Background: an optimization exercise with open tools, aiming at a short achievable clock period and few clock cycles per item. Do not read the settings as production practice. Only simulation tests tie the RTL to the original design; equivalence was not proved. Some runs may be left out. An edit can pass the tests and still lose a function that they never use.

`design/flow/run.sh`:
```
#!/bin/bash
# synth_recipe.tcl (not shown) runs the flow's synth.tcl, then flattens the netlist and writes it again
# the make line also repeats each setting of config.mk as NAME=value (left out here)
make -C /OpenROAD-flow-scripts/flow DESIGN_CONFIG=/design/flow/config.mk WORK_HOME=/design/flow/orfs CLKGATE_MAP_FILE= SYNTH_SCRIPT=/design/flow/synth_recipe.tcl finish
```
`design/flow/config.mk`:
```
export PLATFORM = sky130hd
export DESIGN_NAME = pipelinedcpu
export DESIGN_NICKNAME = pipelinedcpu
export VERILOG_FILES = /design/flow/design.v
export SDC_FILE = /design/flow/constraint.sdc
export NUM_CORES = 4
export LEC_CHECK = 0
export CAP_MARGIN = 20
export CORE_MARGIN = 2
export CORE_UTILIZATION = 40
export SLEW_MARGIN = 20
```
`design/flow/constraint.sdc`:
```
create_clock -name core_clock -period 10.0 [get_ports {Clk}]
set_input_delay 2.0000 -clock core_clock [delete_from_list [all_inputs] [get_ports {Clk}]]
set_output_delay 2.0000 -clock core_clock [all_outputs]
set_load 0.01 [all_outputs]
```
`design/flow/design.v`:
```
`timescale 1ns / 1ps
module MUX2X32(A0,A1,S,Y);
    input[31:0]A0,A1;
    input S;
    output[31:0]Y;
    function[31:0]select;
        input[31:0]A0,A1;
        input S;
        case(S)
        1'b0:select=A0;
        1'b1:select=A1;
        endcase
    endfunction
    assign Y=select(A0,A1,S);
endmodule
`timescale 1ns / 1ps
module MUX2X5(A0,A1,S,Y);
input[4:0]A0,A1;
input S;
output[4:0]Y;
function[4:0]select;
    input[4:0]A0,A1;
    input S;
    case(S)
    1'b0:select=A0;
    1'b1:select=A1;
    endcase
endfunction
assign Y=select(A0,A1,S);
endmodule
`timescale 1ns / 1ps
module MUX4X32(A0,A1,A2,A3,S,Y);
    input [31:0]A0,A1,A2,A3;
    input [1:0]S;
    output [31:0]Y;
    function [31:0]select;
        input [31:0]A0,A1,A2,A3;
        input [1:0]S;
        case(S)
            2'b00:select=A0;
            2'b01:select=A1;
            2'b10:select=A2;
            2'b11:select=A3;
        endcase
    endfunction
    assign Y=select(A0,A1,A2,A3,S);
endmodule
`timescale 1ns / 1ps
module CLA_32(X,Y,Cin,S);
    input[31:0]X,Y;
    input Cin;
    output[31:0]S;
    assign S = X + Y + Cin;
endmodule
`timescale 1ns / 1ps
module ADDSUB_32(X,Y,Sub,S);
    input[31:0]X,Y;
    input Sub;
    output[31:0]S;
    CLA_32 adder0(X,Y^{32{Sub}},Sub,S);
endmodule
`timescale 1ns / 1ps
module ALU(X,Y,Aluc,R,Z);
    input[31:0]X,Y;
    input[1:0]Aluc;
    output[31:0]R;
    output Z;
    wire [31:0]d_as,d_and,d_or,d_and_or;
    ADDSUB_32 as32(X,Y,Aluc[0],d_as);
    assign d_and = X&Y;
    assign d_or = X|Y;
    MUX2X32 select1(d_and,d_or,Aluc[0],d_and_or);
    MUX2X32 select2(d_as,d_and_or,Aluc[1],R);
    assign Z=~|R;
endmodule
`timescale 1ns / 1ps
module dffe32(d,Clk,Clrn,e,q);
    input [31:0]d;
    input Clk,Clrn,e;
    output reg [31:0]q;
    always @(posedge Clk or negedge Clrn)    
        if(Clrn == 0)begin
            q <= 0 ;
        end else begin
        if(e)
             q<=d;
        end
endmodule
`timescale 1ns / 1ps
module REGFILE_1(rna,rnb,d,wn,we,clk,Clrn,qa,qb);
    input [4:0]rna,rnb,wn;
    input [31:0]d;
    input we,clk,Clrn;
    output [31:0]qa,qb;
    reg [31:0]register [1:31];
    integer i;
    assign qa=(rna==0)?0:((we&&(wn==rna))?d:register[rna]);
    assign qb=(rnb==0)?0:((we&&(wn==rnb))?d:register[rnb]);
    always @(posedge clk or negedge Clrn) begin        
        if(Clrn == 0) begin
            for(i=1;i<32;i=i+1)
                register[i]<=32'h0;
        end else if ((wn!=0)&&we)
            register[wn]<=d;
        end
endmodule
`timescale 1ns / 1ps
module pipe_CONUNIT(Op,M_Op,Func,M_Z,Regrt,Se,Wreg,Aluqb,Aluc,Wmem,Pcsrc,Reg2reg,E_Rd,M_Rd,E_Wreg,M_Wreg,Rs,Rt,FwdA,FwdB,E_Reg2reg,stall,br_taken);
    input [5:0]Op,Func,M_Op;
    input M_Z;
    input E_Wreg,M_Wreg,E_Reg2reg;
    input [4:0]E_Rd,M_Rd,Rs,Rt;
    output Regrt,Se,Wreg,Aluqb,Wmem,Reg2reg,stall,br_taken;
    output [1:0]Pcsrc,Aluc;
    output reg [1:0]FwdA,FwdB;
    wire R_type=~|Op;
    wire I_add=R_type&Func[5]&~Func[4]&~Func[3]&~Func[2]&~Func[1]&~Func[0];
    wire I_sub=R_type&Func[5]&~Func[4]&~Func[3]&~Func[2]&Func[1]&~Func[0];
    wire I_and=R_type&Func[5]&~Func[4]&~Func[3]&Func[2]&~Func[1]&~Func[0];
    wire I_or=R_type&Func[5]&~Func[4]&~Func[3]&Func[2]&~Func[1]&Func[0];
    wire I_addi=~Op[5]&~Op[4]&Op[3]&~Op[2]&~Op[1]&~Op[0];
    wire I_andi=~Op[5]&~Op[4]&Op[3]&Op[2]&~Op[1]&~Op[0];
    wire I_ori=~Op[5]&~Op[4]&Op[3]&Op[2]&~Op[1]&Op[0];
    wire I_lw=Op[5]&~Op[4]&~Op[3]&~Op[2]&Op[1]&Op[0];
    wire I_sw=Op[5]&~Op[4]&Op[3]&~Op[2]&Op[1]&Op[0];
    wire I_beq=~Op[5]&~Op[4]&~Op[3]&Op[2]&~Op[1]&~Op[0];
    wire I_bne=~Op[5]&~Op[4]&~Op[3]&Op[2]&~Op[1]&Op[0];
    wire M_beq=~M_Op[5]&~M_Op[4]&~M_Op[3]&M_Op[2]&~M_Op[1]&~M_Op[0];
    wire M_bne=~M_Op[5]&~M_Op[4]&~M_Op[3]&M_Op[2]&~M_Op[1]&M_Op[0];
    wire I_J=~Op[5]&~Op[4]&~Op[3]&~Op[2]&Op[1]&~Op[0];
    wire E_Inst = I_add|I_sub|I_and|I_or|I_sw|I_beq|I_bne;
    assign Regrt = I_addi|I_andi|I_ori|I_lw|I_sw|I_beq|I_bne|I_J;
    assign Se = I_addi|I_lw|I_sw|I_beq|I_bne;
    assign Wreg = I_add|I_sub|I_and|I_or|I_addi|I_andi|I_ori|I_lw;
    assign Aluqb = I_add|I_sub|I_and|I_or|I_beq|I_bne|I_J;
    assign Aluc[1] = I_and|I_or|I_andi|I_ori;
    assign Aluc[0] = I_sub|I_or|I_ori|I_beq|I_bne;
    assign Wmem = I_sw;
    assign br_taken = (M_beq&M_Z)|(M_bne&~M_Z);
    assign Pcsrc[1] = br_taken|I_J;
    assign Pcsrc[0] = I_J&~br_taken;
    assign Reg2reg = I_add|I_sub|I_and|I_or|I_addi|I_andi|I_ori|I_sw|I_beq|I_bne|I_J;
    always@(E_Rd,M_Rd,E_Wreg,M_Wreg,Rs,Rt)begin
        FwdA=2'b00; 
        if((Rs==E_Rd)&(E_Rd!=0)&(E_Wreg==1))begin
            FwdA=2'b10; 
        end else begin
            if((Rs==M_Rd)&(M_Rd!=0)&(M_Wreg==1))begin
                FwdA=2'b01; 
            end
        end
        end
    always@(E_Rd,M_Rd,E_Wreg,M_Wreg,Rs,Rt)begin
        FwdB=2'b00; 
        if((Rt==E_Rd)&(E_Rd!=0)&(E_Wreg==1))begin
                   FwdB=2'b10; 
        end else begin
            if((Rt==M_Rd)&(M_Rd!=0)&(M_Wreg==1))begin
                FwdB=2'b01; 
            end
        end
    end
    assign stall=((Rs==E_Rd)|(Rt==E_Rd))&(E_Reg2reg==0)&(E_Rd!=0)&(E_Wreg==1);
endmodule
`timescale 1ns / 1ps
module pipepc(d,e,Clk,Clrn,q);
    input [31:0]d;
    input Clk,Clrn,e;
    output reg [31:0]q;
    always @(posedge Clk or negedge Clrn)    
        if(Clrn == 0)begin
              q <= 0 ;
        end else begin
        if(e)
             q<=d;
        end
endmodule
`timescale 1ns / 1ps
module pipeif(Pcsrc,Addr,M_bpc,jpc,npc,pc4);
    input [1:0]Pcsrc;
    input [31:0]Addr,M_bpc,jpc;
    output [31:0]npc,pc4;
    MUX4X32 nextpc(pc4,32'h0,M_bpc,jpc,Pcsrc,npc);    
    assign pc4=Addr+4;       
endmodule
`timescale 1ns / 1ps
module pipe_irid_reg(pc4,Inst,we_irid,flush,Clk,Clrn,D_pc4,D_Inst);
    input [31:0]pc4,Inst;
    input we_irid,flush,Clk,Clrn;
    output [31:0]D_pc4,D_Inst;
    dffe32 ifid_pc4(pc4,Clk,Clrn,we_irid,D_pc4);
    dffe32 ifid_Inst(flush ? 32'h0 : Inst,Clk,Clrn,we_irid | flush,D_Inst);
endmodule
`timescale 1ns / 1ps
module pipeid(Clk,Clrn,D_pc4,D_Inst,E_Rd,M_Rd,M_Op,M_Z,E_Wreg,M_Wreg,E_Reg2reg,W_Wreg,Wreg,Aluqb,Wmem,Reg2reg,we_irid,we_pc,flush_irid,bubble_e,bubble_m,Aluc,Pcsrc,FwdA,FwdB,jpc,immediate,W_Din,W_Rd,I_Rd,Op,qa,qb);
    input Clk,Clrn;
    input [31:0]D_pc4,D_Inst,W_Din;
    input [4:0]E_Rd,M_Rd,W_Rd;
    input [5:0]M_Op;
    input M_Z,E_Wreg,M_Wreg,E_Reg2reg,W_Wreg;
    output Wreg,Aluqb,Wmem,Reg2reg;
    output we_irid,we_pc,flush_irid,bubble_e,bubble_m;
    output [1:0]Aluc,Pcsrc;
    output [4:0]I_Rd;
    output [1:0]FwdA,FwdB;
    output [31:0]jpc,immediate;
    output [5:0]Op;
    output [31:0]qa,qb;
    wire [5:0]Func;
    wire [4:0]rs,rt,rd;
    wire Regrt,stall,Se,br_taken;
    wire e =Se&D_Inst[15];                          
    assign immediate ={{16{e}},D_Inst[15:0]};
    assign Op=D_Inst[31:26];
    assign Func=D_Inst[5:0];
    assign rs=D_Inst[25:21];
    assign rt=D_Inst[20:16];
    assign rd=D_Inst[15:11];
    assign we_irid=~stall;
    assign we_pc=~stall|br_taken;
    assign flush_irid=br_taken|(Pcsrc[0]&~stall);
    assign bubble_e=stall|br_taken;
    assign bubble_m=br_taken;
    pipe_CONUNIT CONUNIT(Op,M_Op,Func,M_Z,Regrt,Se,Wreg,Aluqb,Aluc,Wmem,Pcsrc,Reg2reg,E_Rd,M_Rd,E_Wreg,M_Wreg,rs,rt,FwdA,FwdB,E_Reg2reg,stall,br_taken);
    REGFILE_1 i0(rs,rt,W_Din,W_Rd,W_Wreg,Clk,Clrn,qa,qb);
    MUX2X5 reg_wr(rd,rt,Regrt,I_Rd);
    assign jpc={D_pc4[31:28],D_Inst[25:0],2'b00};
endmodule
`timescale 1ns / 1ps
module pipe_idexe_reg(Clk,Clrn,bubble,Wreg,Reg2reg,Wmem,Aluqb,Aluc,FwdA,FwdB,Op,I_Rd,D_pc4,qa,qb,immediate,E_Wreg,E_Reg2reg,E_Wmem,E_Aluqb,E_Op,E_Aluc,E_Rd,E_pc4,E_qa,E_qb,E_immediate,E_FwdA,E_FwdB);
    input Clk,Clrn,bubble;
    input Wreg,Reg2reg,Wmem,Aluqb;
    input [1:0]Aluc,FwdA,FwdB;
    input [5:0]Op;
    input [4:0]I_Rd;
    input [31:0]D_pc4,qa,qb,immediate;
    output reg E_Wreg,E_Reg2reg,E_Wmem,E_Aluqb;
    output reg [5:0]E_Op;
    output reg [1:0]E_Aluc;
    output reg [4:0]E_Rd;
    output reg [31:0]E_pc4,E_qa,E_qb,E_immediate;
    output reg [1:0]E_FwdA,E_FwdB;
    always@ (posedge Clk or negedge Clrn)
        if(Clrn==0)begin
            E_Wreg<=0;     E_Reg2reg<=0;
            E_Wmem<=0;     E_Aluqb  <=0;
            E_Op  <=0;     E_Aluc   <=0;
            E_Rd  <=0;     E_pc4    <=0;
            E_qa  <=0;     E_qb     <=0;
            E_FwdA<=0;     E_FwdB   <=0;
            E_immediate<=0;
        end else begin
            E_Wreg<=Wreg&~bubble;  E_Reg2reg<=Reg2reg;
            E_Wmem<=Wmem&~bubble;  E_Aluqb<=Aluqb;
            E_Op<=bubble?6'b0:Op;  E_Aluc<=Aluc;
            E_Rd<=I_Rd;         E_pc4<=D_pc4;
            E_qa<=qa;           E_qb<=qb;
            E_FwdA<=FwdA;       E_FwdB<=FwdB;
            E_immediate<=immediate;
        end
endmodule
`timescale 1ns / 1ps
module pipeexe(E_Aluqb,E_Aluc,E_pc4,E_qa,E_qb,E_immediate,W_Din,M_ALUR,E_FwdA,E_FwdB,E_bpc,E_ALUR,E_FwdB_out,E_Z);
    input E_Aluqb;
    input [1:0]E_Aluc;
    input [31:0]E_pc4,E_qa,E_qb,E_immediate,W_Din,M_ALUR;
    input [1:0]E_FwdA,E_FwdB;
    output [31:0]E_bpc,E_ALUR,E_FwdB_out;
    output E_Z;
    wire [31:0]E_beqbne_imm;
    wire [31:0]ALU_X1,ALU_Y1;
    wire [31:0]A3=32'h0;
    assign E_beqbne_imm=E_immediate<<2; 
    CLA_32 pc4_imm(E_pc4,E_beqbne_imm,1'b0,E_bpc); 
    MUX4X32 ALU_X(E_qa,W_Din,M_ALUR,A3,E_FwdA,ALU_X1);
    MUX4X32 ALU_Y(E_qb,W_Din,M_ALUR,A3,E_FwdB,E_FwdB_out);
    MUX2X32 alu_b(E_immediate,E_FwdB_out,E_Aluqb,ALU_Y1);
    ALU ii0(ALU_X1,ALU_Y1,E_Aluc,E_ALUR,E_Z);
endmodule
`timescale 1ns / 1ps
module pipe_exemem_reg(Clk,Clrn,bubble,E_Wreg,E_Reg2reg,E_Wmem,E_Z,E_Op,E_bpc,E_ALUR,E_FwdB_out,E_Rd,M_Wreg,M_Reg2reg,M_Wmem,M_Z,M_Op,M_bpc,M_ALUR,M_FwdB_out,M_Rd);
    input Clk,Clrn,bubble;
    input E_Wreg,E_Reg2reg,E_Wmem,E_Z;
    input [5:0]E_Op;
    input [31:0]E_bpc,E_ALUR,E_FwdB_out;
    input [4:0]E_Rd;
    output reg M_Wreg,M_Reg2reg,M_Wmem,M_Z;
    output reg [5:0]M_Op;
    output reg [31:0]M_bpc,M_ALUR,M_FwdB_out;
    output reg [4:0]M_Rd;
    always@ (posedge Clk or negedge Clrn)
        if(Clrn==0)begin
            M_Wreg<=0;          M_Reg2reg<=0;
            M_Wmem<=0;          M_Z<=0;
            M_Op<=0;            M_bpc<=0;
            M_ALUR<=0;          M_FwdB_out<=0;
            M_Rd<=0;
        end else begin
            M_Wreg<=E_Wreg&~bubble;  M_Reg2reg<=E_Reg2reg;
            M_Wmem<=E_Wmem&~bubble;  M_Z<=E_Z;
            M_Op<=bubble?6'b0:E_Op;  M_bpc<=E_bpc;
            M_ALUR<=E_ALUR;          M_FwdB_out<=E_FwdB_out;
            M_Rd<=E_Rd;
        end
endmodule
`timescale 1ns / 1ps
module pipe_memwb_reg(Clk,Clrn,M_Wreg,M_Reg2reg,M_ALUR,M_Dout,M_Rd,W_Wreg,W_Reg2reg,W_ALUR,W_Dout,W_Rd);
    input Clk,Clrn;
    input M_Wreg,M_Reg2reg;
    input [31:0]M_ALUR,M_Dout;
    input [4:0]M_Rd;
    output reg W_Wreg,W_Reg2reg;
    output reg [31:0]W_ALUR,W_Dout;
    output reg [4:0]W_Rd;
    always@ (posedge Clk or negedge Clrn)
        if(Clrn==0)begin
            W_Wreg<=0;          W_Reg2reg<=0;
            W_ALUR<=0;          W_Dout<=0;
            W_Rd<=0;
        end else begin
            W_Wreg<=M_Wreg;     W_Reg2reg<=M_Reg2reg;
            W_ALUR<=M_ALUR;     W_Dout<=M_Dout;
            W_Rd<=M_Rd;
        end
endmodule
`timescale 1ns / 1ps
module pipewb(W_Reg2reg,W_ALUR,W_Dout,W_Din);
    input W_Reg2reg;
    input [31:0]W_ALUR,W_Dout;
    output [31:0]W_Din;
    MUX2X32 i0(W_Dout,W_ALUR,W_Reg2reg,W_Din);      
endmodule
`timescale 1ns / 1ps
module pipelinedcpu(Clk,Clrn,Addr,Inst,D_Addr,D_Wdata,D_We,D_Rdata);
    input Clk,Clrn;
    output [31:0]Addr;
    input [31:0]Inst;
    output [31:0]D_Addr,D_Wdata;
    output D_We;
    input [31:0]D_Rdata;
    wire [31:0]M_FwdB_out,M_Dout,W_Din;
    wire [31:0]E_ALUR,M_ALUR,W_ALUR;
    wire [1:0]FwdA,FwdB,E_FwdA,E_FwdB;
    wire [31:0]npc,M_bpc,jpc,pc4,D_pc4,D_Inst,immediate,qa,qb,E_pc4,E_qa,E_qb,E_immediate,E_bpc,E_FwdB_out,W_Dout;
    wire we_irid,we_pc,flush_irid,bubble_e,bubble_m,M_Z,E_Wreg,M_Wreg,E_Reg2reg,W_Wreg,Wreg,Aluqb,Wmem,Reg2reg,E_Wmem,E_Aluqb,E_Z,M_Reg2reg,M_Wmem,W_Reg2reg;
    wire [1:0]Pcsrc,Aluc,E_Aluc;
    wire [4:0]E_Rd,M_Rd,W_Rd,I_Rd;
    wire [5:0]M_Op,Op,E_Op;
    pipepc i0(npc,we_pc,Clk,Clrn,Addr);
    pipeif i1(Pcsrc,Addr,M_bpc,jpc,npc,pc4);
    pipe_irid_reg i2(pc4,Inst,we_irid,flush_irid,Clk,Clrn,D_pc4,D_Inst);
    pipeid i3(Clk,Clrn,D_pc4,D_Inst,E_Rd,M_Rd,M_Op,M_Z,E_Wreg,M_Wreg,E_Reg2reg,W_Wreg,Wreg,Aluqb,Wmem,Reg2reg,we_irid,we_pc,flush_irid,bubble_e,bubble_m,Aluc,Pcsrc,FwdA,FwdB,jpc,immediate,W_Din,W_Rd,I_Rd,Op,qa,qb);
    pipe_idexe_reg i4(Clk,Clrn,bubble_e,Wreg,Reg2reg,Wmem,Aluqb,Aluc,FwdA,FwdB,Op,I_Rd,D_pc4,qa,qb,immediate,E_Wreg,E_Reg2reg,E_Wmem,E_Aluqb,E_Op,E_Aluc,E_Rd,E_pc4,E_qa,E_qb,E_immediate,E_FwdA,E_FwdB);
    pipeexe i5(E_Aluqb,E_Aluc,E_pc4,E_qa,E_qb,E_immediate,W_Din,M_ALUR,E_FwdA,E_FwdB,E_bpc,E_ALUR,E_FwdB_out,E_Z);
    pipe_exemem_reg i6(Clk,Clrn,bubble_m,E_Wreg,E_Reg2reg,E_Wmem,E_Z,E_Op,E_bpc,E_ALUR,E_FwdB_out,E_Rd,M_Wreg,M_Reg2reg,M_Wmem,M_Z,M_Op,M_bpc,M_ALUR,M_FwdB_out,M_Rd);
    assign D_Addr  = M_ALUR;
    assign D_Wdata = M_FwdB_out;
    assign D_We    = M_Wmem;
    assign M_Dout  = D_Rdata;
    pipe_memwb_reg i8(Clk,Clrn,M_Wreg,M_Reg2reg,M_ALUR,M_Dout,M_Rd,W_Wreg,W_Reg2reg,W_ALUR,W_Dout,W_Rd);
    pipewb i9(W_Reg2reg,W_ALUR,W_Dout,W_Din);
endmodule
```
==> out/results.tsv, run 1 <==
stage	metric	value	unit
logic_synthesis	Synth Area in Compound Gates	25.7	%
logic_synthesis	mux cell area share after synthesis	0.777	%
finish	fill count	15400	
timing	Fin Hold WS	354	ps
critical_path	Crit path top cell by count	or4_1	
timing	Fmax	0.143	GHz
global_route	global-route wire length before repair	442000	um
finish	multi-input logic area	29600	um2
logic_synthesis	Seq cells post-synth	1404	
timing	Setup TNS	0	ps
place	I/O Buffers	162	
route	met2 WL post-DR	124000	um
global_route	vias in the first global route	58800	
clock_network	clock root cell	clkbuf_16	
timing	clk_skew	34.0	ps
finish	Buffers, non-clock	343	
finish	Inverters	55	
timing	RSZ-0062 raised after global routing	false	
place	Final Wtd Congestion	0.948	
hold_path	HP Start	i4.E_pc4[0]	
finish	max FFs per register	992	
clock_network	CTS tree	done	
route	vias after detailed routing	62900	
timing	Hold Vio Cnt, Final	0	
floorplan	number of tapcells	2189	
finish	flip-flop and latch count	1404	
finish	commonest non-fill, non-tap cell in the layout	dfrtp_1	
global_route	M1 GR Usage	48.4	%
finish	antenna diode count	14	
route	Top Layer Used	met5	
timing	Setup violations, final	0	
logic_synthesis	Yosys top cell by area	dfrtp_1	
clock_network	clock slew at reported path FFs	60	ps
logic_synthesis	Async S/R FF share, synth	100	%
global_route	largest net degree at the start of global routing	160	
logic_synthesis	Synth top area share	53.0	%
critical_path	Worst Setup SP	i8.W_Reg2reg	
clock_network	CTS Buf Count	150	
critical_path	WP data arrival	7700	ps
timing	worst rel slew slack	13.3	%
place	DP HPWL	177000	um
logic_synthesis	largest family of logic cells by synthesized area	compound AO/OA/AOI/OAI gates	
logic_synthesis	syn avg cell area	9.52	um2
clock_network	clk latency of the worst-skew pair	810	ps
route	M1 WL	118000	um
floorplan	Initial Util	40.2	%
route	metal3 WL	49000	um
route	Detailed Route Iter0 Violations	11500	
floorplan	# rows	149	
logic_synthesis	Synth Area in XOR/XNOR	1.72	%
clock_network	post-CTS setup buffer count	0	
global_route	gr ovfl total	0	
finish	register with the most flip-flops	i3.i0.register	
timing	fin crit share	69.9	%
finish	register area	35100	um2
logic_synthesis	Post-synth top cells	dfrtp_1 (1404), nor2_1 (885), a21oi_1 (836)	
critical_path	Crit Path Category	reg2reg	
global_route	gr busiest metal	met2	
critical_path	Worst Path Max Fanout	36	
hold_path	Hold Path Class	reg2reg	
finish	layout cell share with drive strength beyond 1	8.79	%
critical_path	Buf/Inv on CP	0	
critical_path	Worst setup EP type	flop	
place	dpl ws	2760	ps
critical_path	R2R cell count	15	
clock_network	Post-CTS Resized	0	
finish	Seq/total area	46.0	%
status	status	complete, no violations	
route	routed vias/inst	6.88	
logic_synthesis	Mapped Area	66300	um2
floorplan	Die Y-Extent	411	um
route	first-pass detailed-route iteration total	14	
logic_synthesis	Post-Synth Simple-Gate Area	13.2	%
critical_path	CP top delay family	simple AND/OR/NAND/NOR gates	
global_route	initial antenna violation count	16	
timing	Max Slew Vio Count	0	
timing	final setup margin	3010	ps
route	Routed WL	314000	um
finish	multi-input combinational area share	38.7	%
clock_network	CTS Buffer Depth	3	
finish	Final Cell Area	76500	um2
critical_path	WP depth	15	
logic_synthesis	Synth Flop Type	dfrtp_1	
logic_synthesis	Post-Synth Adder-Cell Area	1.60	%
logic_synthesis	Synth warnings	11	
finish	Clock-cell share	6.95	%
finish	area growth from synthesis to layout	15.3	%
global_route	met3 Usage GRT	15.5	%
critical_path	worst-path cell chain	mux2i_4 -> a211oi_1 -> or2_2 -> ha_1 -> nor2b_1 -> o211ai_1 -> a21oi_1 -> or4b_1 -> o211a_2 -> nand4b_1 -> or4_1 -> or4b_1 -> or4_1 -> or4_1 -> nor4_2	
critical_path	Critical R2R Capture	i6.M_Z	
finish	largest cell class by area	flip-flops and latches	
finish	Nets	6948	
logic_synthesis	Mapped Cells	6968	
logic_synthesis	largest cells by area after synthesis	dfrtp_1 (53%), a21oi_1 (6.3%), nor2_1 (5.0%)	
finish	final-layout clock buffer total	209	
critical_path	CP endpoint	i6.M_Z	
logic_synthesis	top-count cell post-synth	dfrtp_1	
finish	#MultiIn Comb	4866	
Testbench counts for the RTL of run 1, summed over its fixed seeds: cycles 39,346, instrs 28,142.
run_1/blocks.png
Drawn at 1 px/um.
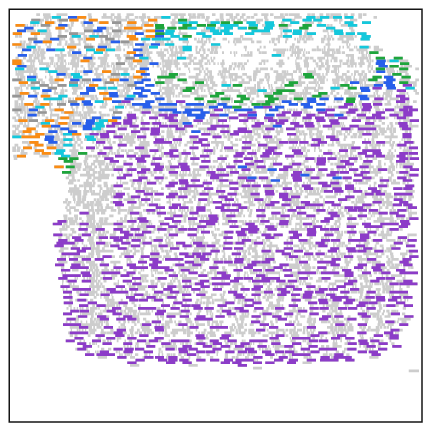
colour	scope	sequential cells
cyan	`i6`	111
orange	`i2`	64
green	`i8`	71
blue	`i4`	134
purple	`i3`	992
not coloured	32
Final Non-Filler Cells: 9142
Die ar.: 169000 um2
fin util: 46.4%

run_1/routed.png
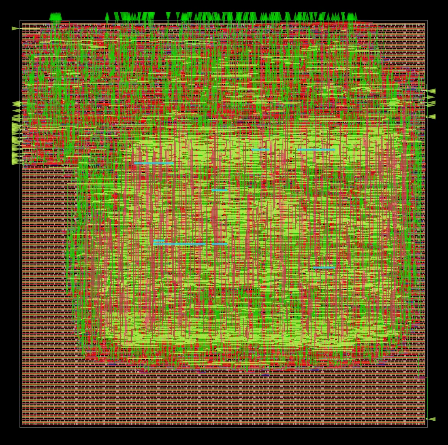
Total Routing Usage GR: 36.4%
WL/cell: 34.4 um

run_1/util_map.png
Drawn at 1 px/um. 21 x 21 tiles, from white (low) to dark blue (high), 0 to 100% covered.
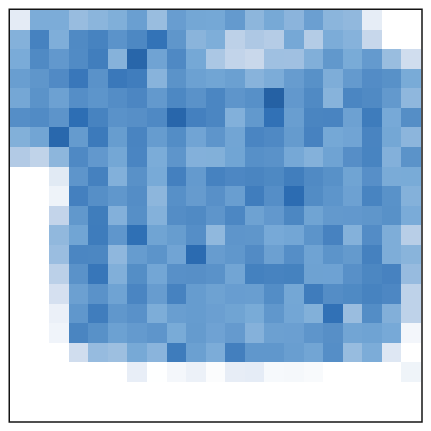
emptiest ninth of the die	bottom left
nearly empty tiles	18%
tiles over 75% full	1.4%

run_1/route_heat.png
Drawn at 1 px/um. 21 x 21 tiles, from white (low) to dark blue (high), scaled to the fullest tile. Values are wire area over tile area, all layers added.
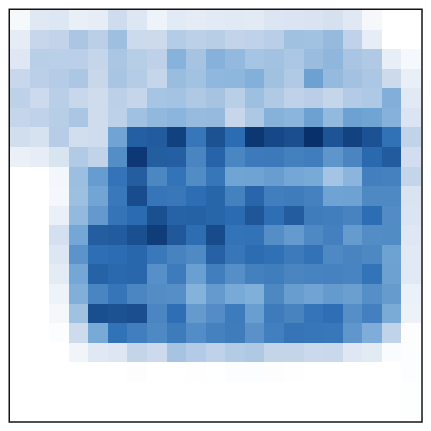

--- run 2 (changed files replaced; the others as in run 1) ---
==> design/flow/design.v <==
`timescale 1ns / 1ps
module pipelinedcpu(Clk,Clrn,Addr,Inst,D_Addr,D_Wdata,D_We,D_Rdata);
    input Clk,Clrn;
    output [31:0]Addr;
    input [31:0]Inst;
    output [31:0]D_Addr,D_Wdata;
    output D_We;
    input [31:0]D_Rdata;
    reg  [9:0] pc;                       
    assign Addr = {20'b0, pc, 2'b00};
    reg  [15:0] btb_v;
    reg  [5:0]  btb_tag [0:15];
    reg  [9:0]  btb_tgt [0:15];
    wire [3:0]  bidx    = pc[3:0];
    wire        btb_hit = btb_v[bidx] & (btb_tag[bidx] == pc[9:4]);
    wire [9:0]  pc1     = pc + 10'd1;
    wire [9:0]  f_next  = btb_hit ? btb_tgt[bidx] : pc1;
    reg  [31:0] ir;
    reg         d_valid, d_bp;
    reg  [9:0]  d_pc;
    wire [5:0]  op = ir[31:26];
    wire [5:0]  fn = ir[5:0];
    wire [4:0]  rs = ir[25:21];
    wire [4:0]  rt = ir[20:16];
    wire [4:0]  rd = ir[15:11];
    wire r_type = (op == 6'b000000);
    wire i_add  = r_type & (fn == 6'b100000);
    wire i_sub  = r_type & (fn == 6'b100010);
    wire i_and  = r_type & (fn == 6'b100100);
    wire i_or   = r_type & (fn == 6'b100101);
    wire i_addi = (op == 6'b001000);
    wire i_andi = (op == 6'b001100);
    wire i_ori  = (op == 6'b001101);
    wire i_lw   = (op == 6'b100011);
    wire i_sw   = (op == 6'b101011);
    wire i_beq  = (op == 6'b000100);
    wire i_bne  = (op == 6'b000101);
    wire i_j    = (op == 6'b000010);
    wire i_alur = i_add | i_sub | i_and | i_or;
    wire i_br   = i_beq | i_bne;
    wire use_rs = i_alur | i_addi | i_andi | i_ori | i_lw | i_sw | i_br;
    wire use_rt = i_alur | i_sw | i_br;
    wire use_imm = i_addi | i_andi | i_ori | i_lw | i_sw;
    wire [4:0] dst = i_alur ? rd : rt;
    wire d_wr  = (i_alur | i_addi | i_andi | i_ori | i_lw) & (dst != 5'd0);
    wire se    = i_addi | i_lw | i_sw;
    wire [31:0] imm = {{16{se & ir[15]}}, ir[15:0]};
    reg         e_wr, e_load;
    reg  [4:0]  e_dst;
    reg         m_wr, m_load;
    reg  [4:0]  m_dst;
    reg  [31:0] m_res;
    wire stall = e_load & ((use_rs & (rs == e_dst)) | (use_rt & (rt == e_dst)));
    reg  [31:0] rf [1:31];
    wire [31:0] m_val = m_load ? D_Rdata : m_res;
    wire [31:0] rf_a  = (rs == 5'd0) ? 32'd0 : rf[rs];
    wire [31:0] rf_b  = (rt == 5'd0) ? 32'd0 : rf[rt];
    wire [31:0] qa    = (m_wr & (m_dst == rs)) ? m_val : rf_a;
    wire [31:0] qb    = (m_wr & (m_dst == rt)) ? m_val : rf_b;
    wire fa  = e_wr & (e_dst == rs);
    wire frt = e_wr & (e_dst == rt);
    wire [9:0] d_pc1  = d_pc + 10'd1;
    wire [9:0] d_btgt = d_pc1 + ir[9:0];
    wire       d_zoff = (ir[15:0] == 16'd0);
    wire       d_pt   = i_br & ~d_zoff & (d_bp | ir[15]);
    wire [9:0] d_expect = i_j ? ir[9:0] : (d_pt ? d_btgt : d_pc1);
    wire       id_redirect = d_valid & (d_expect != pc);
    reg         e_bp, e_store, e_beq, e_bne, e_pt, e_sub, e_logic, e_or, e_fa, e_fb, e_frt;
    reg  [31:0] e_a, e_b, e_rt;
    reg  [9:0]  e_pc, e_pc1, e_btgt;
    wire [31:0] alu_a = e_fa  ? m_res : e_a;
    wire [31:0] alu_b = e_fb  ? m_res : e_b;
    wire [31:0] sd    = e_frt ? m_res : e_rt;
    wire [31:0] sum   = alu_a + (alu_b ^ {32{e_sub}}) + {31'd0, e_sub};
    wire [31:0] lgc   = e_or ? (alu_a | alu_b) : (alu_a & alu_b);
    wire [31:0] res   = e_logic ? lgc : sum;
    wire eq_rr = (e_a == e_rt);
    wire eq_ma = (m_res == e_rt);
    wire eq_mb = (e_a == m_res);
    wire eq    = e_fa ? (e_frt ? 1'b1 : eq_ma) : (e_frt ? eq_mb : eq_rr);
    wire taken = (e_beq & eq) | (e_bne & ~eq);
    wire e_br  = e_beq | e_bne;              
    wire ex_mis = e_br & (taken ^ e_pt);
    wire [9:0] e_fix = taken ? e_btgt : e_pc1;
    reg         m_store;
    reg  [31:0] m_sd;
    assign D_Addr  = m_res;
    assign D_Wdata = m_sd;
    assign D_We    = m_store;
    integer i;
    always @(posedge Clk or negedge Clrn) begin
        if (Clrn == 0) begin
            pc <= 0;
            btb_v <= 0;
            ir <= 0; d_valid <= 0; d_bp <= 0; d_pc <= 0;
            e_wr <= 0; e_load <= 0; e_dst <= 0; e_store <= 0; e_beq <= 0; e_bne <= 0;
            e_pt <= 0; e_bp <= 0; e_sub <= 0; e_logic <= 0; e_or <= 0; e_fa <= 0; e_fb <= 0; e_frt <= 0;
            e_a <= 0; e_b <= 0; e_rt <= 0; e_pc <= 0; e_pc1 <= 0; e_btgt <= 0;
            m_wr <= 0; m_load <= 0; m_dst <= 0; m_res <= 0; m_store <= 0; m_sd <= 0;
            for (i = 1; i < 32; i = i + 1) rf[i] <= 32'd0;
        end else begin
            if (ex_mis)           pc <= e_fix;
            else if (id_redirect) pc <= d_expect;
            else if (!stall)      pc <= f_next;
            if (ex_mis | (id_redirect & ~stall)) begin
                ir <= 0; d_valid <= 0; d_bp <= 0;
            end else if (!stall) begin
                ir <= Inst; d_valid <= 1; d_bp <= btb_hit; d_pc <= pc;
            end
            if (ex_mis | stall) begin
                e_wr <= 0; e_load <= 0; e_store <= 0; e_beq <= 0; e_bne <= 0; e_pt <= 0; e_bp <= 0;
            end else begin
                e_wr <= d_wr; e_load <= i_lw; e_store <= i_sw;
                e_beq <= i_beq & ~d_zoff; e_bne <= i_bne & ~d_zoff; e_pt <= d_pt;
                e_bp <= d_bp;
            end
            e_dst <= dst;
            e_sub <= i_sub; e_logic <= i_and | i_or | i_andi | i_ori; e_or <= i_or | i_ori;
            e_fa <= fa; e_fb <= frt & ~use_imm; e_frt <= frt;
            e_a <= qa; e_b <= use_imm ? imm : qb; e_rt <= qb;
            e_pc <= d_pc; e_pc1 <= d_pc1; e_btgt <= d_btgt;
            m_wr <= e_wr; m_load <= e_load; m_store <= e_store; m_dst <= e_dst;
            m_res <= res; m_sd <= sd;
            if (m_wr) rf[m_dst] <= m_val;
            if (btb_wr) btb_v[btb_widx] <= 1'b1;
            else if (e_br & ~taken & e_bp) btb_v[e_pc[3:0]] <= 1'b0;
        end
    end
    wire       btb_wr_br = e_br & taken;
    wire       btb_wr    = btb_wr_br | (d_valid & i_j & ~d_bp);
    wire [3:0] btb_widx  = btb_wr_br ? e_pc[3:0] : d_pc[3:0];
    always @(posedge Clk) begin
        if (btb_wr) begin
            btb_tag[btb_widx] <= btb_wr_br ? e_pc[9:4] : d_pc[9:4];
            btb_tgt[btb_widx] <= btb_wr_br ? e_btgt : ir[9:0];
        end
    end
endmodule
run_2/route_heat.png
22 x 22 tiles, from white (low) to dark blue (high), scaled to the fullest tile. Values are wire area over tile area, all layers added.
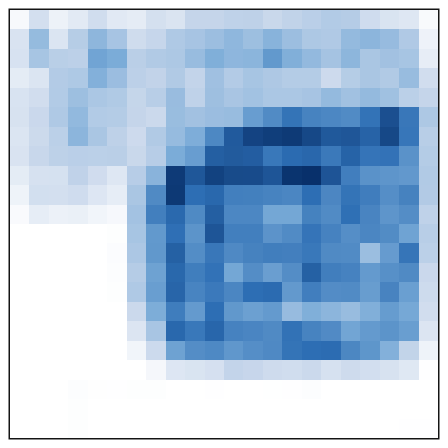
fullest tile	0.92
densest ninth of the die	middle
tiles over half the peak	34%
emptiest ninth of the die	bottom left

run_2/closeup.png
Window x 83 to 133, y 298 to 348 um. Cells in grey, sequential cells in the stronger grey; small squares are vias.
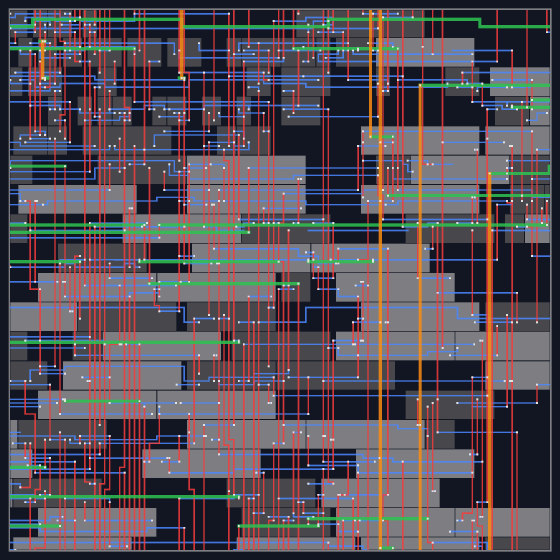
colour	layer
red	M2
orange	M4
blue	M1
green	M3
cells with their middle in the window	93
sequential cells in the window	32
netlist names of flops here include	`btb_tgt` (21), `btb_tag` (8), `ir` (2)
most frequent	edfxtp_1 (29), mux4_2 (13), nand2_1 (6)

==> run 2 against run 1 <==
Via count increased by 2.2%. Register-to-register slack better by 500 ps. Critical path type unchanged. Utilization fell by 0.43 points. Area after synthesis is 9.9% higher. Routed wire length is 3.9% higher. Synthesized cell count increased by 1.6%. Global-route usage fell by 2.0 points.
==> out/results.tsv, run 2 <==
stage	metric	value	unit
logic_synthesis	Post-Synth Adder-Cell Area	1.10	%
logic_synthesis	mux cell area share after synthesis	5.63	%
logic_synthesis	Async S/R FF share, synth	83.3	%
hold_path	HP Start	e_store	
finish	Clock-cell share	6.56	%
critical_path	R2R cell count	13	
global_route	gr ovfl total	0	
place	DP HPWL	187000	um
clock_network	clock slew at reported path FFs	60	ps
finish	multi-input combinational area share	38.1	%
critical_path	Worst setup EP type	flop	
global_route	initial antenna violation count	15	
route	Routed WL	327000	um
critical_path	CP endpoint	btb_tag[4][1]	
critical_path	WP data arrival	6910	ps
logic_synthesis	Post-synth top cells	dfrtp_1 (1278), nor2_1 (761), a21oi_1 (756)	
finish	flip-flop and latch count	1534	
floorplan	Die ar.	186000	um2
critical_path	Critical R2R Capture	btb_tag[4][1]	
timing	clk_skew	51.9	ps
logic_synthesis	Synth top area share	43.9	%
route	vias after detailed routing	64300	
hold_path	Hold Path Class	reg2reg	
route	routed vias/inst	6.78	
logic_synthesis	Mapped Cells	7080	
logic_synthesis	Post-Synth Simple-Gate Area	11.8	%
logic_synthesis	Synth Area in XOR/XNOR	2.22	%
critical_path	Crit path top cell by count	buf_4	
finish	register with the most flip-flops	rf	
finish	#MultiIn Comb	4887	
finish	register area	39700	um2
route	Top Layer Used	met5	
logic_synthesis	Synth warnings	2	
clock_network	clk latency of the worst-skew pair	840	ps
global_route	M1 GR Usage	44.2	%
status	status	complete, no violations	
timing	Setup violations, final	0	
clock_network	post-CTS setup buffer count	0	
logic_synthesis	largest cells by area after synthesis	dfrtp_1 (44%), edfxtp_1 (11%), a21oi_1 (5.2%)	
finish	Seq/total area	47.7	%
route	WL/cell	34.5	um
critical_path	worst-path cell chain	buf_4 -> mux2_2 -> xor2_1 -> nor4_1 -> nand4_1 -> nor3_2 -> nor2_1 -> mux2i_4 -> buf_4 -> mux2i_1 -> ha_1 -> nand2_1 -> nor2_2	
route	first-pass detailed-route iteration total	14	
finish	Inverters	32	
global_route	vias in the first global route	60900	
clock_network	clock root cell	clkbuf_16	
timing	Fmax	0.154	GHz
finish	area growth from synthesis to layout	14.1	%
Testbench counts for the RTL of run 2, summed over its fixed seeds: cycles 31,716, instrs 28,142.
run_2/critical_path.png
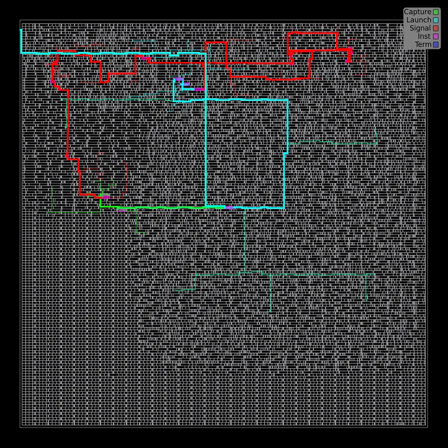
Period minus WS final: 6490 ps
final setup margin: 3510 ps
Final Non-Filler Cells: 9476
Setup TNS: 0 ps
fin util: 46.0%

run_2/util_map.png
22 x 22 tiles, from white (low) to dark blue (high), 0 to 100% covered.
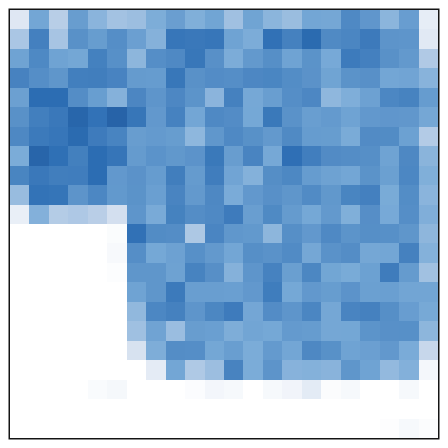
emptiest ninth of the die	bottom left
mean over tiles	43%
nearly empty tiles	21%
tiles over 75% full	1.9%
fullest tile	79%

run_2/class_map.png
Drawn at 1 px/um. Fill, decap, tap and diode cells in grey.
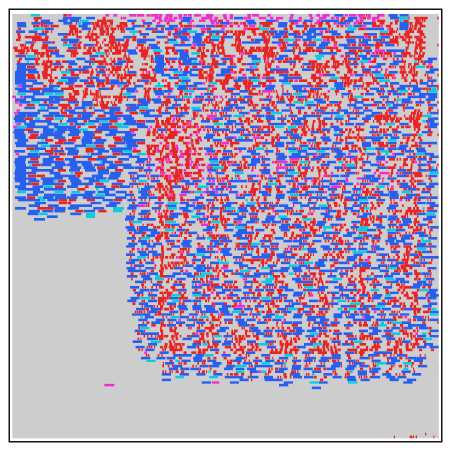

==> run 3: a larger rewrite; changed files in full <==
removed: design/flow/run.sh
==> design/flow/design.v <==
`timescale 1ns / 1ps
module pipelinedcpu(Clk,Clrn,Addr,Inst,D_Addr,D_Wdata,D_We,D_Rdata);
    input Clk,Clrn;
    output [31:0]Addr;
    input [31:0]Inst;
    output [31:0]D_Addr,D_Wdata;
    output D_We;
    input [31:0]D_Rdata;
    reg  [9:0] pc;                       
    assign Addr = {20'b0, pc, 2'b00};
    wire [9:0] pc1 = pc + 10'd1;
    reg  [63:0] bh_v, bh_t;
    wire [5:0]  f_op   = Inst[31:26];
    wire        f_j    = (f_op == 6'b000010);
    wire        f_br   = (f_op[5:1] == 5'b00010);
    wire        f_zoff = (Inst[15:0] == 16'd0);
    wire [9:0]  f_btgt = pc1 + Inst[9:0];
    wire        f_pt   = f_br & ~f_zoff & (bh_v[pc[5:0]] ? bh_t[pc[5:0]] : Inst[15]);
    wire [9:0]  f_next = f_j ? Inst[9:0] : (f_pt ? f_btgt : pc1);
    reg         m_wr, m_load;
    reg  [4:0]  m_dst;
    reg  [31:0] m_res;
    wire [31:0] m_val = m_load ? D_Rdata : m_res;
    reg  [31:0] rf [1:31];
    reg  [31:0] ir;
    reg         d_valid, d_pt;
    reg  [9:0]  d_pc1, d_btgt;
    reg  [9:0]  d_alt;                       
    reg  [5:0]  d_pc;
    reg  [31:1] d_sa, d_sb;                  
    wire [5:0]  op = ir[31:26];
    wire [5:0]  fn = ir[5:0];
    wire [4:0]  rs = ir[25:21];
    wire [4:0]  rt = ir[20:16];
    wire [4:0]  rd = ir[15:11];
    wire r_type = (op == 6'b000000);
    wire i_add  = r_type & (fn == 6'b100000);
    wire i_sub  = r_type & (fn == 6'b100010);
    wire i_and  = r_type & (fn == 6'b100100);
    wire i_or   = r_type & (fn == 6'b100101);
    wire i_addi = (op == 6'b001000);
    wire i_andi = (op == 6'b001100);
    wire i_ori  = (op == 6'b001101);
    wire i_lw   = (op == 6'b100011);
    wire i_sw   = (op == 6'b101011);
    wire i_beq  = (op == 6'b000100);
    wire i_bne  = (op == 6'b000101);
    wire i_alur = i_add | i_sub | i_and | i_or;
    wire i_lgc  = i_and | i_or | i_andi | i_ori;
    wire use_rs = i_alur | i_addi | i_andi | i_ori | i_lw | i_sw | i_beq | i_bne;
    wire use_rt = i_alur | i_sw | i_beq | i_bne;
    wire use_imm = i_addi | i_andi | i_ori | i_lw | i_sw;
    wire [4:0] dst = i_alur ? rd : rt;
    wire d_wr  = (i_alur | i_addi | i_andi | i_ori | i_lw) & (dst != 5'd0);
    wire se    = i_addi | i_lw | i_sw;
    wire [31:0] imm = {{16{se & ir[15]}}, ir[15:0]};
    wire d_zoff = (ir[15:0] == 16'd0);
    wire d_beq  = d_valid & i_beq & ~d_zoff;    
    wire d_bne  = d_valid & i_bne & ~d_zoff;
    reg         e_wr, e_load, e_lgc, e_zok;     
    reg  [4:0]  e_dst;
    wire        e_zero;                      
    wire stall = d_valid & e_load & ((use_rs & (rs == e_dst)) | (use_rt & (rt == e_dst)));
    reg  [31:0] rf_a, rf_b;
    integer k;
    always @(*) begin
        rf_a = 32'd0; rf_b = 32'd0;
        for (k = 1; k < 32; k = k + 1) begin
            rf_a = rf_a | ({32{d_sa[k]}} & rf[k]);
            rf_b = rf_b | ({32{d_sb[k]}} & rf[k]);
        end
    end
    wire m_a = m_wr & (m_dst == rs);
    wire m_b = m_wr & (m_dst == rt);
    wire [31:0] qa = m_a ? m_val : rf_a;
    wire [31:0] qb = m_b ? m_val : rf_b;
    wire fa  = e_wr & (e_dst == rs);
    wire frt = e_wr & (e_dst == rt);
    wire fb  = frt & ~use_imm;
    wire id_eq  = (rs == rt) | e_zero;
    wire id_ok  = (rs == rt) | (e_zok & ((fa & (rt == 5'd0)) | (frt & (rs == 5'd0))));
    wire id_mis = (d_beq | d_bne) & id_ok & ~stall & (id_eq ^ d_pt ^ i_bne);
    reg         e_store, e_beq, e_bne, e_pt, e_inv, e_sub, e_or, e_fa, e_fb, e_frt;
    reg  [9:0]  e_alt;
    reg         s_rr, s_mr, s_rma, s_rms, s_mm, s_0;        
    reg  [31:0] e_a, e_b, e_bx, e_rt;
    reg  [5:0]  e_pc;
    wire [31:0] sum_rr  = e_a + e_bx + {31'd0, e_sub};
    wire [31:0] sum_mr  = m_res + e_bx + {31'd0, e_sub};
    wire [31:0] sum_rma = e_a + m_res;
    wire [31:0] sum_rms = e_a - m_res;
    wire [31:0] alu_a = e_fa ? m_res : e_a;
    wire [31:0] lgc_b = e_fb ? m_res : e_b;
    wire [31:0] lgc   = e_or ? (alu_a | lgc_b) : (alu_a & lgc_b);
    wire [31:0] res   = ({32{s_rr}}  & sum_rr)  | ({32{s_mr}}  & sum_mr)
                      | ({32{s_rma}} & sum_rma) | ({32{s_rms}} & sum_rms)
                      | ({32{s_mm}}  & {m_res[30:0], 1'b0}) | ({32{e_lgc}} & lgc);
    wire [31:0] addr  = e_fa ? sum_mr : sum_rr;   
    wire [31:0] sd    = e_frt ? m_res : e_rt;
    function zsum;
        input [31:0] a, b;
        input c;
        zsum = ((a ^ b) == {a[30:0] | b[30:0], c});
    endfunction
    assign e_zero = e_fa ? zsum(m_res, e_bx, e_sub) : zsum(e_a, e_bx, e_sub);
    wire eq_rr = (e_a == e_rt);
    wire eq_ma = (m_res == e_rt);
    wire eq_mb = (e_a == m_res);
    wire eq    = e_fa ? (e_frt ? 1'b1 : eq_ma) : (e_frt ? eq_mb : eq_rr);
    wire taken = (e_beq & eq) | (e_bne & ~eq);
    wire e_br  = e_beq | e_bne;
    wire ex_mis = e_br & (eq ^ e_inv);         
    reg         m_store;
    reg  [31:0] m_addr, m_sd;
    assign D_Addr  = m_addr;
    assign D_Wdata = m_sd;
    assign D_We    = m_store;
    reg        u_we, u_t;
    reg  [5:0] u_idx;
    integer i;
    always @(posedge Clk or negedge Clrn) begin
        if (Clrn == 0) begin
            pc <= 0;
            bh_v <= 0; bh_t <= 0; u_we <= 0; u_t <= 0; u_idx <= 0;
            d_valid <= 0; d_pt <= 0;
            e_wr <= 0; e_load <= 0; e_lgc <= 0; e_dst <= 0; e_store <= 0; e_beq <= 0; e_bne <= 0;
            e_pt <= 0; e_inv <= 0; e_zok <= 0; e_sub <= 0; e_or <= 0; e_fa <= 0; e_fb <= 0; e_frt <= 0;
            s_rr <= 0; s_mr <= 0; s_rma <= 0; s_rms <= 0; s_mm <= 0; s_0 <= 0;
            m_wr <= 0; m_load <= 0; m_dst <= 0; m_store <= 0;
            for (i = 1; i < 32; i = i + 1) rf[i] <= 32'd0;
        end else begin
            if (ex_mis)      pc <= e_alt;
            else if (id_mis) pc <= d_alt;
            else if (!stall) pc <= f_next;
            if (ex_mis | id_mis) d_valid <= 0;
            else if (!stall) d_valid <= 1;
            if (!stall) d_pt <= f_pt;
            if (ex_mis | stall) begin
                e_wr <= 0; e_load <= 0; e_store <= 0; e_beq <= 0; e_bne <= 0; e_pt <= 0; e_inv <= 0;
            end else begin
                e_wr <= d_valid & d_wr; e_load <= d_valid & i_lw; e_store <= d_valid & i_sw;
                e_beq <= d_beq; e_bne <= d_bne;
                e_pt <= d_pt ^ id_mis;
                e_inv <= d_pt ^ id_mis ^ i_bne;
            end
            e_dst <= dst;
            e_sub <= i_sub; e_or <= i_or | i_ori;
            e_fa <= fa; e_fb <= fb; e_frt <= frt;
            e_lgc <= i_lgc;
            e_zok <= d_wr & ~i_lw & ~i_lgc & ~fb;
            s_rr  <= ~i_lgc & ~fa & ~fb;
            s_mr  <= ~i_lgc &  fa & ~fb;
            s_rma <= ~i_lgc & ~fa &  fb & ~i_sub;
            s_rms <= ~i_lgc & ~fa &  fb &  i_sub;
            s_mm  <= ~i_lgc &  fa &  fb & ~i_sub;
            s_0   <= ~i_lgc &  fa &  fb &  i_sub;    
            m_wr <= e_wr; m_load <= e_load; m_store <= e_store; m_dst <= e_dst;
            if (m_wr) rf[m_dst] <= m_val;
            u_we <= e_br; u_t <= taken; u_idx <= e_pc;
            if (u_we) begin
                bh_v[u_idx] <= 1'b1;
                bh_t[u_idx] <= u_t;
            end
        end
    end
    always @(posedge Clk) begin
        if (!stall) begin
            ir <= Inst; d_pc <= pc[5:0]; d_pc1 <= pc1; d_btgt <= f_btgt;
            d_alt <= f_pt ? pc1 : f_btgt;
        end
        if (!stall) begin
            for (k = 1; k < 32; k = k + 1) begin
                d_sa[k] <= (Inst[25:21] == k);
                d_sb[k] <= (Inst[20:16] == k);
            end
        end
        e_a <= qa; e_b <= use_imm ? imm : qb; e_bx <= (use_imm ? imm : qb) ^ {32{i_sub}}; e_rt <= qb;
        e_pc <= d_pc;
        e_alt <= (d_pt ^ id_mis) ? d_pc1 : d_btgt;
        m_res <= res; m_addr <= addr; m_sd <= sd;
    end
endmodule
==> design/flow/flow/run.sh <==
#!/bin/bash
set -euo pipefail
MARGIN=$(cat flow/margin.txt)
bash standard.sh SETUP_SLACK_MARGIN=$MARGIN finish > flow_make.log 2>&1
==> design/flow/flow/margin.txt <==
7
==> design/flow/standard.sh <==
#!/bin/bash
# synth_recipe.tcl (not shown) runs the flow's synth.tcl, then flattens the netlist and writes it again
# the make line also repeats each setting of config.mk as NAME=value (left out here)
make -C /OpenROAD-flow-scripts/flow DESIGN_CONFIG=/design/flow/config.mk WORK_HOME=/design/flow/orfs CLKGATE_MAP_FILE= SYNTH_SCRIPT=/design/flow/synth_recipe.tcl "${@:-finish}"
==> design/flow/config.mk <==
export PLATFORM = sky130hd
export DESIGN_NAME = pipelinedcpu
export DESIGN_NICKNAME = pipelinedcpu
export VERILOG_FILES = /design/flow/design.v
export SDC_FILE = /design/flow/constraint.sdc
export NUM_CORES = 4
export LEC_CHECK = 0
export ABC_CLOCK_PERIOD_IN_PS = 2500
export CAP_MARGIN = 20
export CORE_MARGIN = 2
export CORE_UTILIZATION = 40
export SLEW_MARGIN = 20
run_3/class_map.png
Drawn at 1 px/um. Fill, decap, tap and diode cells in grey.
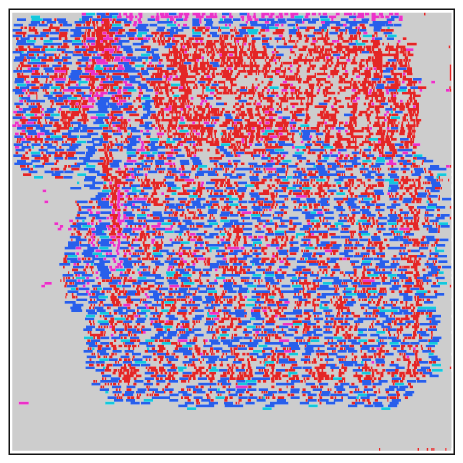
colour	class	cells	share of their area
blue	registers	1541	42%
red	remaining logic cells	5808	45%
magenta	remaining buffers and delay cells	586	6.5%
cyan	clock drivers and dummy loads	300	6.1%
Core Region: 192000 um2
# rows: 161

run_3/util_map.png
22 x 22 tiles, from white (low) to dark blue (high), 0 to 100% covered.
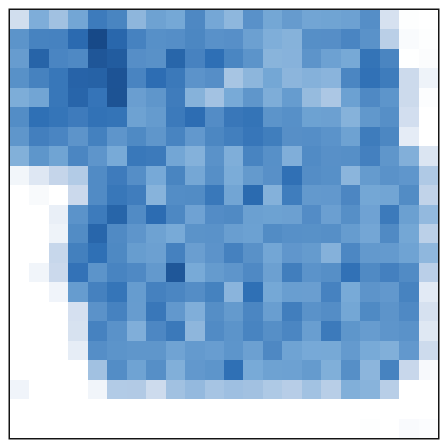
fullest tile	90%
nearly empty tiles	16%
emptiest ninth of the die	bottom left
tiles over 75% full	3.9%

run_3/closeup.png
Window x 86 to 136, y 308 to 358 um. Cells in grey, sequential cells in the stronger grey; small squares are vias.
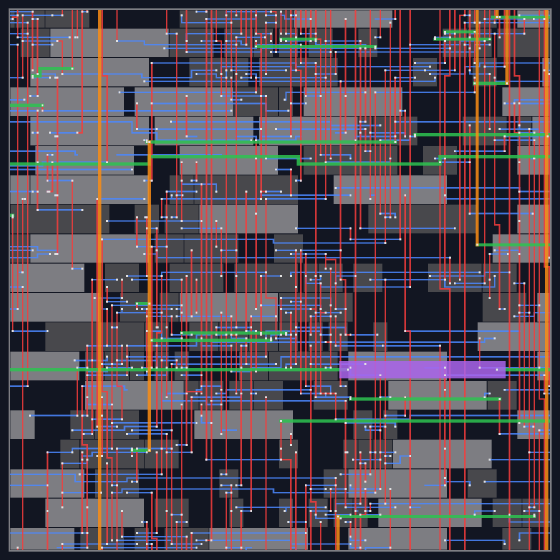
colour	layer
orange	M4
red	M2
green	M3
blue	M1
purple	M5
cells with their middle in the window	134
netlist names of flops here include	`ir` (9), `e_dst` (3)
most frequent	dfrtp_1 (19), buf_4 (14)
sequential cells in the window	34

run_3/route_heat.png
22 x 22 tiles, from white (low) to dark blue (high), scaled to the fullest tile. Values are wire area over tile area, all layers added.
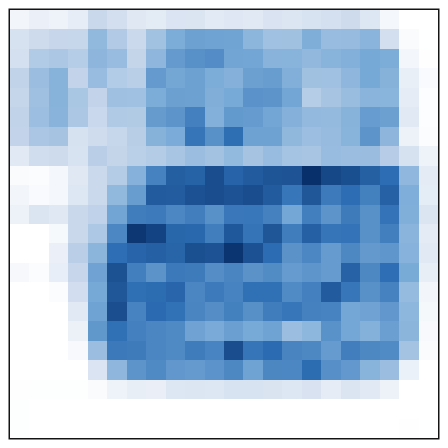
fullest tile	0.93
nearly empty tiles	16%
tiles over half the peak	40%
WL/cell: 35.7 um
vias after detailed routing: 74700
Total Routing Usage GR: 37.5%
Routed WL: 385000 um

==> run 3 against run 2 <==
Still clean. Count of clock-buffer cells in the layout increased by 7. Utilization grew 2.7 points. Register-to-register slack improved by 2900 ps. Final cell count increased by 14%. Maximum frequency up 82%. Via count is 16% higher. Non-clock buffer count up 242. Area after synthesis is 5.9% higher. Hold slack got worse by 36 ps. Largest cell class is now multi-input combinational cells. Highest routed layer unchanged.
==> out/results.tsv, run 3 <==
stage	metric	value	unit
status	status	complete, no violations	
logic_synthesis	top-count cell post-synth	dfrtp_1	
critical_path	Worst setup EP type	flop	
timing	clk_skew	38.2	ps
floorplan	Die Y-Extent	443	um
logic_synthesis	Mapped Cells	8002	
floorplan	Initial Util	40.2	%
finish	fill count	17600	
logic_synthesis	syn avg cell area	9.65	um2
clock_network	CTS Buf Count	166	
finish	#MultiIn Comb	5627	
critical_path	CP top delay family	compound AO/OA/AOI/OAI gates	
critical_path	CP endpoint	m_addr[31]	
timing	Period minus WS final	3570	ps
finish	Buffers, non-clock	586	
finish	Clock-cell share	5.89	%
global_route	M1 GR Usage	48.3	%
logic_synthesis	Synth Area in Compound Gates	24.1	%
finish	area growth from synthesis to layout	21.1	%
critical_path	Crit path top cell by count	buf_6	
critical_path	WP data arrival	4250	ps
finish	multi-input logic area	40000	um2
route	Top Layer Used	met5	
finish	flip-flop and latch count	1541	
critical_path	Critical R2R Capture	m_addr[31]	
timing	Setup violations, final	0	
timing	Hold Vio Cnt, Final	0	
logic_synthesis	largest family of logic cells by synthesized area	compound AO/OA/AOI/OAI gates	
finish	antenna diode count	16	
timing	final setup margin	6430	ps
finish	Inverters	181	
finish	Nets	8374	
global_route	vias in the first global route	70100	
finish	final-layout clock buffer total	231	
logic_synthesis	largest cells by area after synthesis	dfrtp_1 (38%), dfxtp_1 (6.2%), edfxtp_1 (5.1%)	
clock_network	post-CTS setup buffer count	138	
route	M1 WL	140000	um
global_route	gr busiest metal	met2	
critical_path	Crit Path Category	reg2reg	
route	routed vias/inst	6.93	
hold_path	Hold Path Class	reg2reg	
place	Final Wtd Congestion	1.03	
finish	fin util	48.7	%
logic_synthesis	Post-Synth Simple-Gate Area	11.6	%
Testbench counts for the RTL of run 3, summed over its fixed seeds: cycles 30,408, instrs 28,142.
run_3/critical_path.png
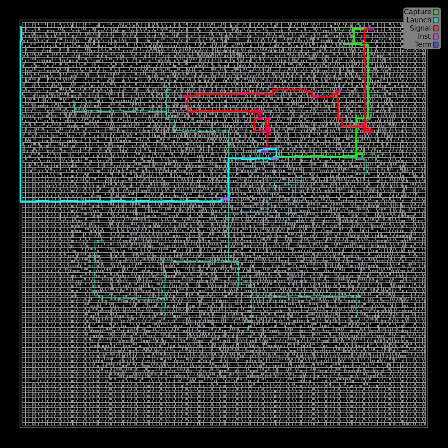

==> run 4: changes to the inputs <==
--- a/design/flow/design.v
+++ b/design/flow/design.v
@@ -9,2 +9,3 @@
     reg  [9:0] pc;                       
+    reg        run;
     assign Addr = {20'b0, pc, 2'b00};
@@ -62,3 +63,4 @@
     wire        e_zero;                      
-    wire stall = d_valid & e_load & ((use_rs & (rs == e_dst)) | (use_rt & (rt == e_dst)));
+    wire stall = d_valid & ((e_load & ((use_rs & (rs == e_dst)) | (use_rt & (rt == e_dst))))
+                          | (e_wr & i_add & (rs == e_dst) & (rt == e_dst)));
     reg  [31:0] rf_a, rf_b;
@@ -84,3 +86,3 @@
     reg  [9:0]  e_alt;
-    reg         s_rr, s_mr, s_rma, s_rms, s_mm, s_0;        
+    reg         s_rr, s_mr, s_rma, s_rms;    
     reg  [31:0] e_a, e_b, e_bx, e_rt;
@@ -96,3 +98,3 @@
                       | ({32{s_rma}} & sum_rma) | ({32{s_rms}} & sum_rms)
-                      | ({32{s_mm}}  & {m_res[30:0], 1'b0}) | ({32{e_lgc}} & lgc);
+                      | ({32{e_lgc}} & lgc);
     wire [31:0] addr  = e_fa ? sum_mr : sum_rr;   
@@ -122,3 +124,3 @@
         if (Clrn == 0) begin
-            pc <= 0;
+            run <= 0;
             bh_v <= 0; bh_t <= 0; u_we <= 0; u_t <= 0; u_idx <= 0;
@@ -127,3 +129,3 @@
             e_pt <= 0; e_inv <= 0; e_zok <= 0; e_sub <= 0; e_or <= 0; e_fa <= 0; e_fb <= 0; e_frt <= 0;
-            s_rr <= 0; s_mr <= 0; s_rma <= 0; s_rms <= 0; s_mm <= 0; s_0 <= 0;
+            s_rr <= 0; s_mr <= 0; s_rma <= 0; s_rms <= 0;
             m_wr <= 0; m_load <= 0; m_dst <= 0; m_store <= 0;
@@ -131,6 +133,4 @@
         end else begin
-            if (ex_mis)      pc <= e_alt;
-            else if (id_mis) pc <= d_alt;
-            else if (!stall) pc <= f_next;
-            if (ex_mis | id_mis) d_valid <= 0;
+            run <= 1;
+            if (ex_mis | id_mis | ~run) d_valid <= 0;
             else if (!stall) d_valid <= 1;
@@ -154,4 +154,2 @@
             s_rms <= ~i_lgc & ~fa &  fb &  i_sub;
-            s_mm  <= ~i_lgc &  fa &  fb & ~i_sub;
-            s_0   <= ~i_lgc &  fa &  fb &  i_sub;    
             m_wr <= e_wr; m_load <= e_load; m_store <= e_store; m_dst <= e_dst;
@@ -166,2 +164,6 @@
     always @(posedge Clk) begin
+        if (!run)        pc <= 10'd0;
+        else if (ex_mis) pc <= e_alt;
+        else if (id_mis) pc <= d_alt;
+        else if (!stall) pc <= f_next;
         if (!stall) begin
run_4/critical_path.png
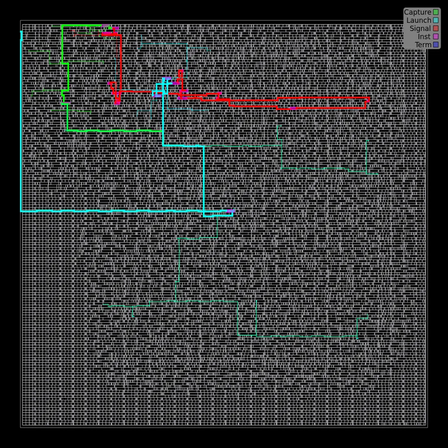
final setup margin: 6450 ps
Final Non-Filler Cells: 10700

run_4/closeup.png
Window x 86 to 136, y 307 to 357 um. Cells in grey, sequential cells in the stronger grey; small squares are vias.
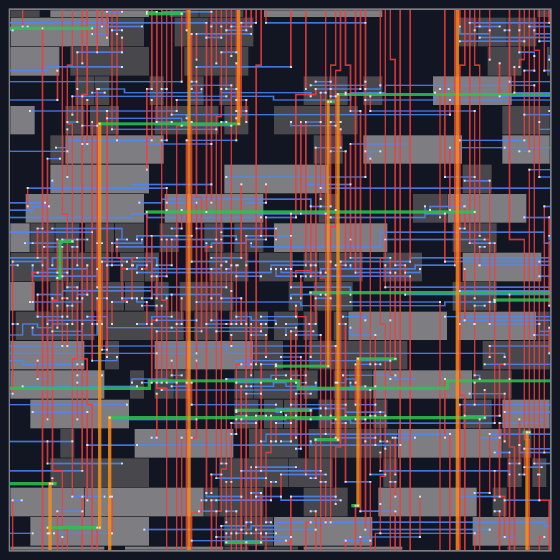
colour	layer
red	M2
blue	M1
green	M3
orange	M4
sequential cells in the window	28
netlist names of flops here include	`ir` (3), `e_rt` (2)
cells with their middle in the window	132
most frequent	dfrtp_1 (15), nor2_1 (14), buf_4 (9)

run_4/routed.png
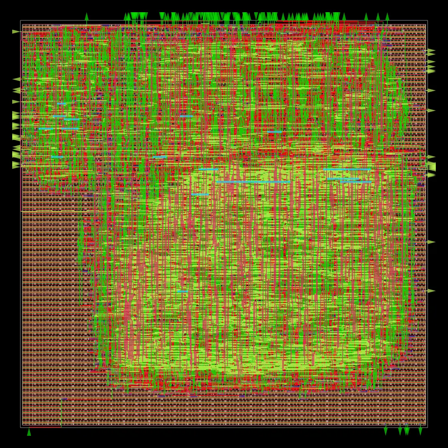
Top Layer Used: met5
metal3 WL: 55400 um
Total Routing Usage GR: 37.7%
M1 WL: 141000 um
WL/cell: 35.6 um

run_4/route_heat.png
22 x 22 tiles, from white (low) to dark blue (high), scaled to the fullest tile. Values are wire area over tile area, all layers added.
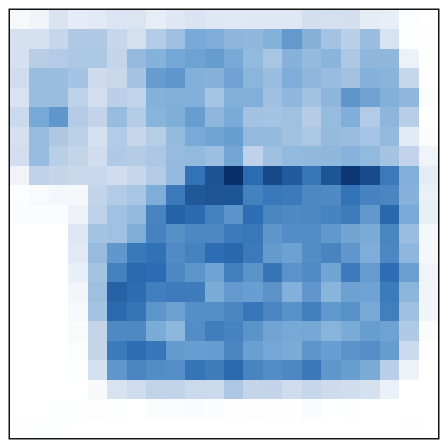
emptiest ninth of the die	bottom left
fullest tile	0.99
nearly empty tiles	18%
vias after detailed routing: 73400
Routed WL: 382000 um

==> run 4 against run 3 <==
Still clean. Synthesized cell count is 0.47% lower. Final cell count decreased by 0.40%. Routed wire length fell by 0.77%. Hold slack about the same. Die area fell by 0.49%.
==> out/results.tsv, run 4 <==
stage	metric	value	unit
status	status	complete, no violations	
clock_network	clk latency of the worst-skew pair	850	ps
global_route	global-route wire length before repair	530000	um
finish	Inverters	173	
finish	commonest non-fill, non-tap cell in the layout	dfrtp_1	
global_route	gr ovfl total	0	
route	met2 WL post-DR	154000	um
floorplan	# rows	160	
timing	fin crit share	35.5	%
place	Final Wtd Congestion	1.01	
finish	max FFs per register	992	
route	routed vias/inst	6.83	
place	I/O Buffers	140	
logic_synthesis	syn avg cell area	9.65	um2
finish	Nets	8332	
finish	fill count	17400	
clock_network	CTS tree	done	
route	first-pass detailed-route iteration total	13	
clock_network	CTS Buf Count	167	
logic_synthesis	top-count cell post-synth	dfrtp_1	
critical_path	Buf/Inv on CP	3	
global_route	M1 GR Usage	48.2	%
logic_synthesis	Synth Area in XOR/XNOR	3.12	%
clock_network	clock root cell	clkbuf_16	
place	dpl ws	4710	ps
logic_synthesis	mux cell area share after synthesis	3.91	%
logic_synthesis	Yosys top cell by area	dfrtp_1	
global_route	largest net degree at the start of global routing	166	
route	Detailed Route Iter0 Violations	13400	
clock_network	Post-CTS Resized	845	
logic_synthesis	Synth Flop Type	dfrtp_1	
critical_path	Worst Path Max Fanout	6	
floorplan	Die ar.	196000	um2
critical_path	R2R cell count	13	
finish	register area	38200	um2
logic_synthesis	Mapped Area	76900	um2
critical_path	Crit Path Category	reg2reg	
critical_path	WP depth	13	
finish	layout cell share with drive strength beyond 1	19.1	%
floorplan	Core Region	191000	um2
floorplan	Initial Util	40.3	%
timing	Period minus WS final	3550	ps
timing	Fmax	0.282	GHz
logic_synthesis	Post-synth top cells	dfrtp_1 (1161), nor2_1 (834), a21oi_1 (823)	
timing	Fin Hold WS	328	ps
finish	register with the most flip-flops	rf	
critical_path	CP endpoint	e_alt[8]	
finish	Buffers, non-clock	580	
global_route	initial antenna violation count	24	
timing	Setup violations, final	0	
finish	flip-flop and latch count	1541	
finish	#MultiIn Comb	5598	
place	DP HPWL	224000	um
global_route	met3 Usage GRT	14.8	%
logic_synthesis	Synth warnings	2	
logic_synthesis	Synth Area in Compound Gates	23.5	%
logic_synthesis	largest cells by area after synthesis	dfrtp_1 (38%), dfxtp_1 (6.5%), a21oi_1 (5.4%)	
finish	multi-input combinational area share	42.4	%
logic_synthesis	Mapped Cells	7964	
finish	multi-input logic area	39500	um2
floorplan	Die Y-Extent	442	um
logic_synthesis	Seq cells post-synth	1541	
logic_synthesis	Async S/R FF share, synth	75.3	%
critical_path	Crit path top cell by count	nand4_1	
finish	Seq/total area	41.0	%
timing	RSZ-0062 raised after global routing	true	
finish	Clock-cell share	6.25	%
global_route	gr busiest metal	met2	
critical_path	CP top delay family	simple AND/OR/NAND/NOR gates	
finish	Final Cell Area	93200	um2
timing	Max Slew Vio Count	0	
hold_path	Hold Path Class	reg2reg	
finish	antenna diode count	22	
logic_synthesis	largest family of logic cells by synthesized area	compound AO/OA/AOI/OAI gates	
finish	area growth from synthesis to layout	21.3	%
global_route	vias in the first global route	69600	
Testbench counts for the RTL of run 4, summed over its fixed seeds: cycles 30,454, instrs 28,142.
==> run 5: changes to the inputs <==
==> design/flow/flow/margin.txt (replaced) <==
8
==> run 5 against run 4 <==
The flow now stops in 5_1_grt. Synthesized cell count unchanged. Area after synthesis unchanged.
==> out/results.tsv, run 5 <==
stage	metric	value	unit
status	status	did not finish	
status	Failed at	5_1_grt	
status	tool error	[ERROR RSZ-0074] Failed to build tree from global routes for pin 'place553/X' and net 'net552' at grid (182850, 217350): found route to 51 pins, expected 52	
clock_network	CTS Buffer Depth	3	
place	dpl cells	10200	
place	Final Wtd Congestion	1.04	
logic_synthesis	Synth Area in Compound Gates	23.5	%
logic_synthesis	Post-Synth Adder-Cell Area	3.41	%
logic_synthesis	Mapped Area	76900	um2
floorplan	Die Y-Extent	442	um
place	I/O Buffers	140	
logic_synthesis	Post-synth top cells	dfrtp_1 (1161), nor2_1 (834), a21oi_1 (823)	
logic_synthesis	Unique masters post-synth	88	
floorplan	# rows	160	
logic_synthesis	Mapped Cells	7964	
clock_network	CTS Buf Count	170	
clock_network	H-tree level count	4	
floorplan	Horiz. Die Dim	442	um
clock_network	CTS Hold Bufs	0	
logic_synthesis	sequential element share of the synthesized area	49.4	%
logic_synthesis	Post-synth EDFFs	130	
place	DP HPWL	223000	um
logic_synthesis	Synth Flop Type	dfrtp_1	
logic_synthesis	top-count cell post-synth	dfrtp_1	
logic_synthesis	Seq cells post-synth	1541	
logic_synthesis	Yosys top cell by area	dfrtp_1	
place	dpl ws	5200	ps
clock_network	post-CTS setup buffer count	725	
logic_synthesis	Post-Synth Simple-Gate Area	12.3	%
logic_synthesis	Synth warnings	2	
logic_synthesis	largest cells by area after synthesis	dfrtp_1 (38%), dfxtp_1 (6.5%), a21oi_1 (5.4%)	
clock_network	# clock sinks	1541	
logic_synthesis	Synth Area in XOR/XNOR	3.12	%
logic_synthesis	largest family of logic cells by synthesized area	compound AO/OA/AOI/OAI gates	
floorplan	# IOs	163	
floorplan	Initial Util	40.3	%
logic_synthesis	mux cell area share after synthesis	3.91	%
clock_network	clock root cell	clkbuf_16	
global_route	largest net degree at the start of global routing	85	
logic_synthesis	Synth top area share	37.8	%
logic_synthesis	Async S/R FF share, synth	75.3	%
logic_synthesis	syn avg cell area	9.65	um2
place	Placed Instance Area	85300	um2
clock_network	Post-CTS Resized	2788	
==> run 6: changes to the inputs <==
==> design/flow/flow/margin.txt (replaced) <==
7
--- a/design/flow/config.mk
+++ b/design/flow/config.mk
@@ -10,3 +10,3 @@
 export CORE_MARGIN = 2
-export CORE_UTILIZATION = 40
+export CORE_UTILIZATION = 50
 export SLEW_MARGIN = 20
run_6/util_map.png
Drawn at 1 px/um. 40 x 40 tiles, from white (low) to dark blue (high), 0 to 100% covered.
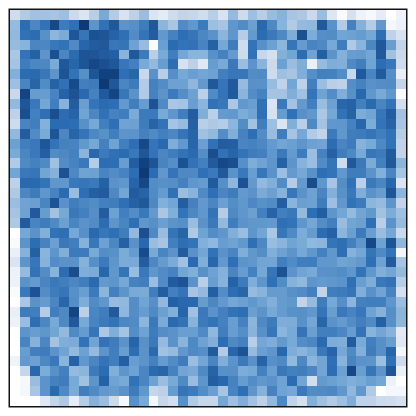
nearly empty tiles	0.90%
tiles over 75% full	14%
fullest tile	97%
mean over tiles	57%
Initial Util: 50.5%
fin util: 60.8%
Core Region: 152000 um2

run_6/closeup.png
Window x 74 to 124, y 272 to 322 um. Cells in grey, sequential cells in the stronger grey; small squares are vias.
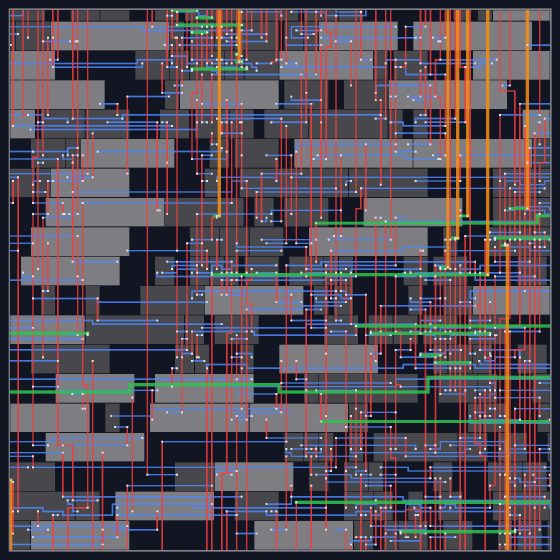
colour	layer
blue	M1
green	M3
red	M2
orange	M4
cells with their middle in the window	150
most frequent	nor2_1 (15), dfrtp_1 (14), edfxtp_1 (10)
sequential cells in the window	31
netlist names of flops here include	`d_pc1` (3), `d_alt` (2), `d_btgt` (2)

==> run 6 against run 5 <==
Area after synthesis stayed put. Synthesized cell count unchanged. Now clean on timing, DRC and antenna.
==> out/results.tsv, run 6 <==
stage	metric	value	unit
status	status	complete, no violations	
finish	antenna diode count	31	
logic_synthesis	Synth warnings	2	
logic_synthesis	Synth Area in XOR/XNOR	3.12	%
finish	Final Non-Filler Cells	10300	
finish	Inverters	173	
finish	flip-flop and latch count	1541	
clock_network	# clock sinks	1541	
clock_network	Post-CTS Resized	942	
clock_network	clk latency of the worst-skew pair	830	ps
logic_synthesis	Synth top area share	37.8	%
clock_network	post-CTS setup buffer count	153	
critical_path	Worst setup EP type	flop	
logic_synthesis	Mapped Cells	7964	
route	routed vias/inst	7.23	
finish	commonest non-fill, non-tap cell in the layout	dfrtp_1	
logic_synthesis	Mapped Area	76900	um2
place	dpl ws	4910	ps
clock_network	H-tree level count	4	
clock_network	CTS Buffer Depth	3	
finish	multi-input logic area	39500	um2
finish	register area	38200	um2
floorplan	# rows	143	
critical_path	CP top delay family	simple AND/OR/NAND/NOR gates	
timing	RSZ-0062 raised after global routing	true	
critical_path	Worst Path Max Fanout	4	
critical_path	worst-path cell chain	clkinvlp_4 -> ha_4 -> xor2_4 -> nand4_1 -> nor4_4 -> nand4_1 -> buf_6 -> and4_4 -> o21ai_4 -> buf_6 -> buf_12 -> o21ai_4 -> buf_4 -> a211oi_1 -> o32ai_1	
global_route	met3 Usage GRT	20.2	%
hold_path	Hold Path Class	reg2reg	
finish	layout cell share with drive strength beyond 1	19.2	%
finish	final-layout clock buffer total	249	
timing	Fmax	0.285	GHz
finish	Clock-cell share	6.12	%
timing	Setup violations, final	0	
finish	fill count	12800	
finish	area growth from synthesis to layout	20.4	%
logic_synthesis	largest cells by area after synthesis	dfrtp_1 (38%), dfxtp_1 (6.5%), a21oi_1 (5.4%)	
floorplan	# IOs	163	
critical_path	R2R cell count	15	
global_route	largest net degree at the start of global routing	155	
logic_synthesis	Post-synth top cells	dfrtp_1 (1161), nor2_1 (834), a21oi_1 (823)	
critical_path	CP endpoint	pc[4]	
place	dpl cells	9678	
route	M1 WL	137000	um
finish	Buffers, non-clock	601	
route	Detailed Route Iter0 Violations	13800	
place	Placed Instance Area	80700	um2
timing	clk_skew	49.5	ps
logic_synthesis	sequential element share of the synthesized area	49.4	%
place	DP HPWL	219000	um
route	Routed WL	384000	um
route	first-pass detailed-route iteration total	13	
global_route	gr busiest metal	met2	
critical_path	Buf/Inv on CP	5	
timing	Fin Hold WS	329	ps
global_route	initial antenna violation count	22	
logic_synthesis	Unique masters post-synth	88	
timing	Hold Vio Cnt, Final	0	
timing	Period minus WS final	3510	ps
finish	max FFs per register	992	
global_route	met2 usage	65.3	%
floorplan	Die Y-Extent	396	um
finish	largest cell class by area	multi-input combinational cells	
hold_path	HP Start	e_pc[1]	
critical_path	Worst Setup SP	m_res[9]	
critical_path	Crit Path Category	reg2reg	
route	Top Layer Used	met5	
floorplan	Horiz. Die Dim	396	um
logic_synthesis	Seq cells post-synth	1541	
floorplan	Die ar.	157000	um2
timing	final setup margin	6490	ps
critical_path	WP data arrival	4180	ps
clock_network	clock slew at reported path FFs	70	ps
clock_network	CTS tree	done	
logic_synthesis	Synth Area in Compound Gates	23.5	%
logic_synthesis	Post-synth EDFFs	130	
finish	multi-input combinational area share	42.7	%
timing	Max Slew Vio Count	0	
logic_synthesis	mux cell area share after synthesis	3.91	%
timing	worst rel slew slack	13.1	%
logic_synthesis	Post-Synth Simple-Gate Area	12.3	%
finish	register with the most flip-flops	rf	
logic_synthesis	largest family of logic cells by synthesized area	compound AO/OA/AOI/OAI gates	
run_6/routed.png
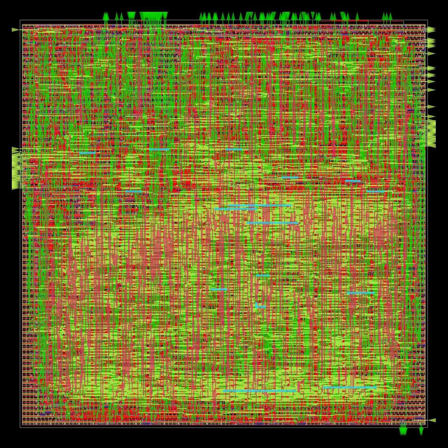
metal3 WL: 57300 um
WL/cell: 37.3 um
Total Routing Usage GR: 47.6%
vias after detailed routing: 74400
met2 WL post-DR: 154000 um

run_6/route_heat.png
Drawn at 1 px/um. 40 x 40 tiles, from white (low) to dark blue (high), scaled to the fullest tile. Values are wire area over tile area, all layers added.
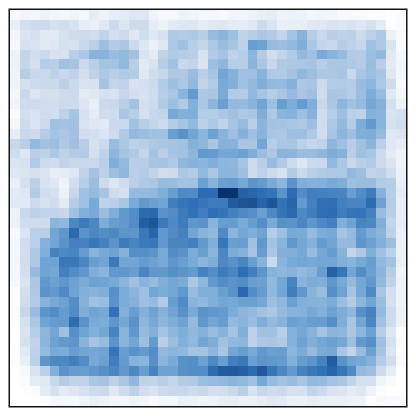
fullest tile	1.2
emptiest ninth of the die	top left
mean over tiles	0.46
nearly empty tiles	1.8%
tiles over half the peak	27%

run_6/critical_path.png
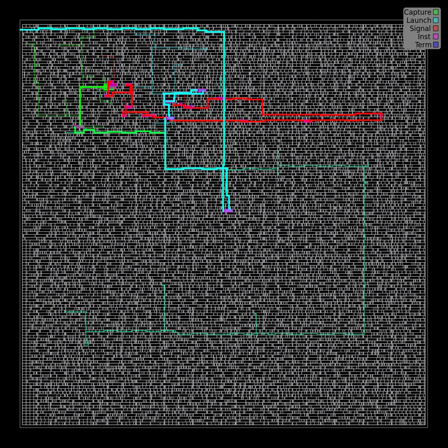

==> run 7: changes to the inputs <==
--- a/design/flow/design.v
+++ b/design/flow/design.v
@@ -180,3 +180,3 @@
         e_pc <= d_pc;
-        e_alt <= (d_pt ^ id_mis) ? d_pc1 : d_btgt;
+        e_alt <= d_alt;
         m_res <= res; m_addr <= addr; m_sd <= sd;
--- a/design/flow/config.mk
+++ b/design/flow/config.mk
@@ -10,3 +10,3 @@
 export CORE_MARGIN = 2
-export CORE_UTILIZATION = 50
+export CORE_UTILIZATION = 55
 export SLEW_MARGIN = 20
run_7/critical_path.png
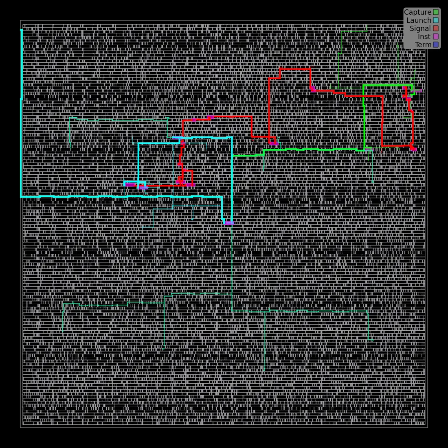
Final Non-Filler Cells: 10000
final setup margin: 6290 ps

run_7/closeup.png
Window x 69 to 119, y 257 to 307 um. Cells in grey, sequential cells in the stronger grey; small squares are vias.
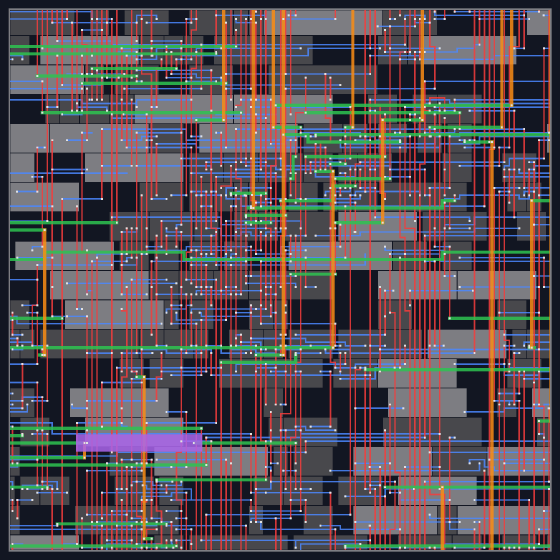
colour	layer
purple	M5
red	M2
blue	M1
orange	M4
green	M3
netlist names of flops here include	`e_b` (3), `e_bx` (3), `u_idx` (3)
cells with their middle in the window	158
most frequent	dfrtp_1 (13), nor2_1 (11), buf_4 (11)
sequential cells in the window	29

==> run 7 against run 6 <==
Maximum frequency fell by 5.4%. Count of clock-buffer cells in the layout fell by 21. Final cell count is 2.7% lower. Still clean on timing, DRC and antenna. First-iteration DRC count increased by 8.5%. Utilization grew 5.9 points.
==> out/results.tsv, run 7 <==
stage	metric	value	unit
status	status	complete, no violations	
logic_synthesis	Mapped Cells	7954	
route	Detailed Route Iter0 Violations	14900	
timing	Period minus WS final	3710	ps
global_route	initial antenna violation count	27	
timing	Setup violations, final	0	
timing	worst rel slew slack	14.9	%
timing	Hold Vio Cnt, Final	0	
logic_synthesis	Post-synth EDFFs	110	
logic_synthesis	Post-Synth Simple-Gate Area	11.8	%
finish	flip-flop and latch count	1521	
hold_path	Hold Path Class	reg2reg	
finish	antenna diode count	31	
finish	commonest non-fill, non-tap cell in the layout	dfrtp_1	
finish	largest cell class by area	multi-input combinational cells	
logic_synthesis	Post-Synth Adder-Cell Area	3.45	%
clock_network	CTS Buffer Depth	3	
logic_synthesis	Synth Area in Compound Gates	24.5	%
route	metal3 WL	61200	um
global_route	vias in the first global route	70300	
timing	Max Slew Vio Count	0	
logic_synthesis	Seq cells post-synth	1521	
critical_path	R2R cell count	14	
clock_network	# clock sinks	1521	
clock_network	CTS Buf Count	160	
floorplan	# IOs	163	
finish	Final Cell Area	91700	um2
place	I/O Buffers	140	
finish	layout cell share with drive strength beyond 1	19.2	%
route	Routed WL	378000	um
critical_path	WP data arrival	4370	ps
logic_synthesis	Unique masters post-synth	87	
critical_path	CP endpoint	m_res[28]	
timing	Fin Hold WS	328	ps
global_route	gr ovfl total	0	
finish	#MultiIn Comb	5624	
timing	clk_skew	50.0	ps
critical_path	worst-path cell chain	fa_2 -> inv_2 -> fa_2 -> nor2b_2 -> o31a_1 -> or4_4 -> a31o_4 -> o311a_4 -> a22oi_2 -> buf_6 -> a31oi_2 -> nor2_1 -> xor2_1 -> o221ai_1	
logic_synthesis	Mapped Area	76300	um2
logic_synthesis	top-count cell post-synth	dfrtp_1	
logic_synthesis	Synth top area share	38.1	%
Testbench counts for the RTL of run 7, summed over its fixed seeds: cycles 30,454, instrs 28,142.
run_7/class_map.png
Drawn at 1 px/um. Fill, decap, tap and diode cells in grey.
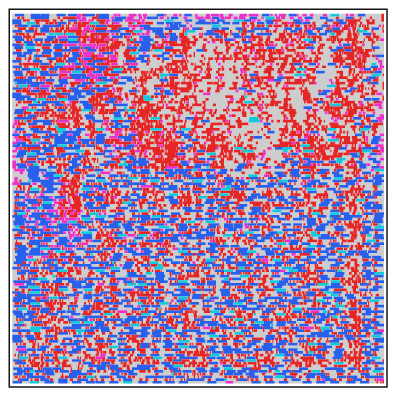
colour	class	cells	share of their area
blue	registers	1521	42%
magenta	remaining buffers and delay cells	589	6.3%
cyan	clock drivers and dummy loads	290	6.1%
red	remaining logic cells	5792	45%

run_7/util_map.png
Drawn at 1 px/um. 38 x 38 tiles, from white (low) to dark blue (high), 0 to 100% covered.
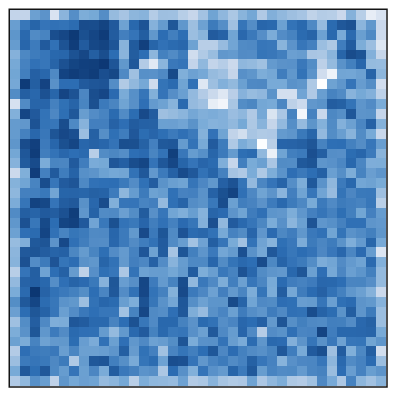
nearly empty tiles	0.10%
tiles over 75% full	26%
fullest tile	97%
mean over tiles	63%
fin util: 66.7%
Core Region: 137000 um2
Initial Util: 55.5%


==> layout pictures side by side <==
The routed nets.
panel A
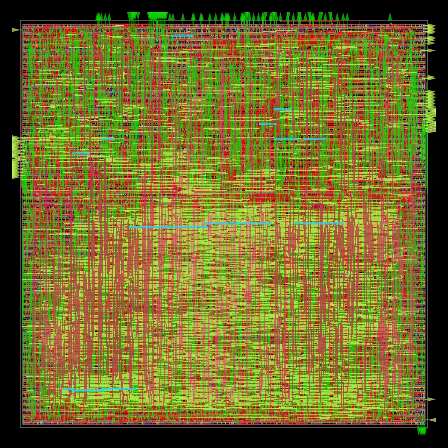
panel B
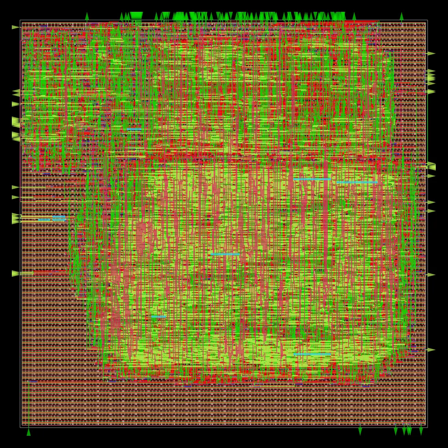
For run 7, see panel A.
For run 3, see panel B.


==> screenshots <==
Cells coloured by class.
Drawn at 1 px/um. Fill, decap, tap and diode cells in grey.
picture 1
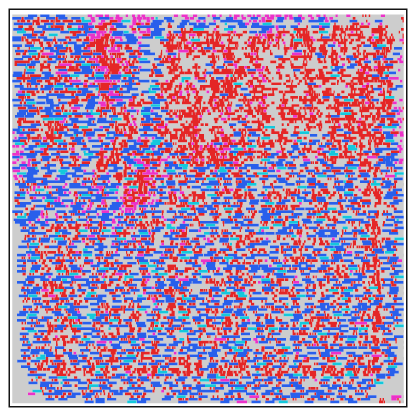
picture 2
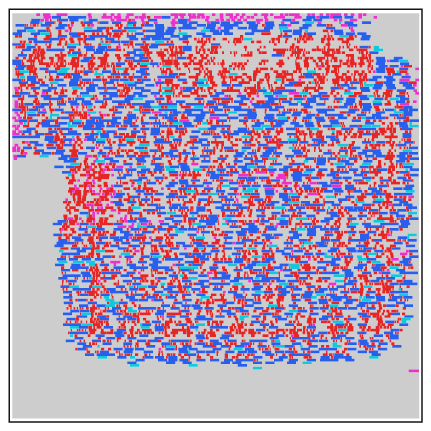
picture 3
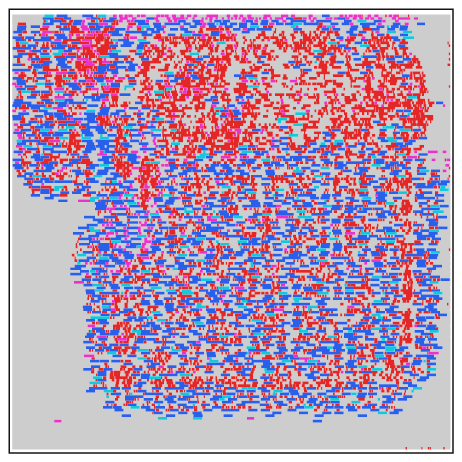
run 6 -> picture 1
run 4 -> picture 3
run 1 -> picture 2
The one with the largest die is picture 3.
The one with the highest utilization is picture 1.

Key to picture 1:
colour	class	cells	share of their area
magenta	remaining buffers and delay cells	601	6.5%
blue	registers	1541	42%
cyan	clock drivers and dummy loads	308	6.3%
red	remaining logic cells	5785	45%

afterwards: timing with drivers on the ports:
Ports are ideal in the flow. The routed layouts listed here were re-timed in OpenROAD.
Step 1: set_driving_cell puts a clkbuf_16 on Clk and a buf_2 on each other input, an assumption about the parent block.
Step 2, shift: input delay + t, output delay - t, t = (earliest + latest rising clock arrival at the registers) / 2. This alone moves slack from input paths to output paths.
Slacks: ideal / step 1 / step 2; pairs: ideal / step 1.
run	t (ns)	slack for setup (ns)	clock arrival spread, ns
run 1	0.887	3.008 / 3.008 / 3.008	0.043 / 0.043
run 2	0.911	3.506 / 3.506 / 3.506	0.053 / 0.053
run 3	0.893	6.427 / 6.392 / 5.747	0.053 / 0.053
run 4	0.930	6.451 / 6.451 / 5.779	0.049 / 0.049
run 6	0.897	6.493 / 6.493 / 5.734	0.053 / 0.053
run 7	0.891	6.294 / 6.294 / 5.621	0.056 / 0.056
After both steps every run listed still meets setup and hold. For run 6, which loses most, drivers alone change the setup slack by 0.000 ns; drivers and shift together by -0.759 ns.
